This design comes from an exercise in tuning for small area on the open sky130 flow, not from production work.
At most, simulation tests tie the RTL to the original design; equivalence was not proved.
The series may have gaps, and a smaller design here may also do less where the tests do not look.
For runs 3 and 4, only the layout was checked, not whether the RTL still works.
In runs 6 to 8 the design's own scripts or RTL, not TritonCTS, make the clock network.
The clock input has no modelled driver; a real chip could not lean on it and would need a root buffer or a full tree.
Power is estimated from default activity; no workload was simulated.

==> design/flow/run.sh <==
#!/bin/bash
# synth_recipe.tcl (not shown) runs the flow's synth.tcl, then flattens the netlist and writes it again
# the make line also repeats each setting of config.mk as NAME=value (left out here)
make -C /OpenROAD-flow-scripts/flow DESIGN_CONFIG=/design/flow/config.mk WORK_HOME=/design/flow/orfs CLKGATE_MAP_FILE= SYNTH_SCRIPT=/design/flow/synth_recipe.tcl finish
==> design/flow/config.mk <==
export PLATFORM = sky130hd
export DESIGN_NAME = top
export DESIGN_NICKNAME = top
export VERILOG_FILES = /design/flow/design.v
export SDC_FILE = /design/flow/constraint.sdc
export NUM_CORES = 4
export LEC_CHECK = 0
export CAP_MARGIN = 20
export CORE_MARGIN = 2
export CORE_UTILIZATION = 40
export PLACE_DENSITY = 0.6
export SLEW_MARGIN = 20
==> design/flow/constraint.sdc <==
create_clock -name core_clock -period 10.0 [get_ports {clock}]
set_input_delay 2.0000 -clock core_clock [delete_from_list [all_inputs] [get_ports {clock}]]
set_output_delay 2.0000 -clock core_clock [all_outputs]
set_load 0.01 [all_outputs]
==> design/flow/design.v <==
module debouncer( 
    input clock, reset, noisy,
    output reg clean 
);
    reg [19:0] count;
    reg new_input;
    always @(posedge clock)
    begin
        if (reset) begin 
            new_input <= noisy; 
            clean <= noisy; 
            count <= 20'd0;
        end
        else  
        begin 
            if (noisy != new_input) begin
                new_input <= noisy; 
                count <= 0;
            end
            else if (count == 20'd100)  
                clean <= new_input;
            else 
                count <= count + 20'd1;
        end
    end
endmodule
module display(
    input clock,
    input reset,
    input [5:0] d1,
    input [5:0] d2,
    input [5:0] d3,
    input [5:0] d4,
    input [5:0] d5,
    input [5:0] d6,
    input [5:0] d7,
    input [5:0] d8,
    output [7:0] dec_cat,
    output [7:0] an
    );    
    reg [2:0] selected;
    always @(posedge clock, posedge reset) begin
        if(reset) begin
            selected <= 3'd0;
        end
        else begin
            if(timer1ms) begin
                selected <= selected + 3'd1;
            end
        end
    end
    reg [7:0] cathode;
    always @* begin
        case(selected)
            3'b000:  cathode = {segments[d1[4:1]], ~d1[0]};
            3'b001:  cathode = {segments[d2[4:1]], ~d2[0]};
            3'b010:  cathode = {segments[d3[4:1]], ~d3[0]};
            3'b011:  cathode = {segments[d4[4:1]], ~d4[0]};
            3'b100:  cathode = {segments[d5[4:1]], ~d5[0]};
            3'b101:  cathode = {segments[d6[4:1]], ~d6[0]};
            3'b110:  cathode = {segments[d7[4:1]], ~d7[0]};
            default: cathode = {segments[d8[4:1]], ~d8[0]};  
        endcase
    end
    reg [7:0] anode;
    always @* begin
        case(selected)
            3'b000:  anode = (d1[5] == 1'b1) ? 8'b0111_1111 : 8'b1111_1111; 
            3'b001:  anode = (d2[5] == 1'b1) ? 8'b1011_1111 : 8'b1111_1111;
            3'b010:  anode = (d3[5] == 1'b1) ? 8'b1101_1111 : 8'b1111_1111;
            3'b011:  anode = (d4[5] == 1'b1) ? 8'b1110_1111 : 8'b1111_1111;
            3'b100:  anode = (d5[5] == 1'b1) ? 8'b1111_0111 : 8'b1111_1111;
            3'b101:  anode = (d6[5] == 1'b1) ? 8'b1111_1011 : 8'b1111_1111;
            3'b110:  anode = (d7[5] == 1'b1) ? 8'b1111_1101 : 8'b1111_1111;
            default: anode = (d8[5] == 1'b1) ? 8'b1111_1110 : 8'b1111_1111;  
        endcase
    end
    wire [6:0] segments [15:0];
    assign segments[0] = 7'b1000000;
    assign segments[1] = 7'b1111001;
    assign segments[2] = 7'b0100100;
    assign segments[3] = 7'b0110000;
    assign segments[4] = 7'b0011001;
    assign segments[5] = 7'b0010010;
    assign segments[6] = 7'b0000010;
    assign segments[7] = 7'b1111000;
    assign segments[8] = 7'b0000000;
    assign segments[9] = 7'b0010000;
    assign segments[10] = 7'b0001000;
    assign segments[11] = 7'b0000011;
    assign segments[12] = 7'b1000110;
    assign segments[13] = 7'b0100001;
    assign segments[14] = 7'b0000110;
    assign segments[15] = 7'b0001110;
    reg timer1ms;
    reg [16:0] counter;
    always @(posedge clock, posedge reset) begin
        if(reset) begin
            timer1ms <=  1'b0;
            counter  <= 17'd0;
        end
        else begin
            if(counter == 17'd10) begin
                timer1ms <= 1'b1;
                counter <= 17'd0;
            end
            else begin
                timer1ms <= 1'b0;
                counter <= counter + 17'd1;
            end
        end
    end
    assign an = anode;
    assign dec_cat = cathode;
endmodule
module fuel_pump(
    input clock, reset, ignition, switch, pedal,
    output status
);
localparam OFF = 0;
localparam ON = 1;
reg EA, PE;
always @(posedge clock, posedge reset) 
begin
    if(reset) begin
        EA <= OFF;
    end else begin
        EA <= PE;
    end
end
always @* 
begin
    case(EA)
        OFF:
            if(switch && pedal && ignition)     PE <= ON;
            else            PE <= OFF;
        ON:
            if(!ignition)   PE <= OFF;
            else            PE <= ON;
        default: PE <= OFF;
    endcase    
end
assign status = (EA == ON) ? 1 : 0;
endmodule
module siren_generator(
    input enable_siren, half_hz_enable,
    output[2:0] siren
);
assign siren = (enable_siren && half_hz_enable) ? 3'b001 :
               (enable_siren && !half_hz_enable) ? 3'b100 : 0;
endmodule
module time_parameters(
    input clock,
    input reset,
    input [1:0]  time_param_sel,
    input [3:0]  time_value, 
    input        reprogram, 
    input [1:0]  interval,
    output [3:0] value
);
localparam P_T_ARM_DELAY       = 2'b00;
localparam P_T_DRIVER_DELAY    = 2'b01;
localparam P_T_PASSENGER_DELAY = 2'b10;
localparam P_T_ALARM_ON        = 2'b11;
reg [3:0] T_ARM_DELAY;               
reg [3:0] T_DRIVER_DELAY;            
reg [3:0] T_PASSENGER_DELAY;         
reg [3:0] T_ALARM_ON;                
always @(posedge clock, posedge reset) begin
    if(reset) begin
        T_ARM_DELAY       <= 4'b0110;    
        T_DRIVER_DELAY    <= 4'b1000;    
        T_PASSENGER_DELAY <= 4'b1111;    
        T_ALARM_ON        <= 4'b1010;    
    end
    else begin
        if(reprogram) begin
            case(time_param_sel)
                2'b00: T_ARM_DELAY       <= time_value;
                2'b01: T_DRIVER_DELAY    <= time_value;
                2'b10: T_PASSENGER_DELAY <= time_value;
                2'b11: T_ALARM_ON        <= time_value;
                default: T_ALARM_ON      <= time_value;
            endcase
        end
    end
end
assign value  =  (interval == P_T_ARM_DELAY)         ? T_ARM_DELAY      :
                 (interval == P_T_DRIVER_DELAY)      ? T_DRIVER_DELAY   :
                 (interval == P_T_PASSENGER_DELAY)   ? T_PASSENGER_DELAY: 
                 (interval == P_T_ALARM_ON)          ? T_ALARM_ON : 4'b0000;
endmodule
module timer(
    input clock, reset, start_timer, 
    input[3:0] value,
    output expired, one_hz_enable, half_hz_enable,
    output[3:0] value_display,
    output[1:0] EA_DISPLAY
);
localparam IDLE = 0;
localparam LOAD = 1;
localparam OPERATE = 2;
localparam DONE = 3;
reg[1:0] EA, PE;
reg[30:0] t, hz_counter;
reg[3:0] t_seg;
reg ohze, hhze;
always @(posedge clock, posedge reset)
begin
    if(reset) begin
        EA <= IDLE;
    end else begin
        EA <= PE;
    end
end
always @*
begin
    case(EA)
    IDLE: 
    begin
        if(start_timer) PE <= LOAD;
        else PE <= IDLE;
    end
    LOAD:      
    begin
            PE <= OPERATE;
    end
    OPERATE: 
    begin
            if(start_timer)      PE <= LOAD;
            else if(t_seg<=0)    PE <= DONE;
            else                 PE <= OPERATE;
    end
    DONE:
    begin
            PE <= IDLE;
    end
    default: PE <= IDLE;
    endcase
end
always @(posedge clock, posedge reset)
begin
    if(reset) begin
        t_seg <= 0;
        t <= 0;  
    end else begin
        case(EA)
        LOAD:
        begin
            t_seg <= value;
            t <= 0;     
        end
        OPERATE: 
        begin
            if(t < 10_000) begin
                t <= t + 1;
            end else begin
                t <= 0;
                t_seg <= t_seg - 1;
            end    
        end
        default:
        begin
            t <= 0;
            t_seg <= 0;
        end
        endcase
    end
end
always @(posedge clock, posedge reset)
begin
    if(reset) begin
        hhze <= 0;
        ohze <= 0;
        hz_counter <= 0;
    end else begin
        if(hz_counter < 10_000) begin
            hz_counter <= hz_counter + 1;
            if(hz_counter == 5_000)
                hhze <= 1;
        end else begin
            hhze <= 0;
            ohze <= !ohze;
            hz_counter <= 0;
        end
    end
end
assign expired = (EA == DONE);
assign one_hz_enable = ohze;
assign half_hz_enable = hhze;
assign value_display = t_seg;
assign EA_DISPLAY = EA;
endmodule
module fsm(
    input clock, reset, ignition, door_driver, door_pass, one_hz_enable, expired, reprogram,
    output start_timer, status, enable_siren, 
    output[1:0] interval, ARM_EA_DISPLAY,
    output[2:0] EA_DISPLAY
);
localparam SET = 0;
localparam OFF = 1;
localparam TRIGGER = 2;
localparam ON = 3;
localparam STOP_ALARM = 4;
localparam WAIT_IGNITION_OFF = 0;
localparam WAIT_DOOR_OPEN = 1;
localparam WAIT_DOOR_CLOSE = 2;
localparam START_ARM_DELAY = 3;
reg[2:0] EA, PE;
reg[1:0] ARM_EA, ARM_PE, time_sel;
wire arm;
always @(posedge clock, posedge reset)
begin
    if(reset) begin
        EA <= SET;
    end else begin
        EA <= PE;
    end
end
always @*
begin
    if(reprogram) begin 
        PE <= SET;
    end else begin 
    if(ignition)  PE <= OFF;
    else begin
        case(EA)
            SET:
            begin
                if(door_driver || door_pass)    PE <= TRIGGER;
                else        PE <= SET;
            end
            OFF:
            begin
                if(expired && arm)  PE <= SET;
                else PE <= OFF;
            end
            TRIGGER:
            begin
                if(expired)     PE <= ON;
                else            PE <= TRIGGER;
            end
            ON:
            begin
                if(!door_driver && !door_pass)     PE <= STOP_ALARM;
                else    PE <= ON;
            end
            STOP_ALARM:
            begin
                if(expired)     PE <= SET;
                else if(door_driver || door_pass)   PE <= ON;
                else    PE <= STOP_ALARM;
            end
            default: PE <= SET;
        endcase
        end
    end
end
always @(posedge clock, posedge reset)
begin
    if(reset) begin
        ARM_EA <= WAIT_IGNITION_OFF;
    end else begin
        ARM_EA <= ARM_PE;
    end
end
always @*
begin
    case(ARM_EA)
        WAIT_IGNITION_OFF:
        begin
            if(!ignition)     ARM_PE <= WAIT_DOOR_OPEN;
            else        ARM_PE <= WAIT_IGNITION_OFF;
        end 
        WAIT_DOOR_OPEN:
        begin
            if(ignition) ARM_PE <= WAIT_IGNITION_OFF;
            else if(door_driver)       ARM_PE <= WAIT_DOOR_CLOSE;
            else        ARM_PE <= WAIT_DOOR_OPEN;
        end
        WAIT_DOOR_CLOSE:
        begin
            if(ignition)      ARM_PE <= WAIT_IGNITION_OFF;
            else if(!door_driver && !door_pass)      ARM_PE <= START_ARM_DELAY;
            else        ARM_PE <= WAIT_DOOR_CLOSE;
        end 
        START_ARM_DELAY:
        begin
            if(ignition)      ARM_PE <= WAIT_IGNITION_OFF;
            else if(door_driver || door_pass)   ARM_PE <= WAIT_DOOR_CLOSE;
            else        ARM_PE <= START_ARM_DELAY;
        end 
        default: ARM_PE <= WAIT_IGNITION_OFF;
    endcase
end
always @(posedge clock, posedge reset)
begin
    if(reset) begin
        time_sel <= 1;
    end else begin
        case(EA)
            SET:
            begin
                if(door_pass) time_sel <= 2;
                else time_sel <= 1;
            end
            OFF:   time_sel <= 0;
            TRIGGER:   time_sel <= 3;
        endcase
    end
end
assign start_timer = (EA == TRIGGER && expired)        || 
                     (EA == OFF && ARM_EA == WAIT_DOOR_CLOSE && ARM_PE == START_ARM_DELAY)  ||
                     (EA == SET && PE == TRIGGER)     ||
                     (EA == ON && PE == STOP_ALARM);
assign arm = (ARM_EA == START_ARM_DELAY);
assign status = ((EA == SET && (one_hz_enable)) || (EA == TRIGGER) || (EA == ON) || EA == (STOP_ALARM));
assign enable_siren = (EA == ON || EA == STOP_ALARM);
assign interval = time_sel;
assign EA_DISPLAY = EA;
assign ARM_EA_DISPLAY = ARM_EA;
endmodule
module top(
    input clock, reset, ignition, door_driver, door_pass, hidden_sw, pedal, reprogram,
    input[1:0] time_select_param,
    input[3:0] time_value,
    output status, fuel_pump_status,
    output[2:0] siren,
    output[7:0] an, dec_cat
);
wire[2:0] EA, PE;
wire c_ignition, c_door_driver, c_door_pass, c_hidden_sw, c_pedal, c_reprogram;
wire tsp1, tsp0, t3, t2, t1, t0; 
wire[1:0] ARM_EA, TIMER_EA, interval;
wire one_hz_enable, half_hz_enable, expired, start_timer, arm, enable_siren;
wire[3:0] value, value_display;
debouncer DEB_IG(
    clock, reset, ignition, c_ignition
);
debouncer DEB_DOOR_DRIVER(
    clock, reset, door_driver, c_door_driver
);
debouncer DEB_DOOR_PASS(
    clock, reset, door_pass, c_door_pass
);
debouncer DEB_HIDDEN_SW(
    clock, reset, hidden_sw, c_hidden_sw
);
debouncer DEB_PEDAL(
    clock, reset, pedal, c_pedal
);
debouncer DEB_REPROGRAM(
    clock, reset, reprogram, c_reprogram
);
debouncer DEB_TIME_SELECT_PARAM_1(
    clock, reset, time_select_param[1], tsp1
);
debouncer DEB_TIME_SELECT_PARAM_0(
    clock, reset, time_select_param[0], tsp0
);
debouncer DEB_TIME_VALUE_3(
    clock, reset, time_value[3], t3
);
debouncer DEB_TIME_VALUE_2(
    clock, reset, time_value[2], t2
);
debouncer DEB_TIME_VALUE_1(
    clock, reset, time_value[1], t1
);
debouncer DEB_TIME_VALUE_0(
    clock, reset, time_value[0], t0
);
fuel_pump FUEL_PUMP_DRIVER(
    clock, reset, c_ignition, c_hidden_sw, c_pedal, fuel_pump_status
);
siren_generator SIREN_GENERATOR_DRIVER(
    enable_siren, half_hz_enable, siren
);
time_parameters TIME_CONTROL_DRIVER(
    clock, reset, {tsp1, tsp0}, {t3, t2, t1, t0}, c_reprogram, interval, value
);
timer TIMER_DRIVER(
    clock, reset, start_timer, value, expired, one_hz_enable, half_hz_enable, value_display, TIMER_EA
);
display DISPLAY_DRIVER(
    .clock(clock), .reset(reset), 
    .d1({1'b1, 1'b0, EA, 1'b0}), 
    .d2({1'b1, 2'b00, ARM_EA, 1'b0}), 
    .d3(6'd0),
    .d4({1'b1, 2'b0, {tsp1, tsp0}, 1'b0}), 
    .d5({1'b1, {t3,t2,t1,t0}, 1'b0}), 
    .d6(6'd0), 
    .d7({1'b1, 2'b00, TIMER_EA, 1'b0}), 
    .d8({1'b1, value_display, 1'b0}),
    .an(an), .dec_cat(dec_cat)
);
fsm FSM_DRIVER(
    .clock(clock), 
    .reset(reset), 
    .ignition(c_ignition), 
    .door_driver(c_door_driver), 
    .door_pass(c_door_pass), 
    .one_hz_enable(one_hz_enable), 
    .expired(expired), 
    .reprogram(c_reprogram),
    .start_timer(start_timer), 
    .status(status), 
    .enable_siren(enable_siren), 
    .interval(interval), 
    .ARM_EA_DISPLAY(ARM_EA),
    .EA_DISPLAY(EA)
);
endmodule
Figure 1. The clock tree on the layout (run 1).
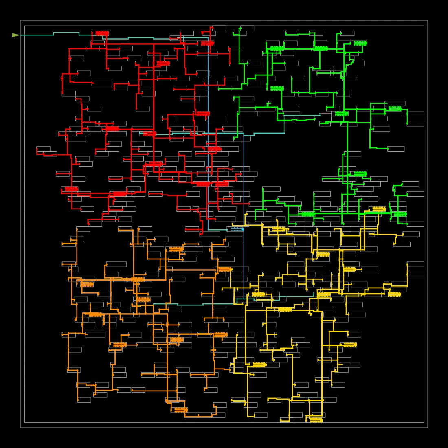
Clock Sinks: 379
CTS root buf: clkbuf_16

Figure 2. Close-up of the layout (run 1).
Region (155, 45) to (175, 65) um. Cells in grey, sequential cells in the stronger grey; small squares are vias.
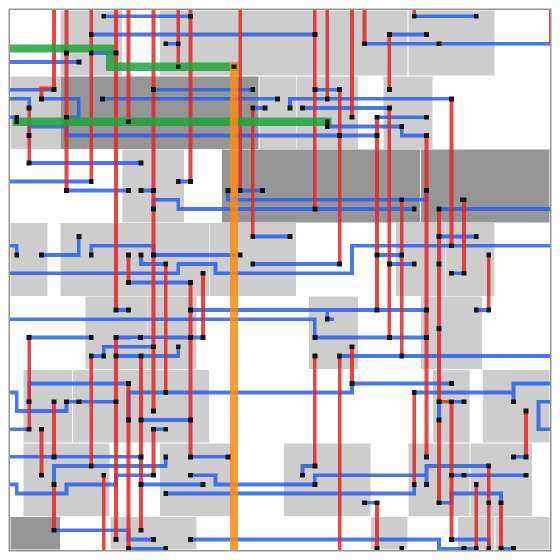
Key: metal 1 = blue; metal 2 = red; metal 3 = green; metal 4 = orange
Netlist names of flops here include DEB_REPROGRAM.count (3). Sequential cells in the window: 3. 28 logic cells have their middle in the window. Most frequent: nand4_1 (4), dfxtp_1 (3), xnor2_1 (3).

==> notes.md, run 1 <==
Maximum VDD drop: 0.1497 mV
Slew Limit Fails: 0
PortBufs: 30
Met2 routed WL: 18260 um
Pwr Total: 3.803 mW
TritonCTS clock tree: built
Crit-path slowest cell: nor4_1
Final Hold Viols: 0
Area after DPL: 19700 um^2
Vias in the first global route: 14040
Lkg Pwr: 7.283 nW
Clock-cell share: 7.724%
Relative slew slack: 40.57%
Critical-path maximum fanout: 15
Clock Skews: 0.01772 ns
Uppermost layer routed: met4
Status: finished clean
Setup Fix Bufs, Post-CTS: 0
Fmax: 0.1821 GHz
Seq cells: 379
Period utilization: 54.90%
Power share of the combinational group: 8.8%
Final ANT Viol Nets: 0
Tap Count: 607
Distinct cells, synth: 78
Simple-gate share of the synthesized area: 27.15%
Max-cap viol count: 0
CP dominant cell by count: inv_1
DRT iter0 DRCs: 1062
Largest stage delay, worst path: 0.62 ns
Critical path data required time: 8.00 ns
CTS Buf Count: 43
Hold Path Class: flip-flop to flip-flop
GRT overflow: 0
Pin count of the biggest net entering global routing: 69
Number of synthesized flops with an enable pin: 24
Tightest Pin Transition: 0.8791 ns
Worst Setup Path Type: flip-flop to output pin
Initial antenna violation count: 0
RSZ-0062 raised after global routing: no
CP cell instances: inv_1 -> ha_1 -> nor4_1 -> inv_1 -> o221ai_1 -> clkdlybuf4s50_1
Share of layout cells above drive strength 1: 7.047%
Cells after synthesis: 2073
Net switching power: 910.7 uW
Die X: 220.5 um
Multi-input logic area: 9863 um^2
Register area share after synthesis: 44.88%
Clock Power Share: 47.5%
Main combinational cell family by area after synthesis: simple AND/OR/NAND/NOR gates
Synth Area in XOR/XNOR: 7.708%
Net Sw Frac: 23.94%
Buffering overhead: 1.477%
Total Die Area: 48620 um^2
Hold Buf Count CTS: 0
FF/Latch Area: 8416 um^2
Layout clock buffers: 55
Ys Warns: 6
Leading cell kind: multi-input combinational cells
Critical Path Start Type: flip-flop
Mux cell area share after synthesis: 3.443%
Delay-heaviest family, CP: buffers and inverters
Seq area share: 39.42%
Detailed Routing Iterations Pass 1: 5
First-pass GRT wire length: 67320 um
Total negative slack: 0 ns
Detail Placement HPWL: 27310 um
WL met3: 1540 um
Async set-reset flop share out of synthesis: 30.34%
Yosys top cell area share: 25.63%
Post-synthesis compound-gate area fraction: 10.50%
Arr. time, crit path: 3.49 ns
Internal power: 2.893 mW
Htree depth: 2
Synth area leaders: dfxtp_1 26%, dfrtp_1 14%, xnor2_1 4.6%
Placed Cells incl. Taps: 2685
Final setup viols: 0
Nets: 2181
CP bufs+invs: 3
Clk buf depth: 3
Inverters: 91
Worst skew pair latency: 0.57 ns
Yosys top cell by area: dfxtp_1
Crit. End Element: output pin
Gpl congestion: 0.8328
Synth Area in Adders: 3.043%
Core Rows: 79
I/O pins: 35
Initial Util: 40.36%
Die H: 220.5 um
Multi-input combinational area share: 46.20%
Core Footprint: 46460 um^2
Final cell count without fillers: 2764
All-Layer GR Usage: 16.44%
P per Cell Area: 178.2 nW/um^2
Area of the mapped netlist: 18750 um^2
#FFs+latches synth: 379
Figure 3. Routed metal, one colour a layer (run 1).
Scale bar: 50 um. Two of the layers only.
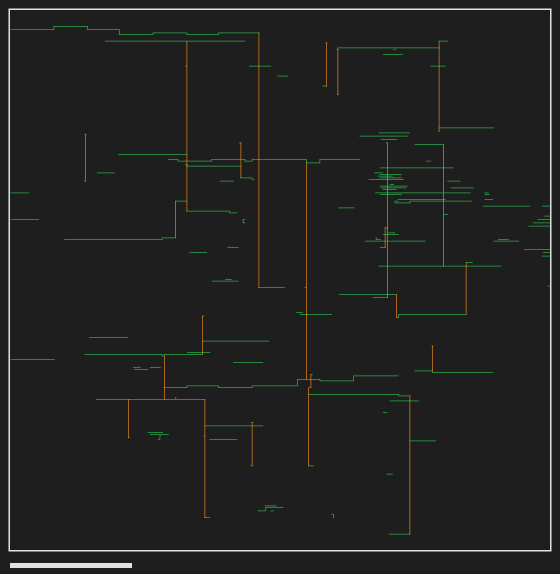
Key: metal 3 = green [wire length 1540 um]; metal 4 = orange [wire length 754 um]
routed wire length: 39780 um
vias: 15000
Avg WL per Cell: 14.39 um

Figure 4. Cell sizes after repair (run 1).
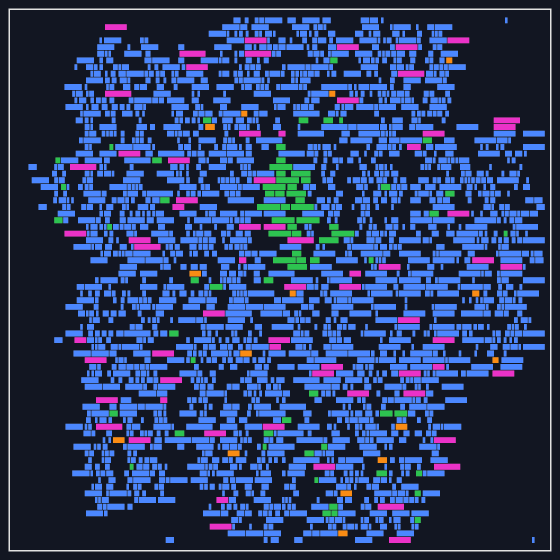
Key: _2 cells = green [cells 71, share 3.3%]; _6 and larger = magenta [cells 66, share 3.1%]; _3 and _4 cells = orange [cells 15, share 0.70%]; _0 and _1 cells = blue [cells 2005, share 93%]
Non-clk bufs: 32
fin area: 21350 um^2
worst setup margin: 4.510 ns
Layout area overhead: 13.87%

## run 1: power by group through the flow
stage	Sequential (mW)	Combinational (mW)	Clock, mW
2_1_floorplan	1.66	0.266	0
3_3_place_gp	1.69	0.329	0
3_5_place_dp	1.70	0.331	0
4_1_cts	1.66	0.333	1.86
5_1_grt	1.67	0.377	1.92
6_report	1.66	0.333	1.81
## run 1: state kept, by name, indices dropped and copies added, names as in the netlist, 3 cells and up
signal                                 count
DEB_TIME_SELECT_PARAM_0.count             20
DEB_TIME_VALUE_0.count                    20
TIME_CONTROL_DRIVER.T_ARM_DELAY            4
DEB_DOOR_PASS.count                       20
TIMER_DRIVER.hz_counter                   31
DEB_HIDDEN_SW.count                       20
DISPLAY_DRIVER.counter                    17
DEB_DOOR_DRIVER.count                     20
DEB_PEDAL.count                           20
TIME_CONTROL_DRIVER.T_DRIVER_DELAY         4
DEB_TIME_VALUE_2.count                    20
DEB_IG.count                              20
TIMER_DRIVER.t_seg                         4
DEB_TIME_VALUE_1.count                    20
FSM_DRIVER.EA                              3
DEB_TIME_VALUE_3.count                    20
TIMER_DRIVER.t                            31
DEB_REPROGRAM.count                       20
TIME_CONTROL_DRIVER.T_PASSENGER_DELAY      4
DISPLAY_DRIVER.selected                    3
DEB_TIME_SELECT_PARAM_1.count             20
TIME_CONTROL_DRIVER.T_ALARM_ON             4
## run 1: metal layers
metal	track usage, %	up-vias
met5	0	-
met4	4.400	0
met3	3.162	58
met2	26.88	206
met1	22.30	7127
li1	-	7605
## run 1: final timing paths
kind	startpoint	end	slack [ns]	cells past startpoint
setup reg to reg	DEB_IG.count[3]	DEB_IG.clean	7.68	4
hold / removal	TIMER_DRIVER.t[0]	TIMER_DRIVER.t[0]	0.46	1
hold reg to reg	TIMER_DRIVER.t[0]	TIMER_DRIVER.t[0]	0.46	1
min in group asynchronous	reset	DISPLAY_DRIVER.counter[11]	2.17	3
max in group asynchronous	reset	TIMER_DRIVER.EA[0]	6.61	4
setup / recovery	DISPLAY_DRIVER.selected[2]	dec_cat[1]	4.51	6
## run 1: cell usage after synthesis, drive strengths merged, types with 72 or more instances
cell type / number
dfrtp: 105
inv: 85
nor2: 192
nand2: 151
nand4: 77
dfxtp: 240
o21ai: 125
nand3: 115
a21oi: 121
or3: 82
xnor2: 98
nor4: 72
Figure 5. Clock wires, drivers and flops (run 1).
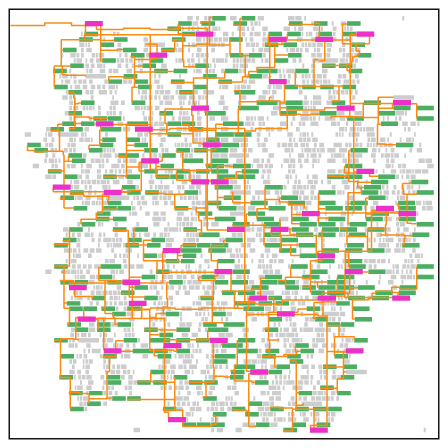

==> run 2: a larger rewrite; changed files in full <==
==> design/flow/design.v <==
module debouncer(
    input clock, reset, noisy,
    output reg clean
);
    reg [6:0] count;
    reg new_input;
    wire change = noisy ^ new_input;
    wire done   = count[6] & count[5] & count[4] & count[2] & count[0];
    always @(posedge clock) begin
        new_input <= noisy;
        if (reset | change)
            count <= 7'd75;
        else
            count <= {count[5:0], count[6] ^ count[0]};
        if (reset | (~change & done))
            clean <= noisy;
    end
endmodule
module display(
    input clock,
    input reset,
    input [2:0] ea,
    input [1:0] arm_ea,
    input [1:0] tsp,
    input [3:0] tv,
    input [1:0] timer_ea,
    input [3:0] tseg,
    output reg [7:0] dec_cat,
    output reg [7:0] an
    );
    reg [2:0] selected;
    reg [3:0] counter;
    wire tick = &counter;
    always @(posedge clock, posedge reset) begin
        if (reset) begin
            selected <= 3'd0;
            counter  <= 4'd4;
        end else begin
            if (tick) begin
                selected <= selected + 3'd1;
                counter  <= 4'd5;
            end else
                counter  <= counter + 4'd1;
        end
    end
    reg [3:0] nib;
    always @* begin
        case (selected)
            3'd0:    nib = {1'b0, ea};
            3'd1:    nib = {2'b00, arm_ea};
            3'd3:    nib = {2'b00, tsp};
            3'd4:    nib = tv;
            3'd6:    nib = {2'b00, timer_ea};
            3'd7:    nib = tseg;
            default: nib = 4'd0;
        endcase
    end
    reg [6:0] seg;
    always @* begin
        case (nib)
            4'd0:  seg = 7'b1000000;
            4'd1:  seg = 7'b1111001;
            4'd2:  seg = 7'b0100100;
            4'd3:  seg = 7'b0110000;
            4'd4:  seg = 7'b0011001;
            4'd5:  seg = 7'b0010010;
            4'd6:  seg = 7'b0000010;
            4'd7:  seg = 7'b1111000;
            4'd8:  seg = 7'b0000000;
            4'd9:  seg = 7'b0010000;
            4'd10: seg = 7'b0001000;
            4'd11: seg = 7'b0000011;
            4'd12: seg = 7'b1000110;
            4'd13: seg = 7'b0100001;
            4'd14: seg = 7'b0000110;
            default: seg = 7'b0001110;
        endcase
    end
    always @* begin
        dec_cat = {seg, 1'b1};
        an = 8'hff;
        case (selected)
            3'd0: an[7] = 1'b0;
            3'd1: an[6] = 1'b0;
            3'd3: an[4] = 1'b0;
            3'd4: an[3] = 1'b0;
            3'd6: an[1] = 1'b0;
            3'd7: an[0] = 1'b0;
            default: ;
        endcase
    end
endmodule
module fuel_pump(
    input clock, reset, ignition, switch, pedal,
    output reg status
);
always @(posedge clock, posedge reset)
    if (reset)
        status <= 1'b0;
    else
        status <= ignition & (status | (switch & pedal));
endmodule
module siren_generator(
    input enable_siren, half_hz_enable,
    output[2:0] siren
);
assign siren = {enable_siren & ~half_hz_enable, 1'b0, enable_siren & half_hz_enable};
endmodule
module time_parameters(
    input clock,
    input reset,
    input [1:0]  time_param_sel,
    input [3:0]  time_value,
    input        reprogram,
    input [1:0]  interval,
    output reg [3:0] value
);
reg [3:0] T_ARM_DELAY, T_DRIVER_DELAY, T_PASSENGER_DELAY, T_ALARM_ON;
always @(posedge clock, posedge reset) begin
    if (reset) begin
        T_ARM_DELAY       <= 4'b0110;
        T_DRIVER_DELAY    <= 4'b1000;
        T_PASSENGER_DELAY <= 4'b1111;
        T_ALARM_ON        <= 4'b1010;
    end else if (reprogram) begin
        case (time_param_sel)
            2'b00: T_ARM_DELAY       <= time_value;
            2'b01: T_DRIVER_DELAY    <= time_value;
            2'b10: T_PASSENGER_DELAY <= time_value;
            default: T_ALARM_ON      <= time_value;
        endcase
    end
end
always @* begin
    case (interval)
        2'b00: value = T_ARM_DELAY;
        2'b01: value = T_DRIVER_DELAY;
        2'b10: value = T_PASSENGER_DELAY;
        default: value = T_ALARM_ON;
    endcase
end
endmodule
module timer(
    input clock, reset, start_timer,
    input [3:0] value,
    output expired, one_hz_enable, half_hz_enable,
    output [3:0] value_display,
    output [1:0] EA_DISPLAY
);
localparam IDLE = 0;
localparam LOAD = 1;
localparam OPERATE = 2;
localparam DONE = 3;
localparam [13:0] START = 14'd13323;
reg [1:0] EA, PE;
reg [13:0] t, hz_counter;
reg [3:0] t_seg;
reg ohze, hhze;
wire t_end  = ~|{t[13:10], t[8], t[6], t[4], t[2:0]};
wire hz_end = ~|{hz_counter[13:10], hz_counter[8], hz_counter[6], hz_counter[4], hz_counter[2:0]};
wire hz_mid = &{hz_counter[13], hz_counter[11], hz_counter[2:0]} &
              ~|{hz_counter[12], hz_counter[9], hz_counter[7], hz_counter[6], hz_counter[3]};
always @(posedge clock, posedge reset)
    if (reset) EA <= IDLE;
    else       EA <= PE;
always @* begin
    case (EA)
    IDLE:    PE = start_timer ? LOAD : IDLE;
    LOAD:    PE = OPERATE;
    OPERATE: PE = start_timer ? LOAD : (t_seg == 4'd0) ? DONE : OPERATE;
    default: PE = IDLE;
    endcase
end
always @(posedge clock) begin
    if (EA == OPERATE && !t_end)
        t <= {t[12:0], t[13] ^ t[12]};
    else
        t <= START;
    case (EA)
    LOAD:    t_seg <= value;
    OPERATE: if (t_end) t_seg <= t_seg - 4'd1;
    default: t_seg <= 4'd0;
    endcase
end
always @(posedge clock) begin
    if (reset | hz_end)
        hz_counter <= START;
    else
        hz_counter <= {hz_counter[12:0], hz_counter[13] ^ hz_counter[12]};
    if (reset)
        ohze <= 1'b0;
    else if (hz_end)
        ohze <= ~ohze;
    if (reset | hz_end)
        hhze <= 1'b0;
    else if (hz_mid)
        hhze <= 1'b1;
end
assign expired = (EA == DONE);
assign one_hz_enable = ohze;
assign half_hz_enable = hhze;
assign value_display = t_seg;
assign EA_DISPLAY = EA;
endmodule
module fsm(
    input clock, reset, ignition, door_driver, door_pass, one_hz_enable, expired, reprogram,
    output start_timer, status, enable_siren, 
    output[1:0] interval, ARM_EA_DISPLAY,
    output[2:0] EA_DISPLAY
);
localparam SET = 0;
localparam OFF = 1;
localparam TRIGGER = 2;
localparam ON = 3;
localparam STOP_ALARM = 4;
localparam WAIT_IGNITION_OFF = 0;
localparam WAIT_DOOR_OPEN = 1;
localparam WAIT_DOOR_CLOSE = 2;
localparam START_ARM_DELAY = 3;
reg[2:0] EA, PE;
reg[1:0] ARM_EA, ARM_PE, time_sel;
wire arm;
always @(posedge clock, posedge reset)
begin
    if(reset) begin
        EA <= SET;
    end else begin
        EA <= PE;
    end
end
always @*
begin
    if(reprogram) begin 
        PE <= SET;
    end else begin 
    if(ignition)  PE <= OFF;
    else begin
        case(EA)
            SET:
            begin
                if(door_driver || door_pass)    PE <= TRIGGER;
                else        PE <= SET;
            end
            OFF:
            begin
                if(expired && arm)  PE <= SET;
                else PE <= OFF;
            end
            TRIGGER:
            begin
                if(expired)     PE <= ON;
                else            PE <= TRIGGER;
            end
            ON:
            begin
                if(!door_driver && !door_pass)     PE <= STOP_ALARM;
                else    PE <= ON;
            end
            STOP_ALARM:
            begin
                if(expired)     PE <= SET;
                else if(door_driver || door_pass)   PE <= ON;
                else    PE <= STOP_ALARM;
            end
            default: PE <= SET;
        endcase
        end
    end
end
always @(posedge clock, posedge reset)
begin
    if(reset) begin
        ARM_EA <= WAIT_IGNITION_OFF;
    end else begin
        ARM_EA <= ARM_PE;
    end
end
always @*
begin
    case(ARM_EA)
        WAIT_IGNITION_OFF:
        begin
            if(!ignition)     ARM_PE <= WAIT_DOOR_OPEN;
            else        ARM_PE <= WAIT_IGNITION_OFF;
        end 
        WAIT_DOOR_OPEN:
        begin
            if(ignition) ARM_PE <= WAIT_IGNITION_OFF;
            else if(door_driver)       ARM_PE <= WAIT_DOOR_CLOSE;
            else        ARM_PE <= WAIT_DOOR_OPEN;
        end
        WAIT_DOOR_CLOSE:
        begin
            if(ignition)      ARM_PE <= WAIT_IGNITION_OFF;
            else if(!door_driver && !door_pass)      ARM_PE <= START_ARM_DELAY;
            else        ARM_PE <= WAIT_DOOR_CLOSE;
        end 
        START_ARM_DELAY:
        begin
            if(ignition)      ARM_PE <= WAIT_IGNITION_OFF;
            else if(door_driver || door_pass)   ARM_PE <= WAIT_DOOR_CLOSE;
            else        ARM_PE <= START_ARM_DELAY;
        end 
        default: ARM_PE <= WAIT_IGNITION_OFF;
    endcase
end
always @(posedge clock, posedge reset)
begin
    if(reset) begin
        time_sel <= 1;
    end else begin
        case(EA)
            SET:
            begin
                if(door_pass) time_sel <= 2;
                else time_sel <= 1;
            end
            OFF:   time_sel <= 0;
            TRIGGER:   time_sel <= 3;
        endcase
    end
end
assign start_timer = (EA == TRIGGER && expired)        || 
                     (EA == OFF && ARM_EA == WAIT_DOOR_CLOSE && ARM_PE == START_ARM_DELAY)  ||
                     (EA == SET && PE == TRIGGER)     ||
                     (EA == ON && PE == STOP_ALARM);
assign arm = (ARM_EA == START_ARM_DELAY);
assign status = ((EA == SET && (one_hz_enable)) || (EA == TRIGGER) || (EA == ON) || EA == (STOP_ALARM));
assign enable_siren = (EA == ON || EA == STOP_ALARM);
assign interval = time_sel;
assign EA_DISPLAY = EA;
assign ARM_EA_DISPLAY = ARM_EA;
endmodule
module top(
    input clock, reset, ignition, door_driver, door_pass, hidden_sw, pedal, reprogram,
    input[1:0] time_select_param,
    input[3:0] time_value,
    output status, fuel_pump_status,
    output[2:0] siren,
    output[7:0] an, dec_cat
);
wire[2:0] EA;
wire c_ignition, c_door_driver, c_door_pass, c_hidden_sw, c_pedal, c_reprogram;
wire[1:0] tsp;
wire[3:0] tv;
wire[1:0] ARM_EA, TIMER_EA, interval;
wire one_hz_enable, half_hz_enable, expired, start_timer, enable_siren;
wire[3:0] value, value_display;
debouncer DEB_IG(clock, reset, ignition, c_ignition);
debouncer DEB_DOOR_DRIVER(clock, reset, door_driver, c_door_driver);
debouncer DEB_DOOR_PASS(clock, reset, door_pass, c_door_pass);
debouncer DEB_HIDDEN_SW(clock, reset, hidden_sw, c_hidden_sw);
debouncer DEB_PEDAL(clock, reset, pedal, c_pedal);
debouncer DEB_REPROGRAM(clock, reset, reprogram, c_reprogram);
debouncer DEB_TIME_SELECT_PARAM_1(clock, reset, time_select_param[1], tsp[1]);
debouncer DEB_TIME_SELECT_PARAM_0(clock, reset, time_select_param[0], tsp[0]);
debouncer DEB_TIME_VALUE_3(clock, reset, time_value[3], tv[3]);
debouncer DEB_TIME_VALUE_2(clock, reset, time_value[2], tv[2]);
debouncer DEB_TIME_VALUE_1(clock, reset, time_value[1], tv[1]);
debouncer DEB_TIME_VALUE_0(clock, reset, time_value[0], tv[0]);
fuel_pump FUEL_PUMP_DRIVER(clock, reset, c_ignition, c_hidden_sw, c_pedal, fuel_pump_status);
siren_generator SIREN_GENERATOR_DRIVER(enable_siren, half_hz_enable, siren);
time_parameters TIME_CONTROL_DRIVER(clock, reset, tsp, tv, c_reprogram, interval, value);
timer TIMER_DRIVER(clock, reset, start_timer, value, expired, one_hz_enable, half_hz_enable,
                   value_display, TIMER_EA);
display DISPLAY_DRIVER(
    .clock(clock), .reset(reset),
    .ea(EA), .arm_ea(ARM_EA), .tsp(tsp), .tv(tv), .timer_ea(TIMER_EA), .tseg(value_display),
    .an(an), .dec_cat(dec_cat)
);
fsm FSM_DRIVER(
    .clock(clock),
    .reset(reset),
    .ignition(c_ignition),
    .door_driver(c_door_driver),
    .door_pass(c_door_pass),
    .one_hz_enable(one_hz_enable),
    .expired(expired),
    .reprogram(c_reprogram),
    .start_timer(start_timer),
    .status(status),
    .enable_siren(enable_siren),
    .interval(interval),
    .ARM_EA_DISPLAY(ARM_EA),
    .EA_DISPLAY(EA)
);
endmodule
Figure 6. Clock wires, drivers and flops (run 2).
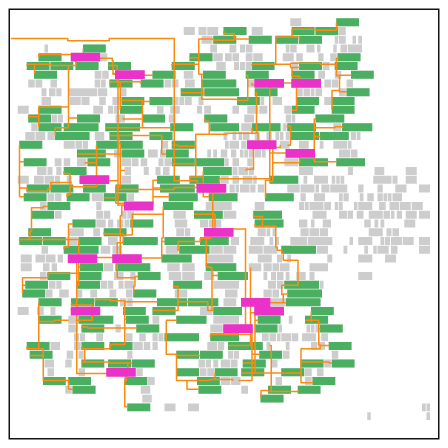
Key: flip-flops = green [count 175]; clock drivers = magenta [count 17]; clock wires = orange [length 1920 um]
Position of the flops: widely spread. There are 18 routed clock nets.
Power Clock: 626 uW
Clock Power Share: 37.7%
worst skew pair latency: 0.42 ns
Clock Skews: 0.006404 ns

Figure 7. Close-up of the layout (run 2).
Region (90, 23) to (110, 43) um. Cells in grey, sequential cells in the stronger grey; small squares are vias.
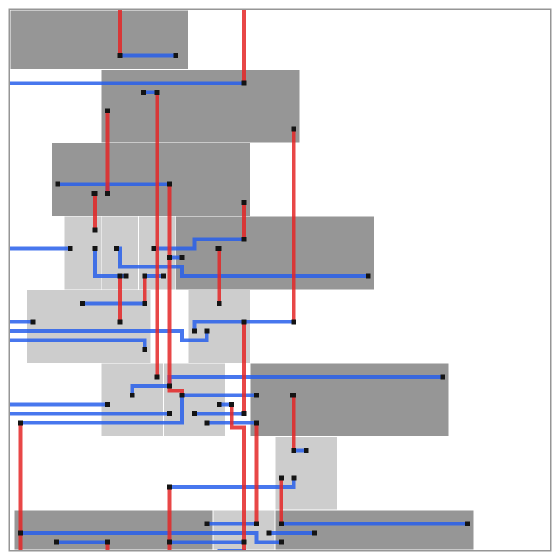
Key: metal 2 = red; metal 1 = blue
16 logic cells have their middle in the window. Sequential cells in the window: 7. Most frequent: dfxtp_1 (6). Netlist names of flops here include TIMER_DRIVER.t (6), TIMER_DRIVER.t_seg (1).

==> run 2 against run 1 <==
Sequential power shrank 49%; critical endpoint is now dec_cat[4]; flip-flop and latch count shrank 204; clock power is 65% lower; still clean; largest cell class is now registers; non-clock buffer count stayed put.
==> notes.md, run 2 <==
Vias: 4234
Number of synthesized flops with an enable pin: 16
Die X: 133.0 um
I/O pins: 35
Die H: 133.0 um
Beginning of the critical path: DISPLAY_DRIVER.selected[0]
DRT iter0 DRCs: 205
Count leader, synth: dfxtp_1
Slew Limit Fails: 0
Area after DPL: 7129 um^2
Yosys top cell by area: dfxtp_1
Crit-path slowest cell: clkdlybuf4s50_1
Cells after synthesis: 591
Top power group: sequential cells
Nets: 655
Hold Path Class: flip-flop to flip-flop
Fmax: 0.1761 GHz
PortBufs: 30
Total negative slack: 0 ns
All-Layer GR Usage: 14.31%
Flop-to-flop setup slack: 7.76 ns
Layout area overhead: 15.66%
Internal power: 1.236 mW
Net Sw Frac: 25.61%
Vias in the first global route: 4341
Largest stage delay, worst path: 0.55 ns
Total Die Area: 17680 um^2
GRT overflow: 0
Clk buf depth: 2
Final Hold Viols: 0
Reg-to-reg startpoint: TIMER_DRIVER.EA[0]
Final cell count without fillers: 854
R2R cell count: 5
Seq. pwr: 842 uW
Pwr Total: 1.661 mW
Max-cap viol count: 0
Multi-input logic area: 2625 um^2
Status: finished clean
Pin count of the biggest net entering global routing: 80
Gpl congestion: 0.8348
Detail Placement HPWL: 8008 um
CP cell instances: inv_1 -> ha_1 -> nor2_1 -> o21ai_0 -> a21o_1 -> inv_1 -> ha_1 -> and2_1 -> nor2_1 -> o22ai_1 -> a21oi_1 -> clkdlybuf4s50_1
Share of layout cells above drive strength 1: 11.99%
Crit path capture: dec_cat[4]
Placed Cells incl. Taps: 822
Area of the mapped netlist: 6654 um^2
Core Rows: 47
Critical-path maximum fanout: 10
Relative slew slack: 43.89%
Biggest regs: TIMER_DRIVER.hz_counter (14), TIMER_DRIVER.t (14)
RSZ-0062 raised after global routing: no
Period utilization: 56.77%
TritonCTS clock tree: built
Lkg Pwr: 3.161 nW
Initial antenna violation count: 0
Async set-reset flop share out of synthesis: 18.86%
CTS root buf: clkbuf_16
Post-synth top cells: 126 x dfxtp_1, 43 x nand3_1, 41 x and3_1, 36 x or3_1, 30 x nor2_1
Fin area: 7696 um^2
Crit. End Element: output pin
Critical Path Start Type: flip-flop
Stages on worst setup path: 12
Initial Util: 40.56%
Worst Setup Path Type: flip-flop to output pin
Register area share after synthesis: 57.75%
Core Footprint: 16410 um^2
Power share of the combinational group: 11.6%
Avg WL per Cell: 13.72 um
Tightest Pin Transition: 0.8307 ns
Setup Fix Bufs, Post-CTS: 0
Figure 8. The clock tree on the layout (run 2).
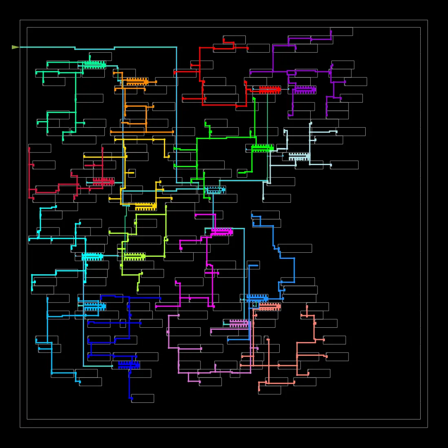
htree depth: 4
CTS Buf Count: 17
Seq cells: 175
Clock Sinks: 175

==> run 2: cell count changes after synthesis, moves of 74 or more <==
cell / before / now
o21ai_0: 123 / 20
nor2_1: 192 / 30
a21oi_1: 121 / 12
nand4_1: 77 / 3
dfxtp_1: 240 / 126
dfrtp_1: 105 / 22
nand2_1: 150 / 17
==> run 2: how the worst min path moves through the flow <==
stage | slack (ns) | depth (start not counted) | end | start
after floorplan | 0.39 | 1 | TIMER_DRIVER.t[10] | TIMER_DRIVER.t[9]
after global placement | 0.40 | 1 | TIMER_DRIVER.t[10] | TIMER_DRIVER.t[9]
after detailed placement | 0.40 | 1 | TIMER_DRIVER.t[10] | TIMER_DRIVER.t[9]
after CTS | 0.42 | 1 | TIMER_DRIVER.t[10] | TIMER_DRIVER.t[9]
after global routing | 0.44 | 1 | TIMER_DRIVER.t[10] | TIMER_DRIVER.t[9]
final | 0.42 | 1 | TIMER_DRIVER.t[10] | TIMER_DRIVER.t[9]
==> run 2: metrics by stage <==
stage,utilization [%],setup slack (ns)
2_1_floorplan,-,5.669
3_3_place_gp,43.45,4.901
3_5_place_dp,43.45,4.779
4_1_cts,46.91,4.317
5_1_grt,46.91,4.043
6_report,46.91,4.323
==> run 2: final cells by class <==
class                           instances  area share (%)
Clock buffer                           20           6.080
Clock inverter                         12           1.284
Inverter                               19          0.9267
Multi-Input combinational cell        376           34.11
Sequential cell                       175           49.93
Tap cell                              220           3.577
Timing Repair Buffer                   32           4.097
==> run 2: cell families (layout without fill, tap and decap cells) <==
kind of cell / after synthesis / after routing / share of synthesized area, %
other: 2 / 4 / 0.1129
buffers and inverters: 42 / 83 / 2.915
AND/OR/NAND/NOR: 216 / 216 / 17.85
XOR/XNOR: 40 / 40 / 5.265
multiplexers: 26 / 26 / 5.058
flip-flops: 175 / 175 / 57.75
AO/OA/AOI/OAI: 70 / 70 / 7.296
adder cells (fa/ha/maj): 20 / 20 / 3.761
==> run 2: metal layers <==
metal	global-route usage, %	part of all wire (%)	up-vias	routed length, um
met5	0	0	-	0
met4	6.213	1.4	0	163
met3	3.793	3.5	14	409
met2	22.71	46	57	5410
met1	18.45	49	2036	5729
li1	-	-	2127	-
Figure 9. Cell sizes after repair (run 2).
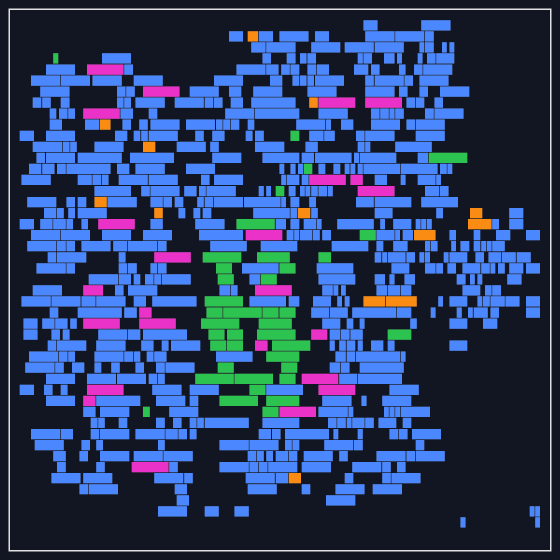

--- run 3 (changed files replaced; the others as in run 2) ---
==> design/flow/design.v <==
module debouncer(
    input clock, reset, noisy,
    output reg clean
);
    localparam [6:0] POL = 7'b1010101;
    reg [6:0] q;
    reg new_input;
    wire [6:0] s      = q ^ POL;
    wire       change = noisy ^ new_input;
    wire       done   = s[6] & s[4] & s[2] & ~s[1] & s[0];
    wire [6:0] s_next = (reset | change) ? 7'd44 : {s[5:0], s[6] ^ s[0]};
    always @(posedge clock) begin
        new_input <= noisy;
        q <= s_next ^ POL;
        if (reset | (~change & done))
            clean <= noisy;
    end
endmodule
module display(
    input clock,
    input reset,
    input [2:0] ea,
    input [1:0] arm_ea,
    input [1:0] tsp,
    input [3:0] tv,
    input [1:0] timer_ea,
    input [3:0] tseg,
    output [7:0] dec_cat,
    output [7:0] an
    );
    reg [2:0] selected;
    reg [3:0] counter;
    wire tick = &counter;
    always @(posedge clock, posedge reset) begin
        if (reset) begin
            selected <= 3'd0;
            counter  <= 4'd4;
        end else begin
            if (tick) begin
                selected <= selected + 3'd1;
                counter  <= 4'd5;
            end else
                counter  <= counter + 4'd1;
        end
    end
    wire [7:0] dsel = 8'd1 << selected;
    wire [3:0] nib = ({4{dsel[0]}} & {1'b0, ea}) |
                     ({4{dsel[1]}} & {2'b00, arm_ea}) |
                     ({4{dsel[3]}} & {2'b00, tsp}) |
                     ({4{dsel[4]}} & tv) |
                     ({4{dsel[6]}} & {2'b00, timer_ea}) |
                     ({4{dsel[7]}} & tseg);
    reg [6:0] seg;
    always @* begin
        case (nib)
            4'd0:  seg = 7'b1000000;
            4'd1:  seg = 7'b1111001;
            4'd2:  seg = 7'b0100100;
            4'd3:  seg = 7'b0110000;
            4'd4:  seg = 7'b0011001;
            4'd5:  seg = 7'b0010010;
            4'd6:  seg = 7'b0000010;
            4'd7:  seg = 7'b1111000;
            4'd8:  seg = 7'b0000000;
            4'd9:  seg = 7'b0010000;
            4'd10: seg = 7'b0001000;
            4'd11: seg = 7'b0000011;
            4'd12: seg = 7'b1000110;
            4'd13: seg = 7'b0100001;
            4'd14: seg = 7'b0000110;
            default: seg = 7'b0001110;
        endcase
    end
    assign dec_cat = {seg, 1'b1};
    assign an = {~dsel[0], ~dsel[1], 1'b1, ~dsel[3], ~dsel[4], 1'b1, ~dsel[6], ~dsel[7]};
endmodule
module fuel_pump(
    input clock, reset, ignition, switch, pedal,
    output reg status
);
always @(posedge clock, posedge reset)
    if (reset)
        status <= 1'b0;
    else
        status <= ignition & (status | (switch & pedal));
endmodule
module siren_generator(
    input enable_siren, half_hz_enable,
    output[2:0] siren
);
assign siren = {enable_siren & ~half_hz_enable, 1'b0, enable_siren & half_hz_enable};
endmodule
module time_parameters(
    input clock,
    input reset,
    input [1:0]  time_param_sel,
    input [3:0]  time_value,
    input        reprogram,
    input [1:0]  interval,
    output reg [3:0] value
);
reg [3:0] T_ARM_DELAY, T_DRIVER_DELAY, T_PASSENGER_DELAY, T_ALARM_ON;
wire [3:0] we = {4{reprogram}} & (4'b0001 << time_param_sel);
always @(posedge clock) begin
    if (reset | we[0]) T_ARM_DELAY       <= reset ? 4'b0110 : time_value;
    if (reset | we[1]) T_DRIVER_DELAY    <= reset ? 4'b1000 : time_value;
    if (reset | we[2]) T_PASSENGER_DELAY <= reset ? 4'b1111 : time_value;
    if (reset | we[3]) T_ALARM_ON        <= reset ? 4'b1010 : time_value;
end
always @* begin
    case (interval)
        2'b00: value = T_ARM_DELAY;
        2'b01: value = T_DRIVER_DELAY;
        2'b10: value = T_PASSENGER_DELAY;
        default: value = T_ALARM_ON;
    endcase
end
endmodule
module timer(
    input clock, reset, start_timer,
    input [3:0] value,
    output expired, one_hz_enable, half_hz_enable,
    output [3:0] value_display,
    output [1:0] EA_DISPLAY
);
localparam IDLE = 0;
localparam LOAD = 1;
localparam OPERATE = 2;
localparam DONE = 3;
localparam [13:0] START = 14'd13323;
localparam [13:0] POL = 14'b01010101010101;
reg [1:0] EA, PE;
reg [13:0] tq, hq;
reg [3:0] t_seg;
reg ohze, hhze;
wire [13:0] t  = tq ^ POL;
wire [13:0] hz = hq ^ POL;
wire t_end  = ~|{t[13:10], t[8], t[6], t[4], t[2:0]};
wire hz_end = ~|{hz[13:10], hz[8], hz[6], hz[4], hz[2:0]};
wire hz_mid = &{hz[13], hz[11], hz[2:0]} & ~|{hz[12], hz[9], hz[7], hz[6], hz[3]};
wire [13:0] t_next  = (EA == OPERATE && !t_end) ? {t[12:0], t[13] ^ t[12]} : START;
wire [13:0] hz_next = (reset | hz_end) ? START : {hz[12:0], hz[13] ^ hz[12]};
wire [3:0] t_dec = {t_seg[3] ^ ~|t_seg[2:0], t_seg[2] ^ ~|t_seg[1:0], t_seg[1] ^ ~t_seg[0], ~t_seg[0]};
always @(posedge clock, posedge reset)
    if (reset) EA <= IDLE;
    else       EA <= PE;
always @* begin
    case (EA)
    IDLE:    PE = start_timer ? LOAD : IDLE;
    LOAD:    PE = OPERATE;
    OPERATE: PE = start_timer ? LOAD : (t_seg == 4'd0) ? DONE : OPERATE;
    default: PE = IDLE;
    endcase
end
always @(posedge clock) begin
    tq <= t_next ^ POL;
    case (EA)
    LOAD:    t_seg <= value;
    OPERATE: if (t_end) t_seg <= t_dec;
    default: t_seg <= 4'd0;
    endcase
end
always @(posedge clock) begin
    hq <= hz_next ^ POL;
    if (reset)
        ohze <= 1'b0;
    else if (hz_end)
        ohze <= ~ohze;
    if (reset | hz_end)
        hhze <= 1'b0;
    else if (hz_mid)
        hhze <= 1'b1;
end
assign expired = (EA == DONE);
assign one_hz_enable = ohze;
assign half_hz_enable = hhze;
assign value_display = t_seg;
assign EA_DISPLAY = EA;
endmodule
module fsm(
    input clock, reset, ignition, door_driver, door_pass, one_hz_enable, expired, reprogram,
    output start_timer, status, enable_siren,
    output[1:0] interval, ARM_EA_DISPLAY,
    output[2:0] EA_DISPLAY
);
localparam SET = 0;
localparam OFF = 1;
localparam TRIGGER = 2;
localparam ON = 3;
localparam STOP_ALARM = 4;
localparam WAIT_IGNITION_OFF = 0;
localparam WAIT_DOOR_OPEN = 1;
localparam WAIT_DOOR_CLOSE = 2;
localparam START_ARM_DELAY = 3;
reg [2:0] EA, PE;
reg [1:0] ARM_EA, ARM_PE, time_sel;
wire door = door_driver | door_pass;
wire hold = ~reprogram & ~ignition;
always @(posedge clock, posedge reset)
    if (reset) begin
        EA <= SET;
        ARM_EA <= WAIT_IGNITION_OFF;
        time_sel <= 2'd1;
    end else begin
        EA <= PE;
        ARM_EA <= ARM_PE;
        time_sel <= (EA == SET) ? {door_pass, ~door_pass} :
                    (EA == OFF) ? 2'd0 : 2'd3;
    end
always @* begin
    if (reprogram)      PE = SET;
    else if (ignition)  PE = OFF;
    else case (EA)
        SET:        PE = door ? TRIGGER : SET;
        OFF:        PE = (expired && ARM_EA == START_ARM_DELAY) ? SET : OFF;
        TRIGGER:    PE = expired ? ON : TRIGGER;
        ON:         PE = door ? ON : STOP_ALARM;
        STOP_ALARM: PE = expired ? SET : door ? ON : STOP_ALARM;
        default:    PE = SET;
    endcase
end
always @* begin
    if (ignition) ARM_PE = WAIT_IGNITION_OFF;
    else case (ARM_EA)
        WAIT_IGNITION_OFF: ARM_PE = WAIT_DOOR_OPEN;
        WAIT_DOOR_OPEN:    ARM_PE = door_driver ? WAIT_DOOR_CLOSE : WAIT_DOOR_OPEN;
        WAIT_DOOR_CLOSE:   ARM_PE = door ? WAIT_DOOR_CLOSE : START_ARM_DELAY;
        default:           ARM_PE = door ? WAIT_DOOR_CLOSE : START_ARM_DELAY;
    endcase
end
assign start_timer = (EA == TRIGGER && expired) ||
                     (EA == OFF && ARM_EA == WAIT_DOOR_CLOSE && !ignition && !door) ||
                     (EA == SET && hold && door) ||
                     (EA == ON && hold && !door);
assign status = (EA == SET) ? one_hz_enable : (EA != OFF);
assign enable_siren = (EA == ON || EA == STOP_ALARM);
assign interval = time_sel;
assign EA_DISPLAY = EA;
assign ARM_EA_DISPLAY = ARM_EA;
endmodule
module top(
    input clock, reset, ignition, door_driver, door_pass, hidden_sw, pedal, reprogram,
    input[1:0] time_select_param,
    input[3:0] time_value,
    output status, fuel_pump_status,
    output[2:0] siren,
    output[7:0] an, dec_cat
);
wire[2:0] EA;
wire c_ignition, c_door_driver, c_door_pass, c_hidden_sw, c_pedal, c_reprogram;
wire[1:0] tsp;
wire[3:0] tv;
wire[1:0] ARM_EA, TIMER_EA, interval;
wire one_hz_enable, half_hz_enable, expired, start_timer, enable_siren;
wire[3:0] value, value_display;
debouncer DEB_IG(clock, reset, ignition, c_ignition);
debouncer DEB_DOOR_DRIVER(clock, reset, door_driver, c_door_driver);
debouncer DEB_DOOR_PASS(clock, reset, door_pass, c_door_pass);
debouncer DEB_HIDDEN_SW(clock, reset, hidden_sw, c_hidden_sw);
debouncer DEB_PEDAL(clock, reset, pedal, c_pedal);
debouncer DEB_REPROGRAM(clock, reset, reprogram, c_reprogram);
debouncer DEB_TIME_SELECT_PARAM_1(clock, reset, time_select_param[1], tsp[1]);
debouncer DEB_TIME_SELECT_PARAM_0(clock, reset, time_select_param[0], tsp[0]);
debouncer DEB_TIME_VALUE_3(clock, reset, time_value[3], tv[3]);
debouncer DEB_TIME_VALUE_2(clock, reset, time_value[2], tv[2]);
debouncer DEB_TIME_VALUE_1(clock, reset, time_value[1], tv[1]);
debouncer DEB_TIME_VALUE_0(clock, reset, time_value[0], tv[0]);
fuel_pump FUEL_PUMP_DRIVER(clock, reset, c_ignition, c_hidden_sw, c_pedal, fuel_pump_status);
siren_generator SIREN_GENERATOR_DRIVER(enable_siren, half_hz_enable, siren);
time_parameters TIME_CONTROL_DRIVER(clock, reset, tsp, tv, c_reprogram, interval, value);
timer TIMER_DRIVER(clock, reset, start_timer, value, expired, one_hz_enable, half_hz_enable,
                   value_display, TIMER_EA);
display DISPLAY_DRIVER(
    .clock(clock), .reset(reset),
    .ea(EA), .arm_ea(ARM_EA), .tsp(tsp), .tv(tv), .timer_ea(TIMER_EA), .tseg(value_display),
    .an(an), .dec_cat(dec_cat)
);
fsm FSM_DRIVER(
    .clock(clock),
    .reset(reset),
    .ignition(c_ignition),
    .door_driver(c_door_driver),
    .door_pass(c_door_pass),
    .one_hz_enable(one_hz_enable),
    .expired(expired),
    .reprogram(c_reprogram),
    .start_timer(start_timer),
    .status(status),
    .enable_siren(enable_siren),
    .interval(interval),
    .ARM_EA_DISPLAY(ARM_EA),
    .EA_DISPLAY(EA)
);
endmodule
==> design/flow/config.mk <==
export PLATFORM = sky130hd
export DESIGN_NAME = top
export DESIGN_NICKNAME = top
export VERILOG_FILES = /design/flow/design.v
export SDC_FILE = /design/flow/constraint.sdc
export NUM_CORES = 4
export LEC_CHECK = 0
export CAP_MARGIN = 20
export CORE_MARGIN = 2
export CORE_UTILIZATION = 60
export CTS_BUF_LIST = sky130_fd_sc_hd__clkbuf_8
export CTS_CLUSTER_DIAMETER = 200
export CTS_CLUSTER_SIZE = 50
export PLACE_DENSITY = 0.8
export SLEW_MARGIN = 20
Figure 10. Cell sizes after repair (run 3).
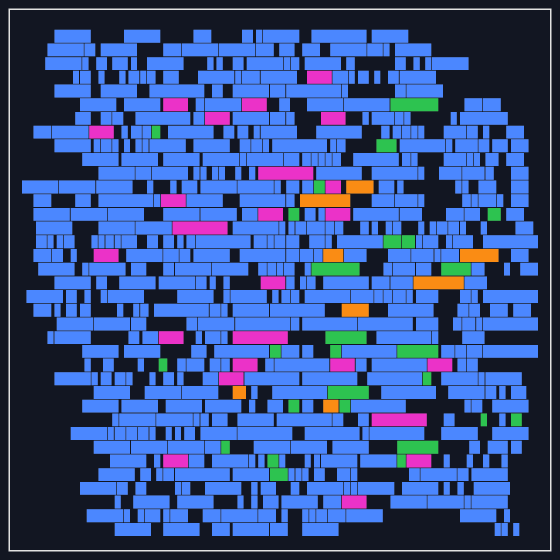
Key: _0 and _1 cells = blue [cells 554, share 91%]; _6 and larger = magenta [cells 24, share 3.9%]; _3 and _4 cells = orange [cells 8, share 1.3%]; _2 cells = green [cells 26, share 4.2%]
worst setup margin: 4.385 ns
Non-clk bufs: 31
fin area: 7177 um^2
Layout area overhead: 12.29%

Figure 11. The clock tree on the layout (run 3).
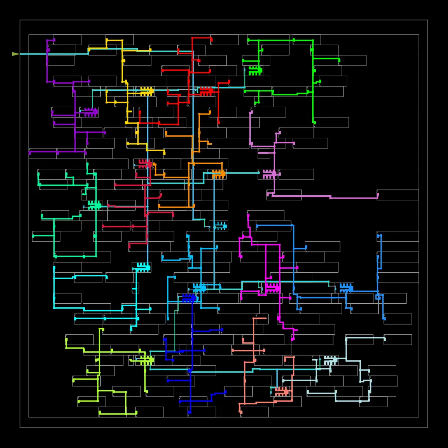
CTS root buf: clkbuf_8

==> run 3 against run 2 <==
Maximum frequency grew 1.1%; register-to-register slack improved by 0.48 ns; still clean on timing, DRC and antenna; final area fell by 6.7%; largest power group unchanged.
==> notes.md, run 3 <==
Layout Utilization: 69.52%
WL met3: 497 um
Residual DRC: 0
Status: finished clean
Dpl ws: 4.863 ns
Critical Path Start Type: flip-flop
FILL cells: 743
Biggest regs: TIMER_DRIVER.hq (14), TIMER_DRIVER.tq (14)
All-Layer GR Usage: 19.31%
RSZ-0062 raised after global routing: no
Met2 routed WL: 4950 um
Initial Util: 61.91%
PortBufs: 30
DRT iter0 DRCs: 235
Gpl congestion: 0.8156
ANT cells: 0
Cells after synthesis: 573
Hold path start: DEB_IG.q[3]
Uppermost layer routed: met4
Final Hold Viols: 0
GRT overflow: 0
Number of synthesized flops with an enable pin: 32
Maximum VDD drop: 0.1114 mV
TritonCTS clock tree: built
Yosys top cell area share: 39.47%
Hold Path Class: flip-flop to flip-flop
Hold Buf Count CTS: 0
Beginning of the critical path: DISPLAY_DRIVER.selected[0]
Total Die Area: 11490 um^2
Reg-to-reg startpoint: TIMER_DRIVER.EA[0]
Clock slew at the register clock pins of the worst setup and hold paths: 0.08 ns
Clk buf depth: 2
Pin count of the biggest net entering global routing: 42
Register area share after synthesis: 61.20%
Distinct cells, synth: 60
Commonest non-fill, non-tap cells in the layout: 126 x dfxtp_1, 100 x nand2_1, 40 x nor2b_1
Crit. End Element: output pin
Critical-path maximum fanout: 7
Hold WS: 0.3648 ns
Tightest Pin Transition: 0.7303 ns
Lkg Pwr: 2.802 nW
Final setup viols: 0
Max-cap viol count: 0
Setup Fix Bufs, Post-CTS: 0
Vias in the first global route: 3809
Final Critical Period: 5.615 ns
Arr. time, crit path: 3.62 ns
Share of layout cells above drive strength 1: 9.477%
Slew Limit Fails: 0
Period utilization: 56.15%
Ys Warns: 6
Initial antenna violation count: 0
Final ANT Viol Nets: 0
Area after DPL: 6745 um^2
Clock Skews: 0.008199 ns
Fmax: 0.1781 GHz
Detailed Routing Iterations Pass 1: 5
Relative slew slack: 50.80%
I/O pins: 35
Core Rows: 37
Mean Syn Cell Area: 11.15 um^2
Worst skew pair latency: 0.45 ns
#FFs+latches synth: 175
Vias: 3865
P per Cell Area: 211.2 nW/um^2
Clock Sinks: 175
Yosys top cell by area: dfxtp_1
Total negative slack: 0 ns
Htree depth: 4
Vias/cell: 5.167
Commonest non-fill, non-tap cell in the layout: dfxtp_1
CTS Buf Count: 17
Critical path data required time: 8.00 ns
DRT met1 WL: 4705 um
Core Footprint: 10320 um^2
Nets: 632
Worst Setup Path Type: flip-flop to output pin
Die H: 107.2 um
First-pass GRT wire length: 17220 um
Gates resized, CTS repair: 0
Detail Placement HPWL: 7208 um
Count leader, synth: dfxtp_1
Post-synth top cells: 126 x dfxtp_1, 100 x nand2_1, 40 x nor2b_1, 32 x edfxtp_1, 29 x nor2_1
Area of the mapped netlist: 6391 um^2
Die X: 107.2 um
Async set-reset flop share out of synthesis: 9.714%
Synth area leaders: dfxtp_1 39%, edfxtp_1 15%, dfrtp_1 5.9%
Main flop type after synthesis: dfxtp_1
Figure 12. Routed metal, one colour a layer (run 3).
Scale bar: 20 um. Two of the layers only.
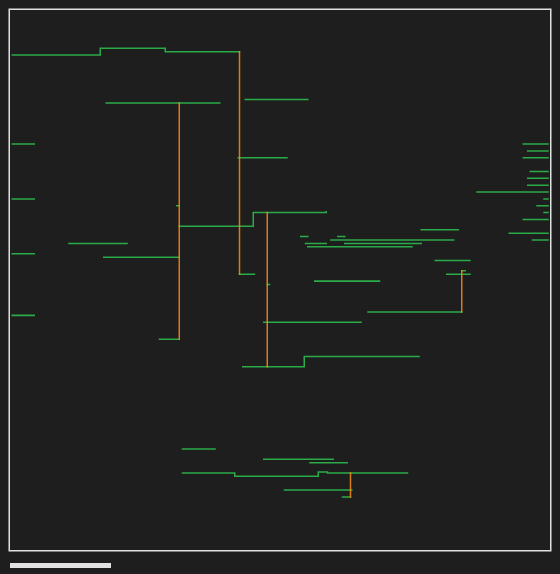
Key: metal 4 = orange [wire length 135 um]; metal 3 = green [wire length 497 um]
routed wire length: 10290 um
Avg WL per Cell: 13.75 um

==> run 3: changes by cell type after synthesis, moves of 16 or more <==
cell | before | now
nor2b_1 | 9 | 40
nand2_1 | 17 | 100
and3_1 | 41 | 1
or3_1 | 36 | 1
edfxtp_1 | 16 | 32
mux2_2 | 17 | 1
nand3_1 | 43 | 6
==> run 3: cells by family (layout without fill, tap and decap cells) <==
kind of cell | count (synthesis) | count (layout) | share of synthesized area [%]
other | 2 | 4 | 0.1175
xor gates and xnor gates | 30 | 30 | 4.111
AOI/OAI and AO/OA | 57 | 57 | 6.578
DFF | 175 | 175 | 61.20
muxes | 10 | 10 | 2.780
buffers and inverters | 46 | 83 | 3.230
adders and majority gates | 20 | 20 | 3.876
and+or+nand+nor | 233 | 233 | 18.11
==> run 3: final timing paths <==
check	to	slack, ns	cells past startpoint
max	dec_cat[4]	4.38	8
min	DEB_IG.q[4]	0.36	1
max reg2reg	TIMER_DRIVER.t_seg[0]	8.24	4
min reg2reg	DEB_IG.q[4]	0.36	1
max in group asynchronous	DISPLAY_DRIVER.counter[2]	7.14	3
min in group asynchronous	FUEL_PUMP_DRIVER.status	2.52	3
==> run 3: worst max-delay path, stage by stage (launching register included) <==
cell	delay, ns
dfrtp_1	0.44
ha_1	0.25
ha_1	0.30
a22o_1	0.26
a2111oi_4	0.50
inv_1	0.14
ha_1	0.28
mux4_1	0.52
clkdlybuf4s50_1	0.49
==> run 3: where the power goes <==
part           leakage (nW)  internal (mW)  switching [mW]
Sequential             1.57          0.786          0.0436
Combinational          1.00         0.0786          0.0864
Clock                 0.232          0.283           0.238
==> run 3: final cells by class <==
cell class              count  area, um^2  share of cell area, %
inverters                  20       75.07                  1.046
clock inverters            13       170.2                  2.371
repair buffers             31       307.8                  4.289
well taps                 136       170.2                  2.371
multi-input cells         354        2281                  31.78
flip-flops and latches    175        3911                  54.50
clock buffers              19       261.5                  3.644
==> run 3: routing by layer <==
layer / GRT usage (%) / vias to the layer above
met2: 31.24 / 72
li1: - / 1951
met5: 0 / -
met4: 6.772 / 0
met1: 24.40 / 1828
met3: 6.261 / 14
==> run 3: through the flow <==
| step | power [mW] | std cells |
|---|---|---|
| global route | 1.578 | 748 |
| finish | 1.515 | 748 |
| global placement | 0.9992 | 716 |
| floorplan | 0.9593 | 575 |
| detailed placement | 1.009 | 716 |
| CTS | 1.525 | 748 |
Figure 13. Clock wires, drivers and flops (run 3).
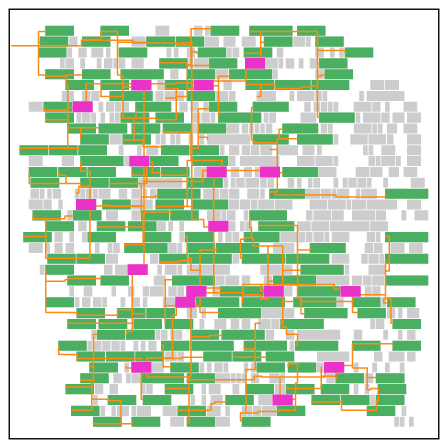

==> inputs of run 4 (changes only) <==
==> design/flow/flow/run.sh (new file) <==
#!/bin/bash
# Own layout flow: the standard ORFS flow (standard.sh) with
#  - an area-oriented ABC script for the combinational logic (flops are
#    mapped by the unchanged standard synthesis before ABC runs),
#  - port buffers of type buf_1,
#  - clock tree of clkbuf_8 without dummy load cells.
set -euo pipefail
cd "$(dirname "$0")/.."
rm -rf scripts_abc
cp -r "$FLOW_HOME/scripts" scripts_abc
cp flow/abc_area.script scripts_abc/abc_speed.script
bash standard.sh \
  SCRIPTS_DIR="$PWD/scripts_abc" \
  "CTS_ARGS=-sink_clustering_enable -repair_clock_nets -dont_use_dummy_load -buf_list sky130_fd_sc_hd__clkbuf_8" \
  "BUFFER_PORTS_ARGS=-buffer_cell sky130_fd_sc_hd__buf_1" \
  finish > standard_flow.log 2>&1
==> design/flow/flow/abc_area.script (new file) <==
strash
&get -n
&fraig -x
&put
scorr
dc2
dretime
strash
&get -n
&dch -f
&nf -a -R 1000
&put
==> design/flow/standard.sh (new file) <==
#!/bin/bash
# synth_recipe.tcl (not shown) runs the flow's synth.tcl, then flattens the netlist and writes it again
# the make line also repeats each setting of config.mk as NAME=value (left out here)
make -C /OpenROAD-flow-scripts/flow DESIGN_CONFIG=/design/flow/config.mk WORK_HOME=/design/flow/orfs CLKGATE_MAP_FILE= SYNTH_SCRIPT=/design/flow/synth_recipe.tcl "${@:-finish}"
==> design/flow/config.mk (replaced) <==
export PLATFORM = sky130hd
export DESIGN_NAME = top
export DESIGN_NICKNAME = top
export VERILOG_FILES = /design/flow/design.v
export SDC_FILE = /design/flow/constraint.sdc
export NUM_CORES = 4
export LEC_CHECK = 0
export CAP_MARGIN = 20
export CORE_MARGIN = 2
export CORE_UTILIZATION = 40
export PLACE_DENSITY = 0.6
export SLEW_MARGIN = 20
removed: design/flow/run.sh
Figure 14. Clock wires, drivers and flops (run 4).
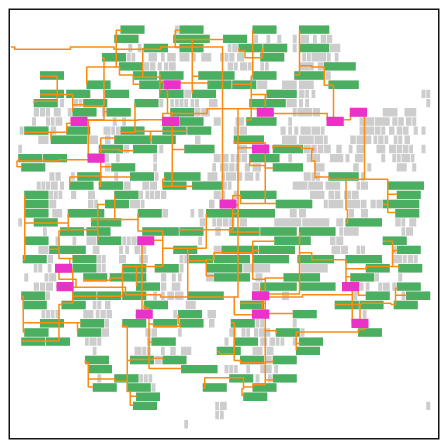
Clock Skews: 0.02603 ns
Power Clock: 354 uW
worst skew pair latency: 0.45 ns
Clock Power Share: 26.8%

Figure 15. Cell sizes after repair (run 4).
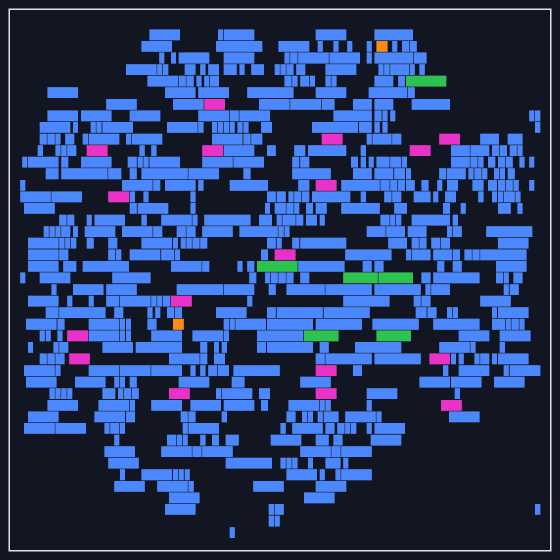
Key: _0 and _1 cells = blue [cells 577, share 96%]; _3 and _4 cells = orange [cells 2, share 0.33%]; _2 cells = green [cells 6, share 1.0%]; _6 and larger = magenta [cells 17, share 2.8%]
fin area: 6609 um^2
worst setup margin: 5.038 ns
Layout area overhead: 9.426%
Non-clk bufs: 32

==> run 4 against run 3 <==
Via count increased by 0.23%; synthesized cell count is 3.1% lower; clock power shrank 32%; highest routed layer unchanged; sequential share of layout area up 4.7 points; still clean on timing, DRC and antenna; hold slack got worse by 0.023 ns; clock-buffer cell count down 2; flip-flop and latch count did not move; global-route usage decreased by 5.2 points.
==> notes.md, run 4 <==
Status: finished clean
Period utilization: 49.62%
Synth area leaders: dfxtp_1 42%, edfxtp_1 16%, dfrtp_1 6.2%
Maximum VDD drop: 0.09700 mV
Hold Buf Count CTS: 0
Clk buf depth: 2
Final Hold Viols: 0
DRT iter0 DRCs: 206
ANT cells: 0
Avg WL per Cell: 13.31 um
RSZ-0062 raised after global routing: no
Vias/cell: 4.929
Crit. End Element: output pin
Commonest non-fill, non-tap cell in the layout: dfxtp_1
Mean Syn Cell Area: 10.88 um^2
Yosys top cell by area: dfxtp_1
Detail Placement HPWL: 7634 um
Distinct cells, synth: 41
Detailed Routing Iterations Pass 1: 4
Nets: 637
Main flop type after synthesis: dfxtp_1
Mux cell area share after synthesis: 1.657%
Flop-to-flop setup slack: 8.08 ns
PortBufs: 30
Count leader, synth: dfxtp_1
Critical Path Start Type: flip-flop
Lkg Pwr: 2.493 nW
Biggest regs: TIMER_DRIVER.hq (14), TIMER_DRIVER.tq (14)
Reg2reg end: TIMER_DRIVER.t_seg[2]
Gpl congestion: 0.8735
Largest stage delay, worst path: 0.75 ns
Slew Limit Fails: 0
Initial Util: 41.24%
GRT overflow: 0
Die X: 126.9 um
Delay-heaviest family, CP: compound AO/OA/AOI/OAI gates
Fmax: 0.2015 GHz
Htree depth: 4
Gates resized, CTS repair: 0
Final setup viols: 0
Post-synthesis compound-gate area fraction: 8.639%
Tightest Pin Transition: 0.9033 ns
Hold endpoint: DEB_TIME_VALUE_0.q[4]
Hold Path Class: flip-flop to flip-flop
Residual DRC: 0
CTS Buf Count: 17
CTS root buf: clkbuf_8
Yosys top cell area share: 41.77%
Arr. time, crit path: 2.96 ns
TritonCTS clock tree: built
CP cell instances: clkinv_1 -> ha_1 -> nor2b_1 -> a21oi_1 -> a21boi_0 -> nand2_1 -> a32oi_1 -> buf_1
Register area share after synthesis: 64.76%
Die H: 126.9 um
Pwr Total: 1.319 mW
Vias in the first global route: 3903
Core Rows: 44
Worst Setup Path Type: flip-flop to output pin
Relative slew slack: 39.24%
Critical path data required time: 8.00 ns
I/O pins: 35
CP bufs+invs: 2
Clock slew at the register clock pins of the worst setup and hold paths: 0.09 ns
Ys Warns: 6
All-Layer GR Usage: 14.13%
Figure 16. The clock tree on the layout (run 4).
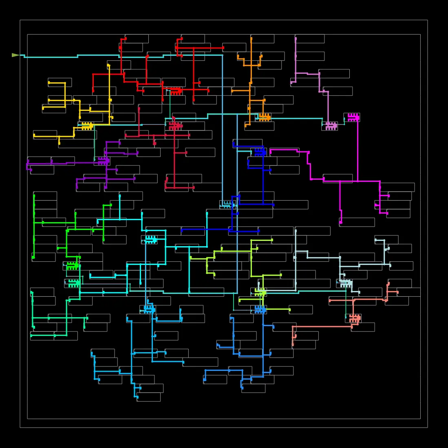

[run 4: worst max path at each step]
stage / start / to / slack, ns / cells past startpoint
after global placement: DISPLAY_DRIVER.selected[0] / dec_cat[4] / 5.66 / 11
after global routing: DISPLAY_DRIVER.selected[0] / dec_cat[1] / 4.72 / 8
after floorplan: DISPLAY_DRIVER.selected[0] / dec_cat[4] / 5.84 / 10
final: DISPLAY_DRIVER.selected[0] / dec_cat[1] / 5.04 / 8
after CTS: DISPLAY_DRIVER.selected[0] / dec_cat[1] / 5.01 / 8
after detailed placement: DISPLAY_DRIVER.selected[0] / dec_cat[1] / 5.49 / 8
[run 4: area by class of cell]
cell class,instances,area share [%]
Tap cell,184,3.484
Clock buffer,17,3.540
Sequential cell,175,59.18
Inverter,20,1.136
Multi-Input combinational cell,358,30.73
Timing Repair Buffer,32,1.931
[run 4: worst reg2reg max path, stage by stage, from the launching register on]
cell      delay, ns
dfrtp_1        0.43
clkinv_1       0.12
ha_1           0.33
o31a_1         0.36
clkinv_1       0.35
[run 4: logic make-up after synthesis]
group	after synthesis
other cells	2
fa+ha+maj	19
simple gates	223
mux	5
buf+inv	24
xor+xnor	15
compound gates	92
flops	175
[run 4: stage by stage]
stage / cells / hold slack (ns) / utilization [%] / setup WS, ns / area, um^2
global placement: 769 / 0.3448 / 43.53 / 5.662 / 6375
detailed placement: 769 / 0.3482 / 43.53 / 5.494 / 6375
finish: 786 / 0.3418 / 45.13 / 5.038 / 6609
floorplan: 557 / 0.3434 / - / 5.839 / 6047
CTS: 786 / 0.3442 / 45.13 / 5.013 / 6609
global route: 786 / 0.3431 / 45.13 / 4.722 / 6609
[run 4: power breakdown]
group	switching [mW]	total, mW	internal, mW
logic	0.0836	0.140	0.0560
registers	0.0398	0.825	0.785
clock network	0.204	0.354	0.150
[run 4: layer usage]
layer  global-route usage (%)  wire length, um
met1                    18.36             5169
met2                    22.04             4736
met3                    4.682              366
met4                    5.365              191
met5                        0                0
Figure 17. Close-up of the layout (run 4).
Region (85, 22) to (105, 42) um. Cells in grey, sequential cells in the stronger grey; small squares are vias.
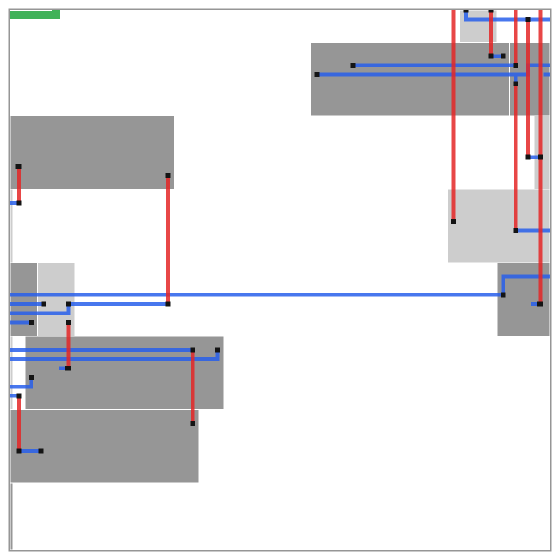

==> inputs of run 5 (changes only) <==
--- a/design/flow/design.v
+++ b/design/flow/design.v
@@ -30,17 +30,21 @@
     );
     reg [2:0] selected;
     reg [3:0] counter;
-    wire tick = &counter;
+    reg f;
+    wire tick = counter[0] & ~counter[1] & ~counter[3];
+    always @* begin
+        case (counter)
+            4'd0, 4'd1, 4'd3, 4'd7, 4'd9, 4'd13, 4'd14: f = 1'b1;
+            default: f = 1'b0;
+        endcase
+    end
     always @(posedge clock, posedge reset) begin
         if (reset) begin
             selected <= 3'd0;
-            counter  <= 4'd4;
+            counter  <= 4'd9;
         end else begin
-            if (tick) begin
-                selected <= selected + 3'd1;
-                counter  <= 4'd5;
-            end else
-                counter  <= counter + 4'd1;
+            counter <= {counter[2:0], f};
+            selected <= selected ^ {tick & selected[1] & selected[0], tick & selected[0], tick};
         end
     end
     wire [7:0] dsel = 8'd1 << selected;
@@ -129,17 +133,21 @@
 localparam DONE = 3;
 localparam [13:0] START = 14'd13323;
 localparam [13:0] POL = 14'b01010101010101;
+localparam [12:0] HPOL = 13'b1010101010101;
+localparam [12:0] H_END = 13'd5581;
+localparam [12:0] H_MASK = 13'b0111101011111;
 reg [1:0] EA, PE;
-reg [13:0] tq, hq;
+reg [13:0] tq;
+reg [12:0] hq;
 reg [3:0] t_seg;
 reg ohze, hhze;
 wire [13:0] t  = tq ^ POL;
-wire [13:0] hz = hq ^ POL;
+wire [12:0] hz = hq ^ HPOL;
 wire t_end  = ~|{t[13:10], t[8], t[6], t[4], t[2:0]};
-wire hz_end = ~|{hz[13:10], hz[8], hz[6], hz[4], hz[2:0]};
-wire hz_mid = &{hz[13], hz[11], hz[2:0]} & ~|{hz[12], hz[9], hz[7], hz[6], hz[3]};
+wire hz_end = ((hz ^ H_END) & H_MASK) == 13'd0;
 wire [13:0] t_next  = (EA == OPERATE && !t_end) ? {t[12:0], t[13] ^ t[12]} : START;
-wire [13:0] hz_next = (reset | hz_end) ? START : {hz[12:0], hz[13] ^ hz[12]};
+wire [12:0] hz_next = (reset | hz_end) ? {9'd0, ~(hhze | reset), 3'b111} :
+                                          {hz[11:0], hz[12] ^ hz[2]};
 wire [3:0] t_dec = {t_seg[3] ^ ~|t_seg[2:0], t_seg[2] ^ ~|t_seg[1:0], t_seg[1] ^ ~t_seg[0], ~t_seg[0]};
 always @(posedge clock, posedge reset)
     if (reset) EA <= IDLE;
@@ -161,15 +169,15 @@
     endcase
 end
 always @(posedge clock) begin
-    hq <= hz_next ^ POL;
+    hq <= hz_next ^ HPOL;
     if (reset)
         ohze <= 1'b0;
+    else if (hz_end & hhze)
+        ohze <= ~ohze;
+    if (reset)
+        hhze <= 1'b0;
     else if (hz_end)
-        ohze <= ~ohze;
-    if (reset | hz_end)
-        hhze <= 1'b0;
-    else if (hz_mid)
-        hhze <= 1'b1;
+        hhze <= ~hhze;
 end
 assign expired = (EA == DONE);
 assign one_hz_enable = ohze;
Figure 18. Close-up of the layout (run 5).
Region (84, 21) to (104, 41) um. Cells in grey, sequential cells in the stronger grey; small squares are vias.
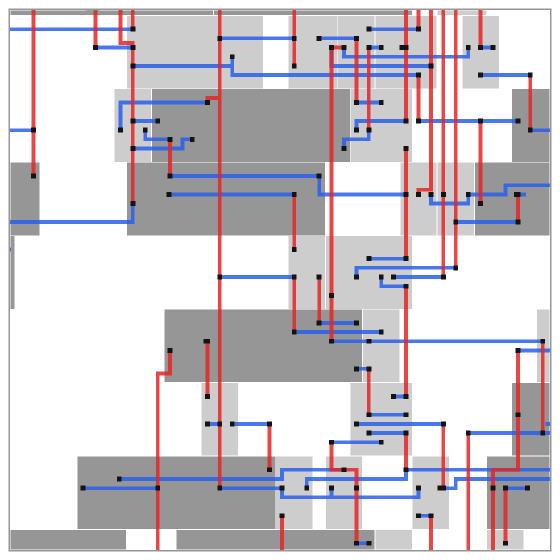
Key: metal 2 = red; metal 1 = blue; metal 3 = green
Netlist names of flops here include TIMER_DRIVER.tq (4). 21 logic cells have their middle in the window. Most frequent: nor2_1 (7), dfxtp_1 (4), nand2_1 (3). Sequential cells in the window: 4.

Figure 19. Cell sizes after repair (run 5).
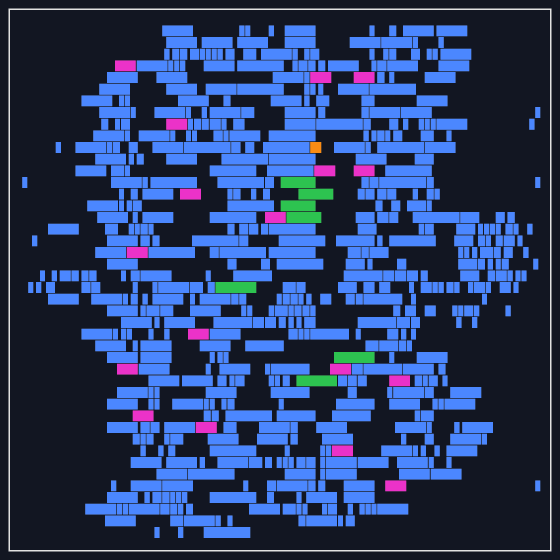
Non-clk bufs: 31
worst setup margin: 5.144 ns

Figure 20. Clock wires, drivers and flops (run 5).
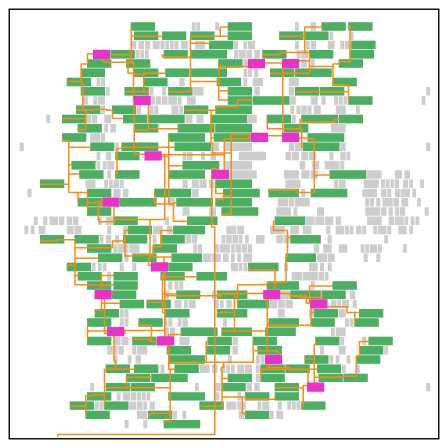
Key: flip-flops = green [count 174]; clock drivers = magenta [count 17]; clock wires = orange [length 1770 um]
There are 18 routed clock nets.
Clock Skews: 0.02212 ns
Power Clock: 351 uW
Clock Power Share: 26.6%

==> run 5 against run 4 <==
Routed wire length is 3.1% lower; final area is 1.6% lower; die area is 1.5% lower; clock-buffer cell count stayed put; sequential power hardly changed; area after synthesis is 1.6% lower; critical path type unchanged; via count is 3.3% lower; core utilization is 0.36 points lower; largest power group unchanged.
==> notes.md, run 5 <==
Fmax: 0.2059 GHz
Ys Warns: 6
Nets: 626
Yosys top cell area share: 42.10%
Commonest non-fill, non-tap cell in the layout: dfxtp_1
Layout area overhead: 9.451%
Die X: 125.9 um
Final setup viols: 0
Crit. End Element: output pin
Final Critical Period: 4.856 ns
DRT iter0 DRCs: 270
Layout Utilization: 44.77%
I/O pins: 35
Async set-reset flop share out of synthesis: 9.770%
Main flop type after synthesis: dfxtp_1
#FFs+latches synth: 174
Number of synthesized flops with an enable pin: 32
Hold endpoint: DEB_REPROGRAM.q[4]
Hold Buf Count CTS: 0
Maximum VDD drop: 0.07386 mV
Core Footprint: 14530 um^2
Count leader, synth: dfxtp_1
GRT overflow: 0
Worst Setup Path Type: flip-flop to output pin
Flop-to-flop setup slack: 8.02 ns
Core Rows: 44
Fin area: 6506 um^2
Synth area leaders: dfxtp_1 42%, edfxtp_1 16%, nand2_1 6.4%
Dpl ws: 5.598 ns
PortBufs: 30
Worst skew pair latency: 0.45 ns
Initial antenna violation count: 0
Clk buf depth: 2
Pwr Total: 1.320 mW
Cells after synthesis: 551
ANT cells: 0
Clock Sinks: 174
Total Die Area: 15850 um^2
Setup Fix Bufs, Post-CTS: 0
Pin count of the biggest net entering global routing: 46
Routed wire length: 10140 um
Die H: 125.9 um
Final cell count without fillers: 781
R2R cell count: 4
Yosys top cell by area: dfxtp_1
Status: finished clean
Placed Cells incl. Taps: 764
Avg WL per Cell: 12.98 um
Area of the mapped netlist: 5944 um^2
Initial Util: 40.90%
All-Layer GR Usage: 13.69%
Distinct cells, synth: 39
FILL cells: 1391
RSZ-0062 raised after global routing: no
Tightest Pin Transition: 0.7109 ns
P per Cell Area: 202.9 nW/um^2
Gpl congestion: 0.8006
Post-synth top cells: 125 x dfxtp_1, 101 x nand2_1, 55 x nor2_1, 34 x a21oi_1, 32 x edfxtp_1
Relative slew slack: 52.29%
Final ANT Viol Nets: 0
Slew Limit Fails: 0
Clock slew at the register clock pins of the worst setup and hold paths: 0.07 ns
Total negative slack: 0 ns
Vias: 3745
Reg-to-reg startpoint: TIMER_DRIVER.EA[0]
Hold Path Class: flip-flop to flip-flop
Reg2reg end: TIMER_DRIVER.t_seg[3]
Biggest regs: TIMER_DRIVER.tq (14), TIMER_DRIVER.hq (13)
Commonest non-fill, non-tap cells in the layout: 125 x dfxtp_1, 101 x nand2_1, 55 x nor2_1
Hold path start: DEB_REPROGRAM.q[3]
CTS root buf: clkbuf_8
Vias/cell: 4.795
Period utilization: 48.56%
Critical Path Start Type: flip-flop
CTS Buf Count: 17
Residual DRC: 0
Htree depth: 4
Final Hold Viols: 0
Arr. time, crit path: 2.86 ns
Detailed Routing Iterations Pass 1: 4
Largest Register: TIMER_DRIVER.tq
Lkg Pwr: 2.385 nW
Number of flip-flops in the largest register: 14
Gates resized, CTS repair: 0
First-pass GRT wire length: 17290 um
Critical-path maximum fanout: 7
TritonCTS clock tree: built
Share of layout cells above drive strength 1: 4.188%
Register area share after synthesis: 65.48%
Hold WS: 0.3540 ns
Max-cap viol count: 0
Mean Syn Cell Area: 10.79 um^2
Area after DPL: 6272 um^2
Worst hold path cell count: 1
Detail Placement HPWL: 7180 um
Critical path data required time: 8.00 ns
Vias in the first global route: 3685
run 5: changes by cell type after synthesis, moves of 4 or more:
cell,change
and2_0,+4
nand3_1,-7
nor3_1,+4
a22oi_1,+6
nor3b_1,+4
ha_1,-6
o21ai_0,-6
nand2_1,+4
run 5: final cells by class:
class / instances / area (um^2) / area share (%)
tap: 184 / 230.2 / 3.538
sequential: 174 / 3892 / 59.83
inverter: 21 / 78.83 / 1.212
multi-input combinational: 354 / 1951 / 29.98
clock buffer: 17 / 234.0 / 3.596
timing repair buffer: 31 / 120.1 / 1.846
run 5: logic make-up after synthesis:
| group | Yosys count | synth area share (%) |
|---|---|---|
| AND/OR/NAND/NOR | 230 | 17.70 |
| adder cells (fa/ha/maj) | 13 | 2.736 |
| AO/OA/AOI/OAI | 88 | 8.398 |
| multiplexers | 4 | 1.516 |
| other | 2 | 0.1263 |
| buffers and inverters | 25 | 1.831 |
| XOR/XNOR | 15 | 2.210 |
| flip-flops | 174 | 65.48 |
run 5: power breakdown:
| part | internal (mW) | switching, mW |
|---|---|---|
| combinational | 0.0591 | 0.0871 |
| clock | 0.150 | 0.201 |
| sequential | 0.782 | 0.0405 |
run 5: critical path, cell delays in order, from the launching register on:
cell	delay, ns
dfrtp_1	0.45
nor3b_1	0.58
a22oi_1	0.16
nand3_1	0.26
clkinv_1	0.17
ha_1	0.30
a21oi_1	0.07
a311oi_1	0.25
buf_1	0.18
run 5: worst max path at each step:
stage / startpoint / end
after floorplan: DISPLAY_DRIVER.selected[1] / dec_cat[2]
after global placement: DISPLAY_DRIVER.selected[1] / dec_cat[2]
after detailed placement: DISPLAY_DRIVER.selected[1] / dec_cat[2]
after CTS: DISPLAY_DRIVER.selected[1] / dec_cat[2]
after global routing: DISPLAY_DRIVER.selected[1] / dec_cat[2]
final: DISPLAY_DRIVER.selected[1] / dec_cat[2]
run 5: metal layers:
layer / share of wire [%] / GRT usage (%) / up-vias / wire, um
li1: - / - / 1947 / -
met1: 51 / 18.26 / 1720 / 5173
met2: 44 / 20.62 / 65 / 4430
met3: 3.9 / 4.121 / 13 / 391
met4: 1.4 / 6.206 / 0 / 141
met5: 0 / 0 / - / 0
Figure 21. Routed metal, one colour a layer (run 5).
Scale bar: 50 um. Two of the layers only.
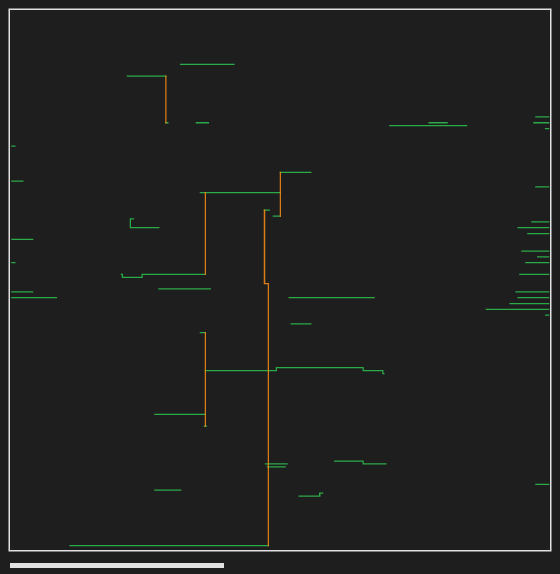

==> inputs of run 6 (changes only) <==
==> design/flow/flow/run.sh (replaced) <==
#!/bin/bash
# Own layout flow: the standard ORFS flow (standard.sh) with
#  - an area-oriented ABC script for the combinational logic, and no
#    adder extraction (the flip-flops are mapped by the unchanged standard
#    synthesis steps before ABC runs),
#  - port buffers of type buf_1,
#  - a two-level clock tree built by flow/cts_tree.tcl (one root buffer on
#    the clock port, CTS_LEAVES leaf buffers each driving one cluster of
#    flip-flops) in place of TritonCTS; the rest of the CTS step (timing
#    repair, legalisation) is ORFS's own.
# Each tool's output goes to the ORFS logs under orfs/logs and to
# standard_flow.log here.
set -euo pipefail
cd "$(dirname "$0")/.."
rm -rf scripts_own
cp -r "$FLOW_HOME/scripts" scripts_own
cp flow/abc_area.script scripts_own/abc_speed.script
cp flow/cts.tcl scripts_own/cts.tcl
bash standard.sh \
  SCRIPTS_DIR="$PWD/scripts_own" \
  ADDER_MAP_FILE= \
  MANUAL_CTS="$PWD/flow/cts_tree.tcl" \
  CTS_LEAVES=5 \
  CTS_LEAF_CELL=sky130_fd_sc_hd__clkbuf_16 \
  CTS_ROOT_CELL=sky130_fd_sc_hd__clkbuf_8 \
  "BUFFER_PORTS_ARGS=-buffer_cell sky130_fd_sc_hd__buf_1" \
  finish > standard_flow.log 2>&1
==> design/flow/flow/cts.tcl (new file) <==
utl::set_metrics_stage "cts__{}"
source $::env(SCRIPTS_DIR)/load.tcl
source $::env(SCRIPTS_DIR)/lec_check.tcl
erase_non_stage_variables cts
load_design 3_place.odb 3_place.sdc
source_step_tcl PRE CTS

# Clone clock tree inverters next to register loads
# so cts does not try to buffer the inverted clocks.
repair_clock_inverters

proc save_progress { stage } {
  puts "Run 'make gui_$stage.odb' to load progress snapshot"
  orfs_write_db $::env(RESULTS_DIR)/$stage.odb
  orfs_write_sdc $::env(RESULTS_DIR)/$stage.sdc
}

# Run CTS
set cts_args [list \
  -sink_clustering_enable \
  -repair_clock_nets]

append_env_var cts_args CTS_BUF_DISTANCE -distance_between_buffers 1
append_env_var cts_args CTS_CLUSTER_SIZE -sink_clustering_size 1
append_env_var cts_args CTS_CLUSTER_DIAMETER -sink_clustering_max_diameter 1
append_env_var cts_args CTS_BUF_LIST -buf_list 1
append_env_var cts_args CTS_LIB_NAME -library 1


if { [env_var_exists_and_non_empty CTS_ARGS] } {
  set cts_args $::env(CTS_ARGS)
}

set_dont_use $::env(DONT_USE_CELLS)

if { [env_var_exists_and_non_empty MANUAL_CTS] } {
  source $::env(MANUAL_CTS)
  build_clock_tree $::env(CTS_LEAVES) $::env(CTS_LEAF_CELL) $::env(CTS_ROOT_CELL)
  set_propagated_clock [all_clocks]
} else {
  log_cmd clock_tree_synthesis {*}$cts_args
}

utl::push_metrics_stage "cts__{}__pre_repair_timing"
log_cmd estimate_parasitics -placement
if { $::env(DETAILED_METRICS) } {
  report_metrics 4 "cts pre-repair-timing"
}
utl::pop_metrics_stage

set_placement_padding -global \
  -left $::env(CELL_PAD_IN_SITES_DETAIL_PLACEMENT) \
  -right $::env(CELL_PAD_IN_SITES_DETAIL_PLACEMENT)

set result [catch { detailed_placement } msg]
if { $result != 0 } {
  save_progress 4_1_error
  error "Detailed placement failed in CTS: $msg"
}

log_cmd estimate_parasitics -placement

if { $::env(CTS_SNAPSHOTS) } {
  save_progress 4_1_pre_repair_hold_setup
}

if { !$::env(SKIP_CTS_REPAIR_TIMING) } {
  if { $::env(EQUIVALENCE_CHECK) } {
    write_eqy_verilog 4_before_rsz.v
  }
  if { $::env(LEC_CHECK) } {
    write_lec_verilog 4_before_rsz_lec.v
  }

  repair_timing_helper

  if { $::env(EQUIVALENCE_CHECK) } {
    run_equivalence_test
  }
  if { $::env(LEC_CHECK) } {
    write_lec_verilog 4_after_rsz_lec.v
    run_lec_test 4_rsz 4_before_rsz_lec.v 4_after_rsz_lec.v
  }

  set result [catch { detailed_placement } msg]
  if { $result != 0 } {
    save_progress 4_1_error
    error "Detailed placement failed in CTS: $msg"
  }

  check_placement -verbose
}

report_metrics 4 "cts final"

source_step_tcl POST CTS

orfs_write_db $::env(RESULTS_DIR)/4_1_cts.odb
orfs_write_sdc $::env(RESULTS_DIR)/4_cts.sdc
==> design/flow/flow/cts_tree.tcl (new file) <==
# Two-level clock tree built by hand: one root buffer on the clock port,
# driving CTS_LEAVES leaf buffers, each driving one k-means cluster of the
# flip-flop clock pins.
proc build_clock_tree { nleaves leaf_cell root_cell } {
  set block [ord::get_db_block]
  set db [ord::get_db]
  set clk_net [$block findNet clock]
  set sinks {}
  foreach it [$clk_net getITerms] {
    set inst [$it getInst]
    lassign [$inst getLocation] x y
    set m [$inst getMaster]
    lappend sinks [list $it [expr {$x + [$m getWidth] / 2}] [expr {$y + [$m getHeight] / 2}]]
  }
  set n [llength $sinks]
  puts "manual cts: $n sinks, $nleaves leaves"
  # k-means, seeded by sorting on x then y bands
  set sorted [lsort -real -index 1 $sinks]
  set cx {}; set cy {}
  for {set k 0} {$k < $nleaves} {incr k} {
    set s [lindex $sorted [expr {int(($k + 0.5) * $n / $nleaves)}]]
    lappend cx [lindex $s 1]; lappend cy [lindex $s 2]
  }
  set cap [expr {int(ceil(double($n) / $nleaves)) + 2}]
  for {set iter 0} {$iter < 30} {incr iter} {
    # balanced assignment: greedy by distance with capacity
    set pairs {}
    set i 0
    foreach s $sinks {
      for {set k 0} {$k < $nleaves} {incr k} {
        set d [expr {abs([lindex $s 1] - [lindex $cx $k]) + abs([lindex $s 2] - [lindex $cy $k])}]
        lappend pairs [list $d $i $k]
      }
      incr i
    }
    set pairs [lsort -real -index 0 $pairs]
    set assign [lrepeat $n -1]
    set cnt [lrepeat $nleaves 0]
    foreach p $pairs {
      lassign $p d i k
      if {[lindex $assign $i] >= 0} continue
      if {[lindex $cnt $k] >= $cap} continue
      lset assign $i $k
      lset cnt $k [expr {[lindex $cnt $k] + 1}]
    }
    set sx [lrepeat $nleaves 0.0]; set sy [lrepeat $nleaves 0.0]
    for {set i 0} {$i < $n} {incr i} {
      set k [lindex $assign $i]
      set s [lindex $sinks $i]
      lset sx $k [expr {[lindex $sx $k] + [lindex $s 1]}]
      lset sy $k [expr {[lindex $sy $k] + [lindex $s 2]}]
    }
    for {set k 0} {$k < $nleaves} {incr k} {
      set c [lindex $cnt $k]
      if {$c > 0} {
        lset cx $k [expr {[lindex $sx $k] / $c}]
        lset cy $k [expr {[lindex $sy $k] / $c}]
      }
    }
  }
  puts "manual cts: cluster sizes $cnt"
  set leaf_master [$db findMaster $leaf_cell]
  set root_master [$db findMaster $root_cell]
  set root [odb::dbInst_create $block $root_master "cts_root_buf"]
  set root_net [odb::dbNet_create $block "clknet_root"]
  $root_net setSigType CLOCK
  [$root findITerm A] connect $clk_net
  [$root findITerm X] connect $root_net
  set mx 0.0; set my 0.0
  for {set k 0} {$k < $nleaves} {incr k} { set mx [expr {$mx + [lindex $cx $k]}]; set my [expr {$my + [lindex $cy $k]}] }
  $root setLocation [expr {int($mx / $nleaves)}] [expr {int($my / $nleaves)}]
  $root setPlacementStatus PLACED
  set leaves {}
  set nets {}
  for {set k 0} {$k < $nleaves} {incr k} {
    set b [odb::dbInst_create $block $leaf_master "cts_leaf_buf_$k"]
    set net [odb::dbNet_create $block "clknet_leaf_$k"]
    $net setSigType CLOCK
    [$b findITerm A] connect $root_net
    [$b findITerm X] connect $net
    $b setLocation [expr {int([lindex $cx $k])}] [expr {int([lindex $cy $k])}]
    $b setPlacementStatus PLACED
    lappend nets $net
  }
  for {set i 0} {$i < $n} {incr i} {
    set it [lindex [lindex $sinks $i] 0]
    $it disconnect
    $it connect [lindex $nets [lindex $assign $i]]
  }
}
Figure 22. Routed metal, one colour a layer (run 6).
Scale bar: 20 um. Two of the layers only.
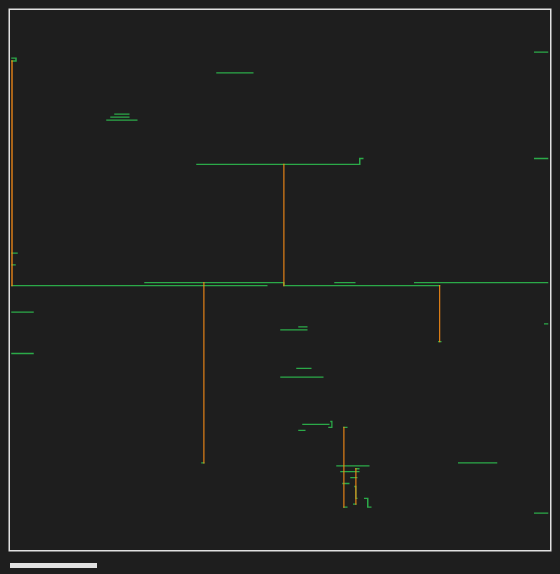
Key: metal 3 = green [wire length 311 um]; metal 4 = orange [wire length 161 um]
routed wire length: 10150 um
vias: 3800
All-Layer GR Usage: 12.59%
Avg WL per Cell: 13.39 um

Figure 23. Clock wires, drivers and flops (run 6).
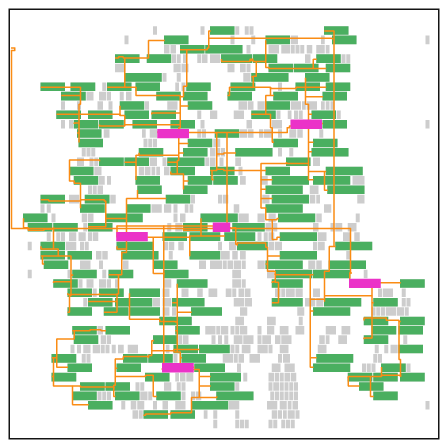
Key: clock wires = orange [length 1610 um]; flip-flops = green [count 174]; clock drivers = magenta [count 6]
Position of the flops: widely spread.
Power Clock: 287 uW
Clock Skews: 0.01126 ns
Clock Power Share: 23.5%
worst skew pair latency: 0.41 ns

==> run 6 against run 5 <==
Largest power group unchanged; worst setup slack better by 0.23 ns; final cell count fell by 2.9%; register-to-register slack improved by 0.02 ns; area after synthesis fell by 2.7%; die area fell by 2.6%.
==> notes.md, run 6 <==
Clock slew at the register clock pins of the worst setup and hold paths: 0.11 ns
DRT iter0 DRCs: 276
Pin count of the biggest net entering global routing: 59
Post-synth top cells: 125 x dfxtp_1, 103 x nand2_1, 60 x nor2_1, 34 x o21ai_0, 32 x edfxtp_1
Final Hold Viols: 0
Ys Warns: 6
RSZ-0062 raised after global routing: no
Core Footprint: 13990 um^2
Share of layout cells above drive strength 1: 1.730%
Async set-reset flop share out of synthesis: 9.770%
Crit. End Element: output pin
PortBufs: 30
Commonest non-fill, non-tap cell in the layout: dfxtp_1
Worst hold path cell count: 1
Die H: 124.3 um
ANT cells: 0
Detail Placement HPWL: 7253 um
Area of the mapped netlist: 5787 um^2
Mean Syn Cell Area: 10.66 um^2
Register area share after synthesis: 67.26%
Yosys top cell by area: dfxtp_1
Initial antenna violation count: 0
Hold Buf Count CTS: 0
Yosys top cell area share: 43.24%
Final ANT Viol Nets: 0
I/O pins: 35
Commonest non-fill, non-tap cells in the layout: 125 x dfxtp_1, 103 x nand2_1, 60 x nor2_1
Critical Path Start Type: flip-flop
Arr. time, crit path: 2.63 ns
Count leader, synth: dfxtp_1
Main flop type after synthesis: dfxtp_1
GRT overflow: 0
Max-cap viol count: 0
R2R cell count: 3
Fin area: 6248 um^2
Dpl ws: 5.883 ns
Critical path data required time: 8.00 ns
Worst Setup Path Type: flip-flop to output pin
Vias in the first global route: 3674
Critical-path maximum fanout: 8
Setup Fix Bufs, Post-CTS: 0
Slew Limit Fails: 0
Total Die Area: 15450 um^2
Residual DRC: 0
Distinct cells, synth: 44
Period utilization: 46.27%
Lkg Pwr: 2.256 nW
Nets: 594
Detailed Routing Iterations Pass 1: 4
Core Rows: 43
#FFs+latches synth: 174
Layout area overhead: 7.978%
Worst setup margin: 5.373 ns
Relative slew slack: 53.25%
Layout Utilization: 44.67%
Fmax: 0.2161 GHz
Largest Register: TIMER_DRIVER.tq
Biggest regs: TIMER_DRIVER.tq (14), TIMER_DRIVER.hq (13)
Hold Path Class: flip-flop to flip-flop
Initial Util: 41.37%
Gpl congestion: 0.8070
Final Critical Period: 4.627 ns
Maximum VDD drop: 0.09847 mV
Number of synthesized flops with an enable pin: 32
Gates resized, CTS repair: 0
First-pass GRT wire length: 16950 um
P per Cell Area: 195.5 nW/um^2
Synth area leaders: dfxtp_1 43%, edfxtp_1 17%, nand2_1 6.7%
Tightest Pin Transition: 0.6998 ns
Final setup viols: 0
Area after DPL: 6110 um^2
Number of flip-flops in the largest register: 14
Total negative slack: 0 ns
Hold WS: 0.3724 ns
Cells after synthesis: 543
Status: finished clean
Vias/cell: 5.013
Die X: 124.3 um
Figure 24. Close-up of the layout (run 6).
Region (83, 21) to (103, 41) um. Cells in grey, sequential cells in the stronger grey; small squares are vias.
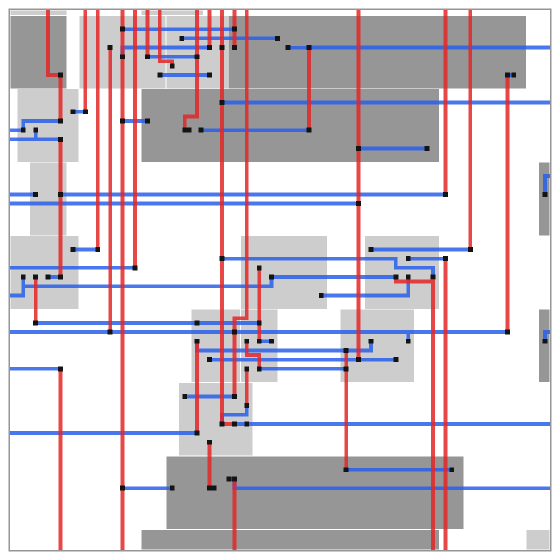
Key: metal 2 = red; metal 1 = blue
14 logic cells have their middle in the window. Netlist names of flops here include TIMER_DRIVER.t_seg (3). Sequential cells in the window: 3. Most frequent: edfxtp_1 (3), o21bai_1 (2).

-- run 6: cell types whose count changed in the layout (fill, tap and decap cells not counted), moves of 3 or more --
cell       change
nor2b_1        -3
xnor2_1        +3
clkbuf_8      -16
clkbuf_16      +5
nor4_1         +3
o22ai_1        +4
o21ai_0        +4
clkinv_1       -9
nor2_1         +5
a21oi_1       -11
ha_1          -13
mux4_2         -4
nand3_1        +3
-- run 6: final cells by class --
| class | instances | area, um^2 |
|---|---|---|
| well taps | 180 | 225.2 |
| plain buffers | 6 | 138.9 |
| inverters | 12 | 45.04 |
| multi-input cells | 355 | 1827 |
| repair buffers | 31 | 120.1 |
| fillers | 1345 | 7740 |
| flip-flops and latches | 174 | 3892 |
-- run 6: power breakdown --
part | total [mW] | switching [mW] | internal, mW
clock | 0.287 | 0.186 | 0.101
sequential | 0.827 | 0.0447 | 0.783
combinational | 0.107 | 0.0651 | 0.0419
total | 1.22 | 0.296 | 0.925
-- run 6: per-stage QoR --
stage | total power, mW | std cells
floorplan | 0.9120 | 545
global placement | 0.9454 | 752
detailed placement | 0.9510 | 752
CTS | 1.238 | 758
global route | 1.283 | 758
finish | 1.221 | 758
-- run 6: path summary, 6_finish.rpt --
check,to,slack (ns),from
setup / recovery,dec_cat[1],5.37,DISPLAY_DRIVER.selected[1]
hold / removal,DEB_TIME_VALUE_2.q[6],0.37,DEB_TIME_VALUE_2.q[5]
setup reg to reg,TIMER_DRIVER.t_seg[1],8.04,TIMER_DRIVER.EA[0]
hold reg to reg,DEB_TIME_VALUE_2.q[6],0.37,DEB_TIME_VALUE_2.q[5]
max in group asynchronous,DISPLAY_DRIVER.selected[0],7.61,reset
min in group asynchronous,FUEL_PUMP_DRIVER.status,1.97,reset
-- run 6: critical path, stage by stage, from the launching register on --
cell,delay (ns)
dfrtp_1,0.48
nor3b_1,0.61
a22o_1,0.23
a221oi_1,0.07
nand2_1,0.18
o21ai_0,0.15
o31ai_1,0.32
buf_1,0.19
-- run 6: cells by family after synthesis --
| family | synth area share, % |
|---|---|
| xor+xnor | 2.724 |
| buf+inv | 1.297 |
| other cells | 0.1298 |
| compound gates | 9.513 |
| simple gates | 19.07 |
| flops | 67.26 |
-- run 6: routing by layer --
layer,part of all wire (%),vias to the layer above,global-route usage (%)
li1,-,1923,-
met1,46,1806,16.83
met2,49,59,22.82
met3,3.1,12,1.031
met4,1.6,0,1.851
met5,0,-,0
Figure 25. Cell sizes after repair (run 6).
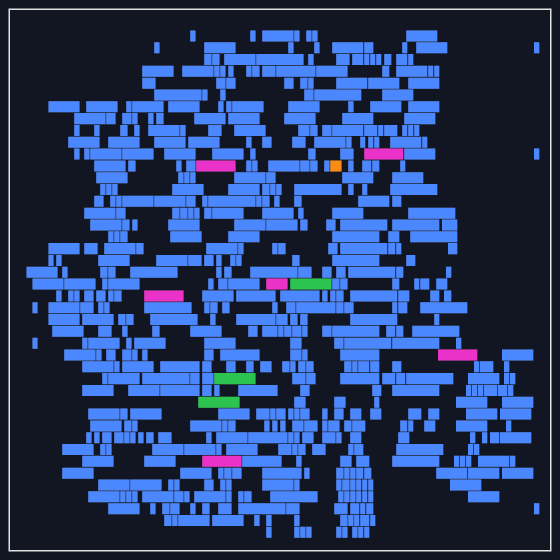

==> inputs of run 7 (changes only) <==
--- a/design/flow/design.v
+++ b/design/flow/design.v
@@ -8,7 +8,7 @@
     wire [6:0] s      = q ^ POL;
     wire       change = noisy ^ new_input;
     wire       done   = s[6] & s[4] & s[2] & ~s[1] & s[0];
-    wire [6:0] s_next = (reset | change) ? 7'd44 : {s[5:0], s[6] ^ s[0]};
+    wire [6:0] s_next = change ? 7'd44 : {s[5:0], s[6] ^ s[0]};
     always @(posedge clock) begin
         new_input <= noisy;
         q <= s_next ^ POL;
@@ -208,13 +208,13 @@
     if (reset) begin
         EA <= SET;
         ARM_EA <= WAIT_IGNITION_OFF;
-        time_sel <= 2'd1;
     end else begin
         EA <= PE;
         ARM_EA <= ARM_PE;
-        time_sel <= (EA == SET) ? {door_pass, ~door_pass} :
-                    (EA == OFF) ? 2'd0 : 2'd3;
     end
+always @(posedge clock)
+    time_sel <= (EA == SET) ? {door_pass, ~door_pass} :
+                (EA == OFF) ? 2'd0 : 2'd3;
 always @* begin
     if (reprogram)      PE = SET;
     else if (ignition)  PE = OFF;
--- a/design/flow/flow/run.sh
+++ b/design/flow/flow/run.sh
@@ -6,7 +6,7 @@
 #  - port buffers of type buf_1,
 #  - a two-level clock tree built by flow/cts_tree.tcl (one root buffer on
 #    the clock port, CTS_LEAVES leaf buffers each driving one cluster of
-#    flip-flops) in place of TritonCTS; the rest of the CTS step (timing
+#    flip-flops; both levels are inverters) in place of TritonCTS; the rest of the CTS step (timing
 #    repair, legalisation) is ORFS's own.
 # Each tool's output goes to the ORFS logs under orfs/logs and to
 # standard_flow.log here.
@@ -21,7 +21,7 @@
   ADDER_MAP_FILE= \
   MANUAL_CTS="$PWD/flow/cts_tree.tcl" \
   CTS_LEAVES=5 \
-  CTS_LEAF_CELL=sky130_fd_sc_hd__clkbuf_16 \
-  CTS_ROOT_CELL=sky130_fd_sc_hd__clkbuf_8 \
+  CTS_LEAF_CELL=sky130_fd_sc_hd__inv_16 \
+  CTS_ROOT_CELL=sky130_fd_sc_hd__inv_8 \
   "BUFFER_PORTS_ARGS=-buffer_cell sky130_fd_sc_hd__buf_1" \
   finish > standard_flow.log 2>&1
--- a/design/flow/flow/cts_tree.tcl
+++ b/design/flow/flow/cts_tree.tcl
@@ -1,6 +1,18 @@
 # Two-level clock tree built by hand: one root buffer on the clock port,
 # driving CTS_LEAVES leaf buffers, each driving one k-means cluster of the
 # flip-flop clock pins.
+proc cts_in_pin { inst } {
+  foreach it [$inst getITerms] {
+    if {[$it isInputSignal]} { return $it }
+  }
+}
+proc cts_out_pin { inst } {
+  foreach it [$inst getITerms] {
+    if {[$it isOutputSignal]} { return $it }
+  }
+}
+# Root and leaf cells are both buffers or both inverters, so the flip-flops
+# see the clock port's polarity.
 proc build_clock_tree { nleaves leaf_cell root_cell } {
   set block [ord::get_db_block]
   set db [ord::get_db]
@@ -64,8 +76,8 @@
   set root [odb::dbInst_create $block $root_master "cts_root_buf"]
   set root_net [odb::dbNet_create $block "clknet_root"]
   $root_net setSigType CLOCK
-  [$root findITerm A] connect $clk_net
-  [$root findITerm X] connect $root_net
+  [cts_in_pin $root] connect $clk_net
+  [cts_out_pin $root] connect $root_net
   set mx 0.0; set my 0.0
   for {set k 0} {$k < $nleaves} {incr k} { set mx [expr {$mx + [lindex $cx $k]}]; set my [expr {$my + [lindex $cy $k]}] }
   $root setLocation [expr {int($mx / $nleaves)}] [expr {int($my / $nleaves)}]
@@ -76,8 +88,8 @@
     set b [odb::dbInst_create $block $leaf_master "cts_leaf_buf_$k"]
     set net [odb::dbNet_create $block "clknet_leaf_$k"]
     $net setSigType CLOCK
-    [$b findITerm A] connect $root_net
-    [$b findITerm X] connect $net
+    [cts_in_pin $b] connect $root_net
+    [cts_out_pin $b] connect $net
     $b setLocation [expr {int([lindex $cx $k])}] [expr {int([lindex $cy $k])}]
     $b setPlacementStatus PLACED
     lappend nets $net
Figure 26. Cell sizes after repair (run 7).
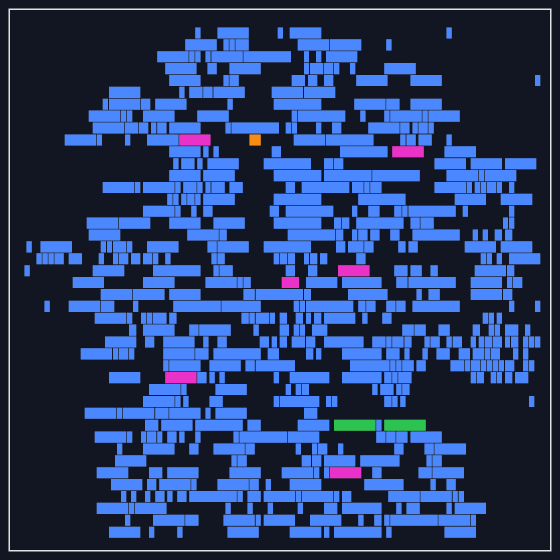
Key: _2 cells = green [cells 2, share 0.36%]; _6 and larger = magenta [cells 6, share 1.1%]; _0 and _1 cells = blue [cells 549, share 98%]; _3 and _4 cells = orange [cells 1, share 0.18%]
worst setup margin: 5.454 ns
Layout area overhead: 7.591%
fin area: 6153 um^2

Figure 27. Routed metal, one colour a layer (run 7).
Scale bar: 20 um. Two of the layers only.
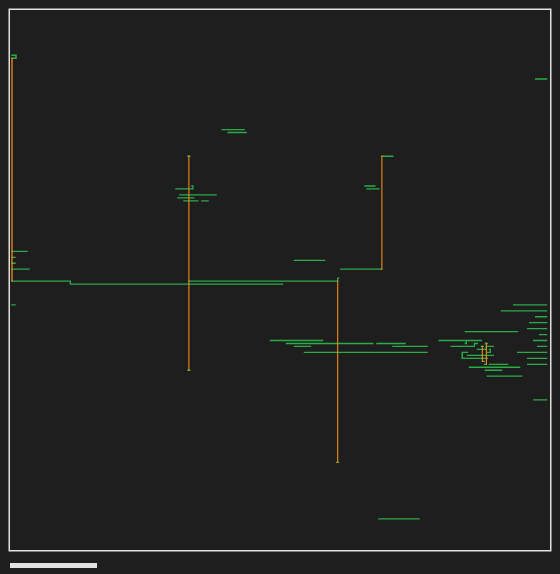
Key: metal 4 = orange [wire length 175 um]; metal 3 = green [wire length 385 um]
Avg WL per Cell: 12.91 um
All-Layer GR Usage: 12.84%
routed wire length: 9531 um
vias: 3577

Figure 28. Close-up of the layout (run 7).
Region (83, 21) to (103, 41) um. Cells in grey, sequential cells in the stronger grey; small squares are vias.
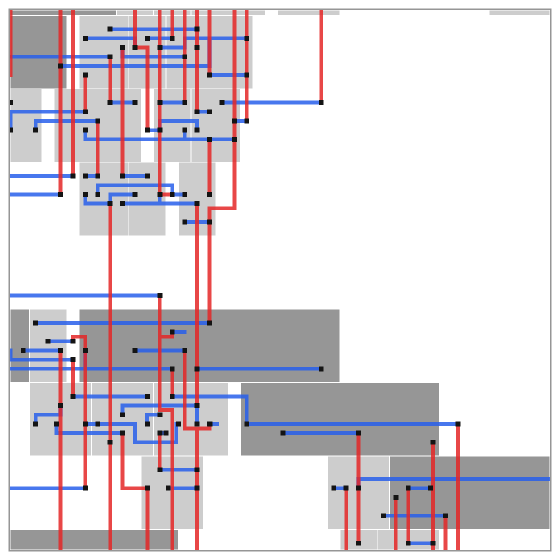
Key: metal 2 = red; metal 1 = blue
19 logic cells have their middle in the window. Netlist names of flops here include DEB_PEDAL.q (2), DISPLAY_DRIVER.counter (1). Sequential cells in the window: 3. Most frequent: nor2_1 (4).

==> run 7 against run 6 <==
Still clean; sequential share of layout area increased by 0.78 points; combinational power grew 21%; power rose by 4.3%; flip-flop and latch count is the same; clock power decreased by 6%; synthesized cell count down 3.7%; global-route usage is 0.24 points higher; critical endpoint is now dec_cat[2].
==> notes.md, run 7 <==
Initial Util: 41.04%
Commonest non-fill, non-tap cells in the layout: 127 x dfxtp_1, 117 x nand2_1, 41 x nor2_1
Residual DRC: 0
Fmax: 0.2200 GHz
DRT iter0 DRCs: 214
Mux cell area share after synthesis: 0%
Period utilization: 45.46%
Commonest non-fill, non-tap cell in the layout: dfxtp_1
Critical-path maximum fanout: 10
Vias/cell: 4.847
Count leader, synth: dfxtp_1
Maximum VDD drop: 0.1262 mV
Crit-path slowest cell: nor3b_1
Largest stage delay, worst path: 0.66 ns
FF/Latch Area: 3881 um^2
#FFs+latches synth: 174
CP cell instances: nor3b_1 -> a32oi_1 -> and4_1 -> and2_0 -> o32ai_1 -> buf_1
PortBufs: 30
Relative slew slack: 50.99%
FILL cells: 1305
Cells after synthesis: 523
Number of synthesized flops with an enable pin: 32
Gpl congestion: 0.7909
Crit. End Element: output pin
Area of the mapped netlist: 5719 um^2
Main flop type after synthesis: dfxtp_1
ANT cells: 0
Nets: 574
Mean Syn Cell Area: 10.94 um^2
Final Hold Viols: 0
Register area share after synthesis: 67.86%
Clock slew at the register clock pins of the worst setup and hold paths: 0.10 ns
Detailed Routing Iterations Pass 1: 4
Status: finished clean
Hold WS: 0.3712 ns
First-pass GRT wire length: 16330 um
Max-cap viol count: 0
Core Rows: 43
Vias in the first global route: 3495
Critical path data required time: 8.00 ns
Total Die Area: 15270 um^2
Simple-gate share of the synthesized area: 20.08%
Share of layout cells above drive strength 1: 1.613%
Yosys top cell by area: dfxtp_1
Multi-input logic area: 1770 um^2
Lkg Pwr: 2.292 nW
Die H: 123.6 um
Arr. time, crit path: 2.55 ns
Detail Placement HPWL: 6942 um
Worst skew pair latency: 0.24 ns
Async set-reset flop share out of synthesis: 8.621%
Distinct cells, synth: 41
Critical Path Start Type: flip-flop
Hold Buf Count CTS: 0
Biggest regs: TIMER_DRIVER.tq (14), TIMER_DRIVER.hq (13)
Die X: 123.6 um
Synth Area in XOR/XNOR: 4.594%
Synth area leaders: dfxtp_1 44%, edfxtp_1 17%, nand2_1 7.7%
Main combinational cell family by area after synthesis: simple AND/OR/NAND/NOR gates
Setup Fix Bufs, Post-CTS: 0
Pin count of the biggest net entering global routing: 38
Clock Skews: 0.009023 ns
Gates resized, CTS repair: 0
Post-synth top cells: 127 x dfxtp_1, 117 x nand2_1, 41 x nor2_1, 32 x edfxtp_1, 32 x nor2b_1
Post-synthesis compound-gate area fraction: 6.016%
Tightest Pin Transition: 0.7336 ns
Final ANT Viol Nets: 0
P per Cell Area: 207.0 nW/um^2
Hold Path Class: flip-flop to flip-flop
Synth Area in Adders: 0%
Number of flip-flops in the largest register: 14
Slew Limit Fails: 0
Final Critical Period: 4.546 ns
RSZ-0062 raised after global routing: no
I/O pins: 35
Initial antenna violation count: 0
GRT overflow: 0
Yosys top cell area share: 44.45%
Ys Warns: 6
Core Footprint: 13930 um^2
Largest Register: TIMER_DRIVER.tq
Final setup viols: 0
Worst Setup Path Type: flip-flop to output pin
Total negative slack: 0 ns
==> run 7: cell count changes in the layout (fill, tap and decap cells not counted), sizes merged, moves of 6 or more <==
cell / change
nand2: +14
a21oi: -14
nor2b: +22
and2: -9
nor2: -19
clkbuf: -6
xor2: +12
inv: +6
o21ai: -21
==> run 7: power breakdown <==
part	internal [mW]	leakage [nW]	switching, mW
registers	0.813	1.55	0.0594
logic	0.0548	0.689	0.0748
clock network	0.0367	0.0550	0.235
==> run 7: path summary, 6_finish.rpt <==
kind / startpoint / endpoint / slack, ns / cells after the start
worst max-delay path: DISPLAY_DRIVER.selected[0] / dec_cat[2] / 5.45 / 6
worst min-delay path: DEB_TIME_VALUE_1.q[3] / DEB_TIME_VALUE_1.q[4] / 0.37 / 1
worst max register to register: TIMER_DRIVER.EA[0] / TIMER_DRIVER.t_seg[1] / 8.07 / 3
worst min register to register: DEB_TIME_VALUE_1.q[3] / DEB_TIME_VALUE_1.q[4] / 0.37 / 1
max in group asynchronous: reset / DISPLAY_DRIVER.counter[3] / 7.54 / 3
min in group asynchronous: reset / FSM_DRIVER.EA[2] / 2.16 / 3
==> run 7: metal layers <==
layer | wire length [um] | GRT usage [%] | share of wire (%) | vias to the layer above
li1 | - | - | - | 1812
met1 | 4745 | 18.76 | 50 | 1662
met2 | 4225 | 21.53 | 44 | 90
met3 | 385 | 0.7784 | 4.0 | 13
met4 | 175 | 1.989 | 1.8 | 0
met5 | 0 | 0 | 0 | -
==> run 7: through the flow <==
step	instances	instance area [um^2]	utilization [%]	total power, mW	setup WS [ns]
3_5_place_dp	732	6042	43.36	1.021	5.807
3_3_place_gp	732	6042	43.36	1.013	5.949
2_1_floorplan	525	5727	-	0.9757	6.097
6_report	738	6153	44.16	1.274	5.454
4_1_cts	738	6153	44.16	1.287	5.523
5_1_grt	738	6153	44.16	1.341	5.298
==> run 7: critical path: cells and delay by family, from the launching register on <==
family	cells	cell delay, ns
flops	1	0.49
compound gates	2	0.47
simple gates	3	1.19
buf+inv	1	0.18
==> run 7: cell families (layout without fill, tap and decap cells) <==
kind of cell / after synthesis / count (layout)
other cells: 2 / 4
flops: 174 / 174
xor+xnor: 30 / 30
simple gates: 248 / 248
compound gates: 53 / 53
buf+inv: 16 / 49
==> run 7: final cells by class <==
type	instances	share of cell area, %
inverters	18	2.542
flip-flops and latches	174	63.07
repair buffers	31	1.952
multi-input cells	335	28.77
well taps	180	3.660
Figure 29. Clock wires, drivers and flops (run 7).
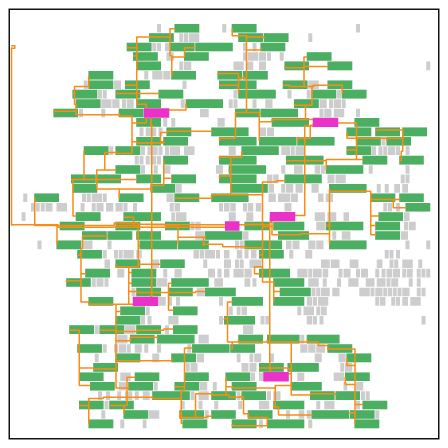

==> inputs of run 8 (changes only) <==
--- a/design/flow/design.v
+++ b/design/flow/design.v
@@ -38,7 +38,7 @@
             default: f = 1'b0;
         endcase
     end
-    always @(posedge clock, posedge reset) begin
+    always @(posedge clock) begin
         if (reset) begin
             selected <= 3'd0;
             counter  <= 4'd9;
@@ -204,7 +204,7 @@
 reg [1:0] ARM_EA, ARM_PE, time_sel;
 wire door = door_driver | door_pass;
 wire hold = ~reprogram & ~ignition;
-always @(posedge clock, posedge reset)
+always @(posedge clock)
     if (reset) begin
         EA <= SET;
         ARM_EA <= WAIT_IGNITION_OFF;
Figure 30. Clock wires, drivers and flops (run 8).
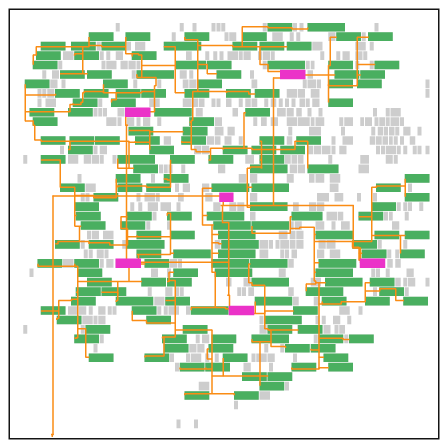
Clock Skews: 0.02101 ns
Clock Power Share: 20.8%
Power Clock: 267 uW
worst skew pair latency: 0.24 ns

Figure 31. Close-up of the layout (run 8).
Region (82, 21) to (102, 41) um. Cells in grey, sequential cells in the stronger grey; small squares are vias.
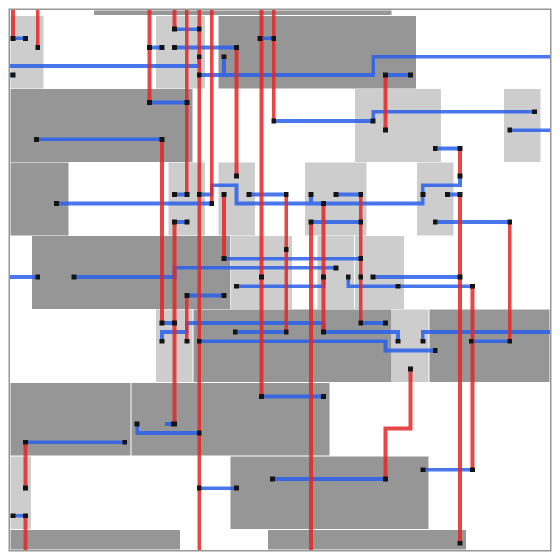
Key: metal 1 = blue; metal 2 = red
22 logic cells have their middle in the window. Most frequent: dfxtp_1 (8), nand2_1 (7), nor2b_1 (2). Sequential cells in the window: 8. Netlist names of flops here include DEB_DOOR_PASS.q (6).

Figure 32. Routed metal, one colour a layer (run 8).
Scale bar: 20 um. Two of the layers only.
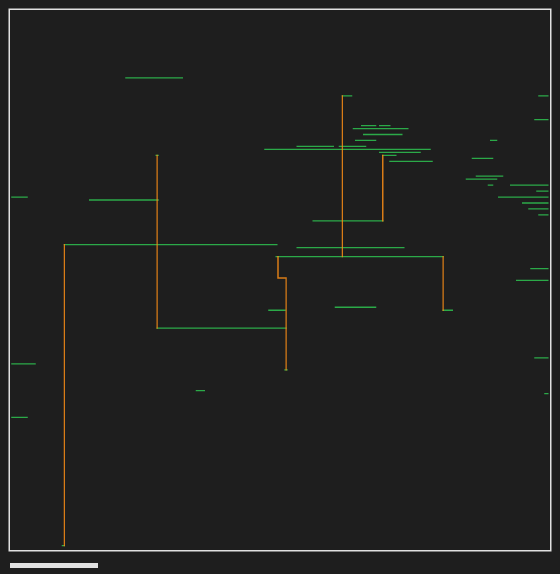
Key: metal 3 = green [wire length 395 um]; metal 4 = orange [wire length 200 um]
routed wire length: 9905 um
vias: 3591
All-Layer GR Usage: 12.97%

==> run 8 against run 7 <==
Critical path depth did not move; sequential share of layout area is 0.66 points lower; final area is 0.57% lower; maximum frequency up 1.8%; clock power shrank 1%; hold slack worse by 0.0035 ns; clock skew increased by 0.012 ns; synthesized cell count increased by 0.76%; routed wire length up 3.9%; core utilization shrank 0.081 points; power up 0.59%; critical path type unchanged; largest power group unchanged.
==> notes.md, run 8 <==
Area of the mapped netlist: 5692 um^2
Final Hold Viols: 0
Number of flip-flops in the largest register: 14
Tightest Pin Transition: 0.8817 ns
Status: finished clean
Critical path data required time: 8.00 ns
Hold Buf Count CTS: 0
Fmax: 0.2240 GHz
DRT met1 WL: 4656 um
Yosys top cell area share: 48.89%
Biggest regs: TIMER_DRIVER.tq (14), TIMER_DRIVER.hq (13)
Detail Placement HPWL: 7203 um
Core Footprint: 13880 um^2
Distinct cells, synth: 40
Setup Fix Bufs, Post-CTS: 0
RSZ-0062 raised after global routing: no
Die X: 123.3 um
Placed Cells incl. Taps: 735
GRT overflow: 0
Uppermost layer routed: met4
DRT iter0 DRCs: 244
Met2 routed WL: 4653 um
Initial Util: 41.00%
Avg WL per Cell: 13.37 um
Total negative slack: 0 ns
Async set-reset flop share out of synthesis: 1.724%
Share of layout cells above drive strength 1: 1.070%
Total Die Area: 15200 um^2
Nets: 577
Largest Register: TIMER_DRIVER.tq
Period utilization: 44.64%
FF/Latch Area: 3819 um^2
PortBufs: 30
Yosys top cell by area: dfxtp_1
Layout area overhead: 7.496%
Hold WS: 0.3677 ns
ANT cells: 0
Register area share after synthesis: 67.09%
WL met3: 395 um
Critical Path Start Type: flip-flop
Residual DRC: 0
Count leader, synth: dfxtp_1
Ys Warns: 6
Relative slew slack: 40.86%
Lkg Pwr: 2.283 nW
Arr. time, crit path: 2.46 ns
Dpl ws: 5.479 ns
Commonest non-fill, non-tap cell in the layout: dfxtp_1
Vias in the first global route: 3537
Final Critical Period: 4.464 ns
#FFs+latches synth: 174
Critical-path maximum fanout: 7
Clock slew at the register clock pins of the worst setup and hold paths: 0.11 ns
Maximum VDD drop: 0.1012 mV
Gpl congestion: 0.7947
FILL cells: 1312
Number of synthesized flops with an enable pin: 32
Gates resized, CTS repair: 0
Worst Setup Path Type: flip-flop to output pin
Multi-input logic area: 1805 um^2
Mean Syn Cell Area: 10.80 um^2
Final setup viols: 0
Detailed Routing Iterations Pass 1: 5
Synth area leaders: dfxtp_1 49%, edfxtp_1 17%, nand2_1 7.7%
Max-cap viol count: 0
Die H: 123.3 um
I/O pins: 35
Final cell count without fillers: 741
First-pass GRT wire length: 16440 um
Worst setup margin: 5.536 ns
Slew Limit Fails: 0
Core Rows: 43
Cells after synthesis: 527
Crit. End Element: output pin
Vias/cell: 4.846
P per Cell Area: 209.4 nW/um^2
Post-synth top cells: 139 x dfxtp_1, 116 x nand2_1, 36 x nor2b_1, 34 x nor2_1, 32 x edfxtp_1
Final ANT Viol Nets: 0
Commonest non-fill, non-tap cells in the layout: 139 x dfxtp_1, 116 x nand2_1, 36 x nor2b_1
Main flop type after synthesis: dfxtp_1
Initial antenna violation count: 0
Pin count of the biggest net entering global routing: 38
Hold Path Class: flip-flop to flip-flop
==> run 8: layout make-up <==
class,instances,area share [%]
inverter,18,2.556
multi-input combinational,339,29.51
tap,180,3.681
timing repair buffer,30,1.840
sequential,174,62.41
==> run 8: kinds of logic (layout without fill, tap and decap cells) <==
family	after synthesis	in the layout	synth area share, %
AO/OA/AOI/OAI	59	59	6.573
XOR/XNOR	27	27	4.155
buffers and inverters	16	48	1.319
other	2	4	0.1319
flip-flops	174	174	67.09
AND/OR/NAND/NOR	249	249	20.73
==> run 8: final timing paths <==
check	startpoint	endpoint	slack (ns)	cells past startpoint
min in group asynchronous	reset	FUEL_PUMP_DRIVER.status	2.20	2
max	DISPLAY_DRIVER.selected[2]	dec_cat[1]	5.54	6
max reg2reg	TIMER_DRIVER.EA[0]	TIMER_DRIVER.t_seg[3]	8.03	3
max in group asynchronous	reset	TIMER_DRIVER.EA[1]	7.38	2
min reg2reg	TIMER_DRIVER.tq[3]	TIMER_DRIVER.tq[4]	0.37	1
min	TIMER_DRIVER.tq[3]	TIMER_DRIVER.tq[4]	0.37	1
==> run 8: stage by stage <==
step                power [mW]  util [%]  area (um^2)
finish                   1.281     44.08         6118
global route             1.351     44.08         6118
CTS                      1.299     44.08         6118
detailed placement       1.033     43.28         6007
global placement         1.025     43.28         6007
floorplan               0.9833         -         5699
==> run 8: layer usage <==
| metal | track usage, % | vias up |
|---|---|---|
| met5 | 0 | - |
| met4 | 2.344 | 0 |
| met3 | 1.245 | 13 |
| met2 | 22.70 | 68 |
| met1 | 17.65 | 1676 |
| li1 | - | 1834 |
==> run 8: worst max-delay path, stage by stage (launching register included) <==
cell	delay, ns
dfxtp_1	0.43
nor3b_1	0.67
a222oi_1	0.30
nand2_1	0.22
o21ai_0	0.14
o31ai_1	0.27
buf_1	0.18
==> run 8: report_power, final <==
group / switching [mW] / leakage [nW] / internal (mW)
clock network: 0.230 / 0.0550 / 0.0367
registers: 0.0609 / 1.51 / 0.813
logic: 0.0815 / 0.718 / 0.0590
total: 0.372 / 2.28 / 0.909

port drivers added, routing unchanged:
Ports are ideal in the flow. The routed layouts listed here were re-timed in OpenROAD.
Step 1 (the two cells are an assumption about what drives the block):
set clk [get_ports {clock}]
set_driving_cell -lib_cell sky130_fd_sc_hd__clkbuf_16 $clk
set_driving_cell -lib_cell sky130_fd_sc_hd__buf_2 [delete_from_list [all_inputs] $clk]
Step 2, shift: input delay + t, output delay - t, t = (earliest + latest rising clock arrival at the registers) / 2. This alone moves slack from input paths to output paths.
a / b / c = ideal ports / drivers / drivers and shift; a / b = the first two.
run | t, ns | slack for setup (ns) | worst setup path after step 2 | latest minus earliest clock arrival (ns) | cell pins on the clock port's net
run 1 | 0.617 | 4.510 / 4.453 / 5.070 | register to output | 0.019 / 0.020 | 1
run 2 | 0.455 | 4.323 / 4.286 / 4.741 | register to output | 0.008 / 0.008 | 1
run 3 | 0.480 | 4.385 / 4.350 / 4.830 | register to output | 0.009 / 0.009 | 1
run 4 | 0.462 | 5.038 / 5.001 / 5.463 | register to output | 0.042 / 0.042 | 1
run 5 | 0.473 | 5.144 / 5.105 / 5.578 | register to output | 0.026 / 0.025 | 1
run 6 | 0.440 | 5.373 / 5.338 / 5.777 | register to output | 0.014 / 0.015 | 1
run 7 | 0.285 | 5.454 / 5.401 / 5.686 | register to output | 0.012 / 0.012 | 1
run 8 | 0.280 | 5.536 / 5.484 / 5.507 | input to register | 0.021 / 0.021 | 1
After both steps every run listed still meets setup and hold. The setup slack of run 8, which loses most, moves by -0.052 ns with the drivers and by -0.029 ns with both steps.
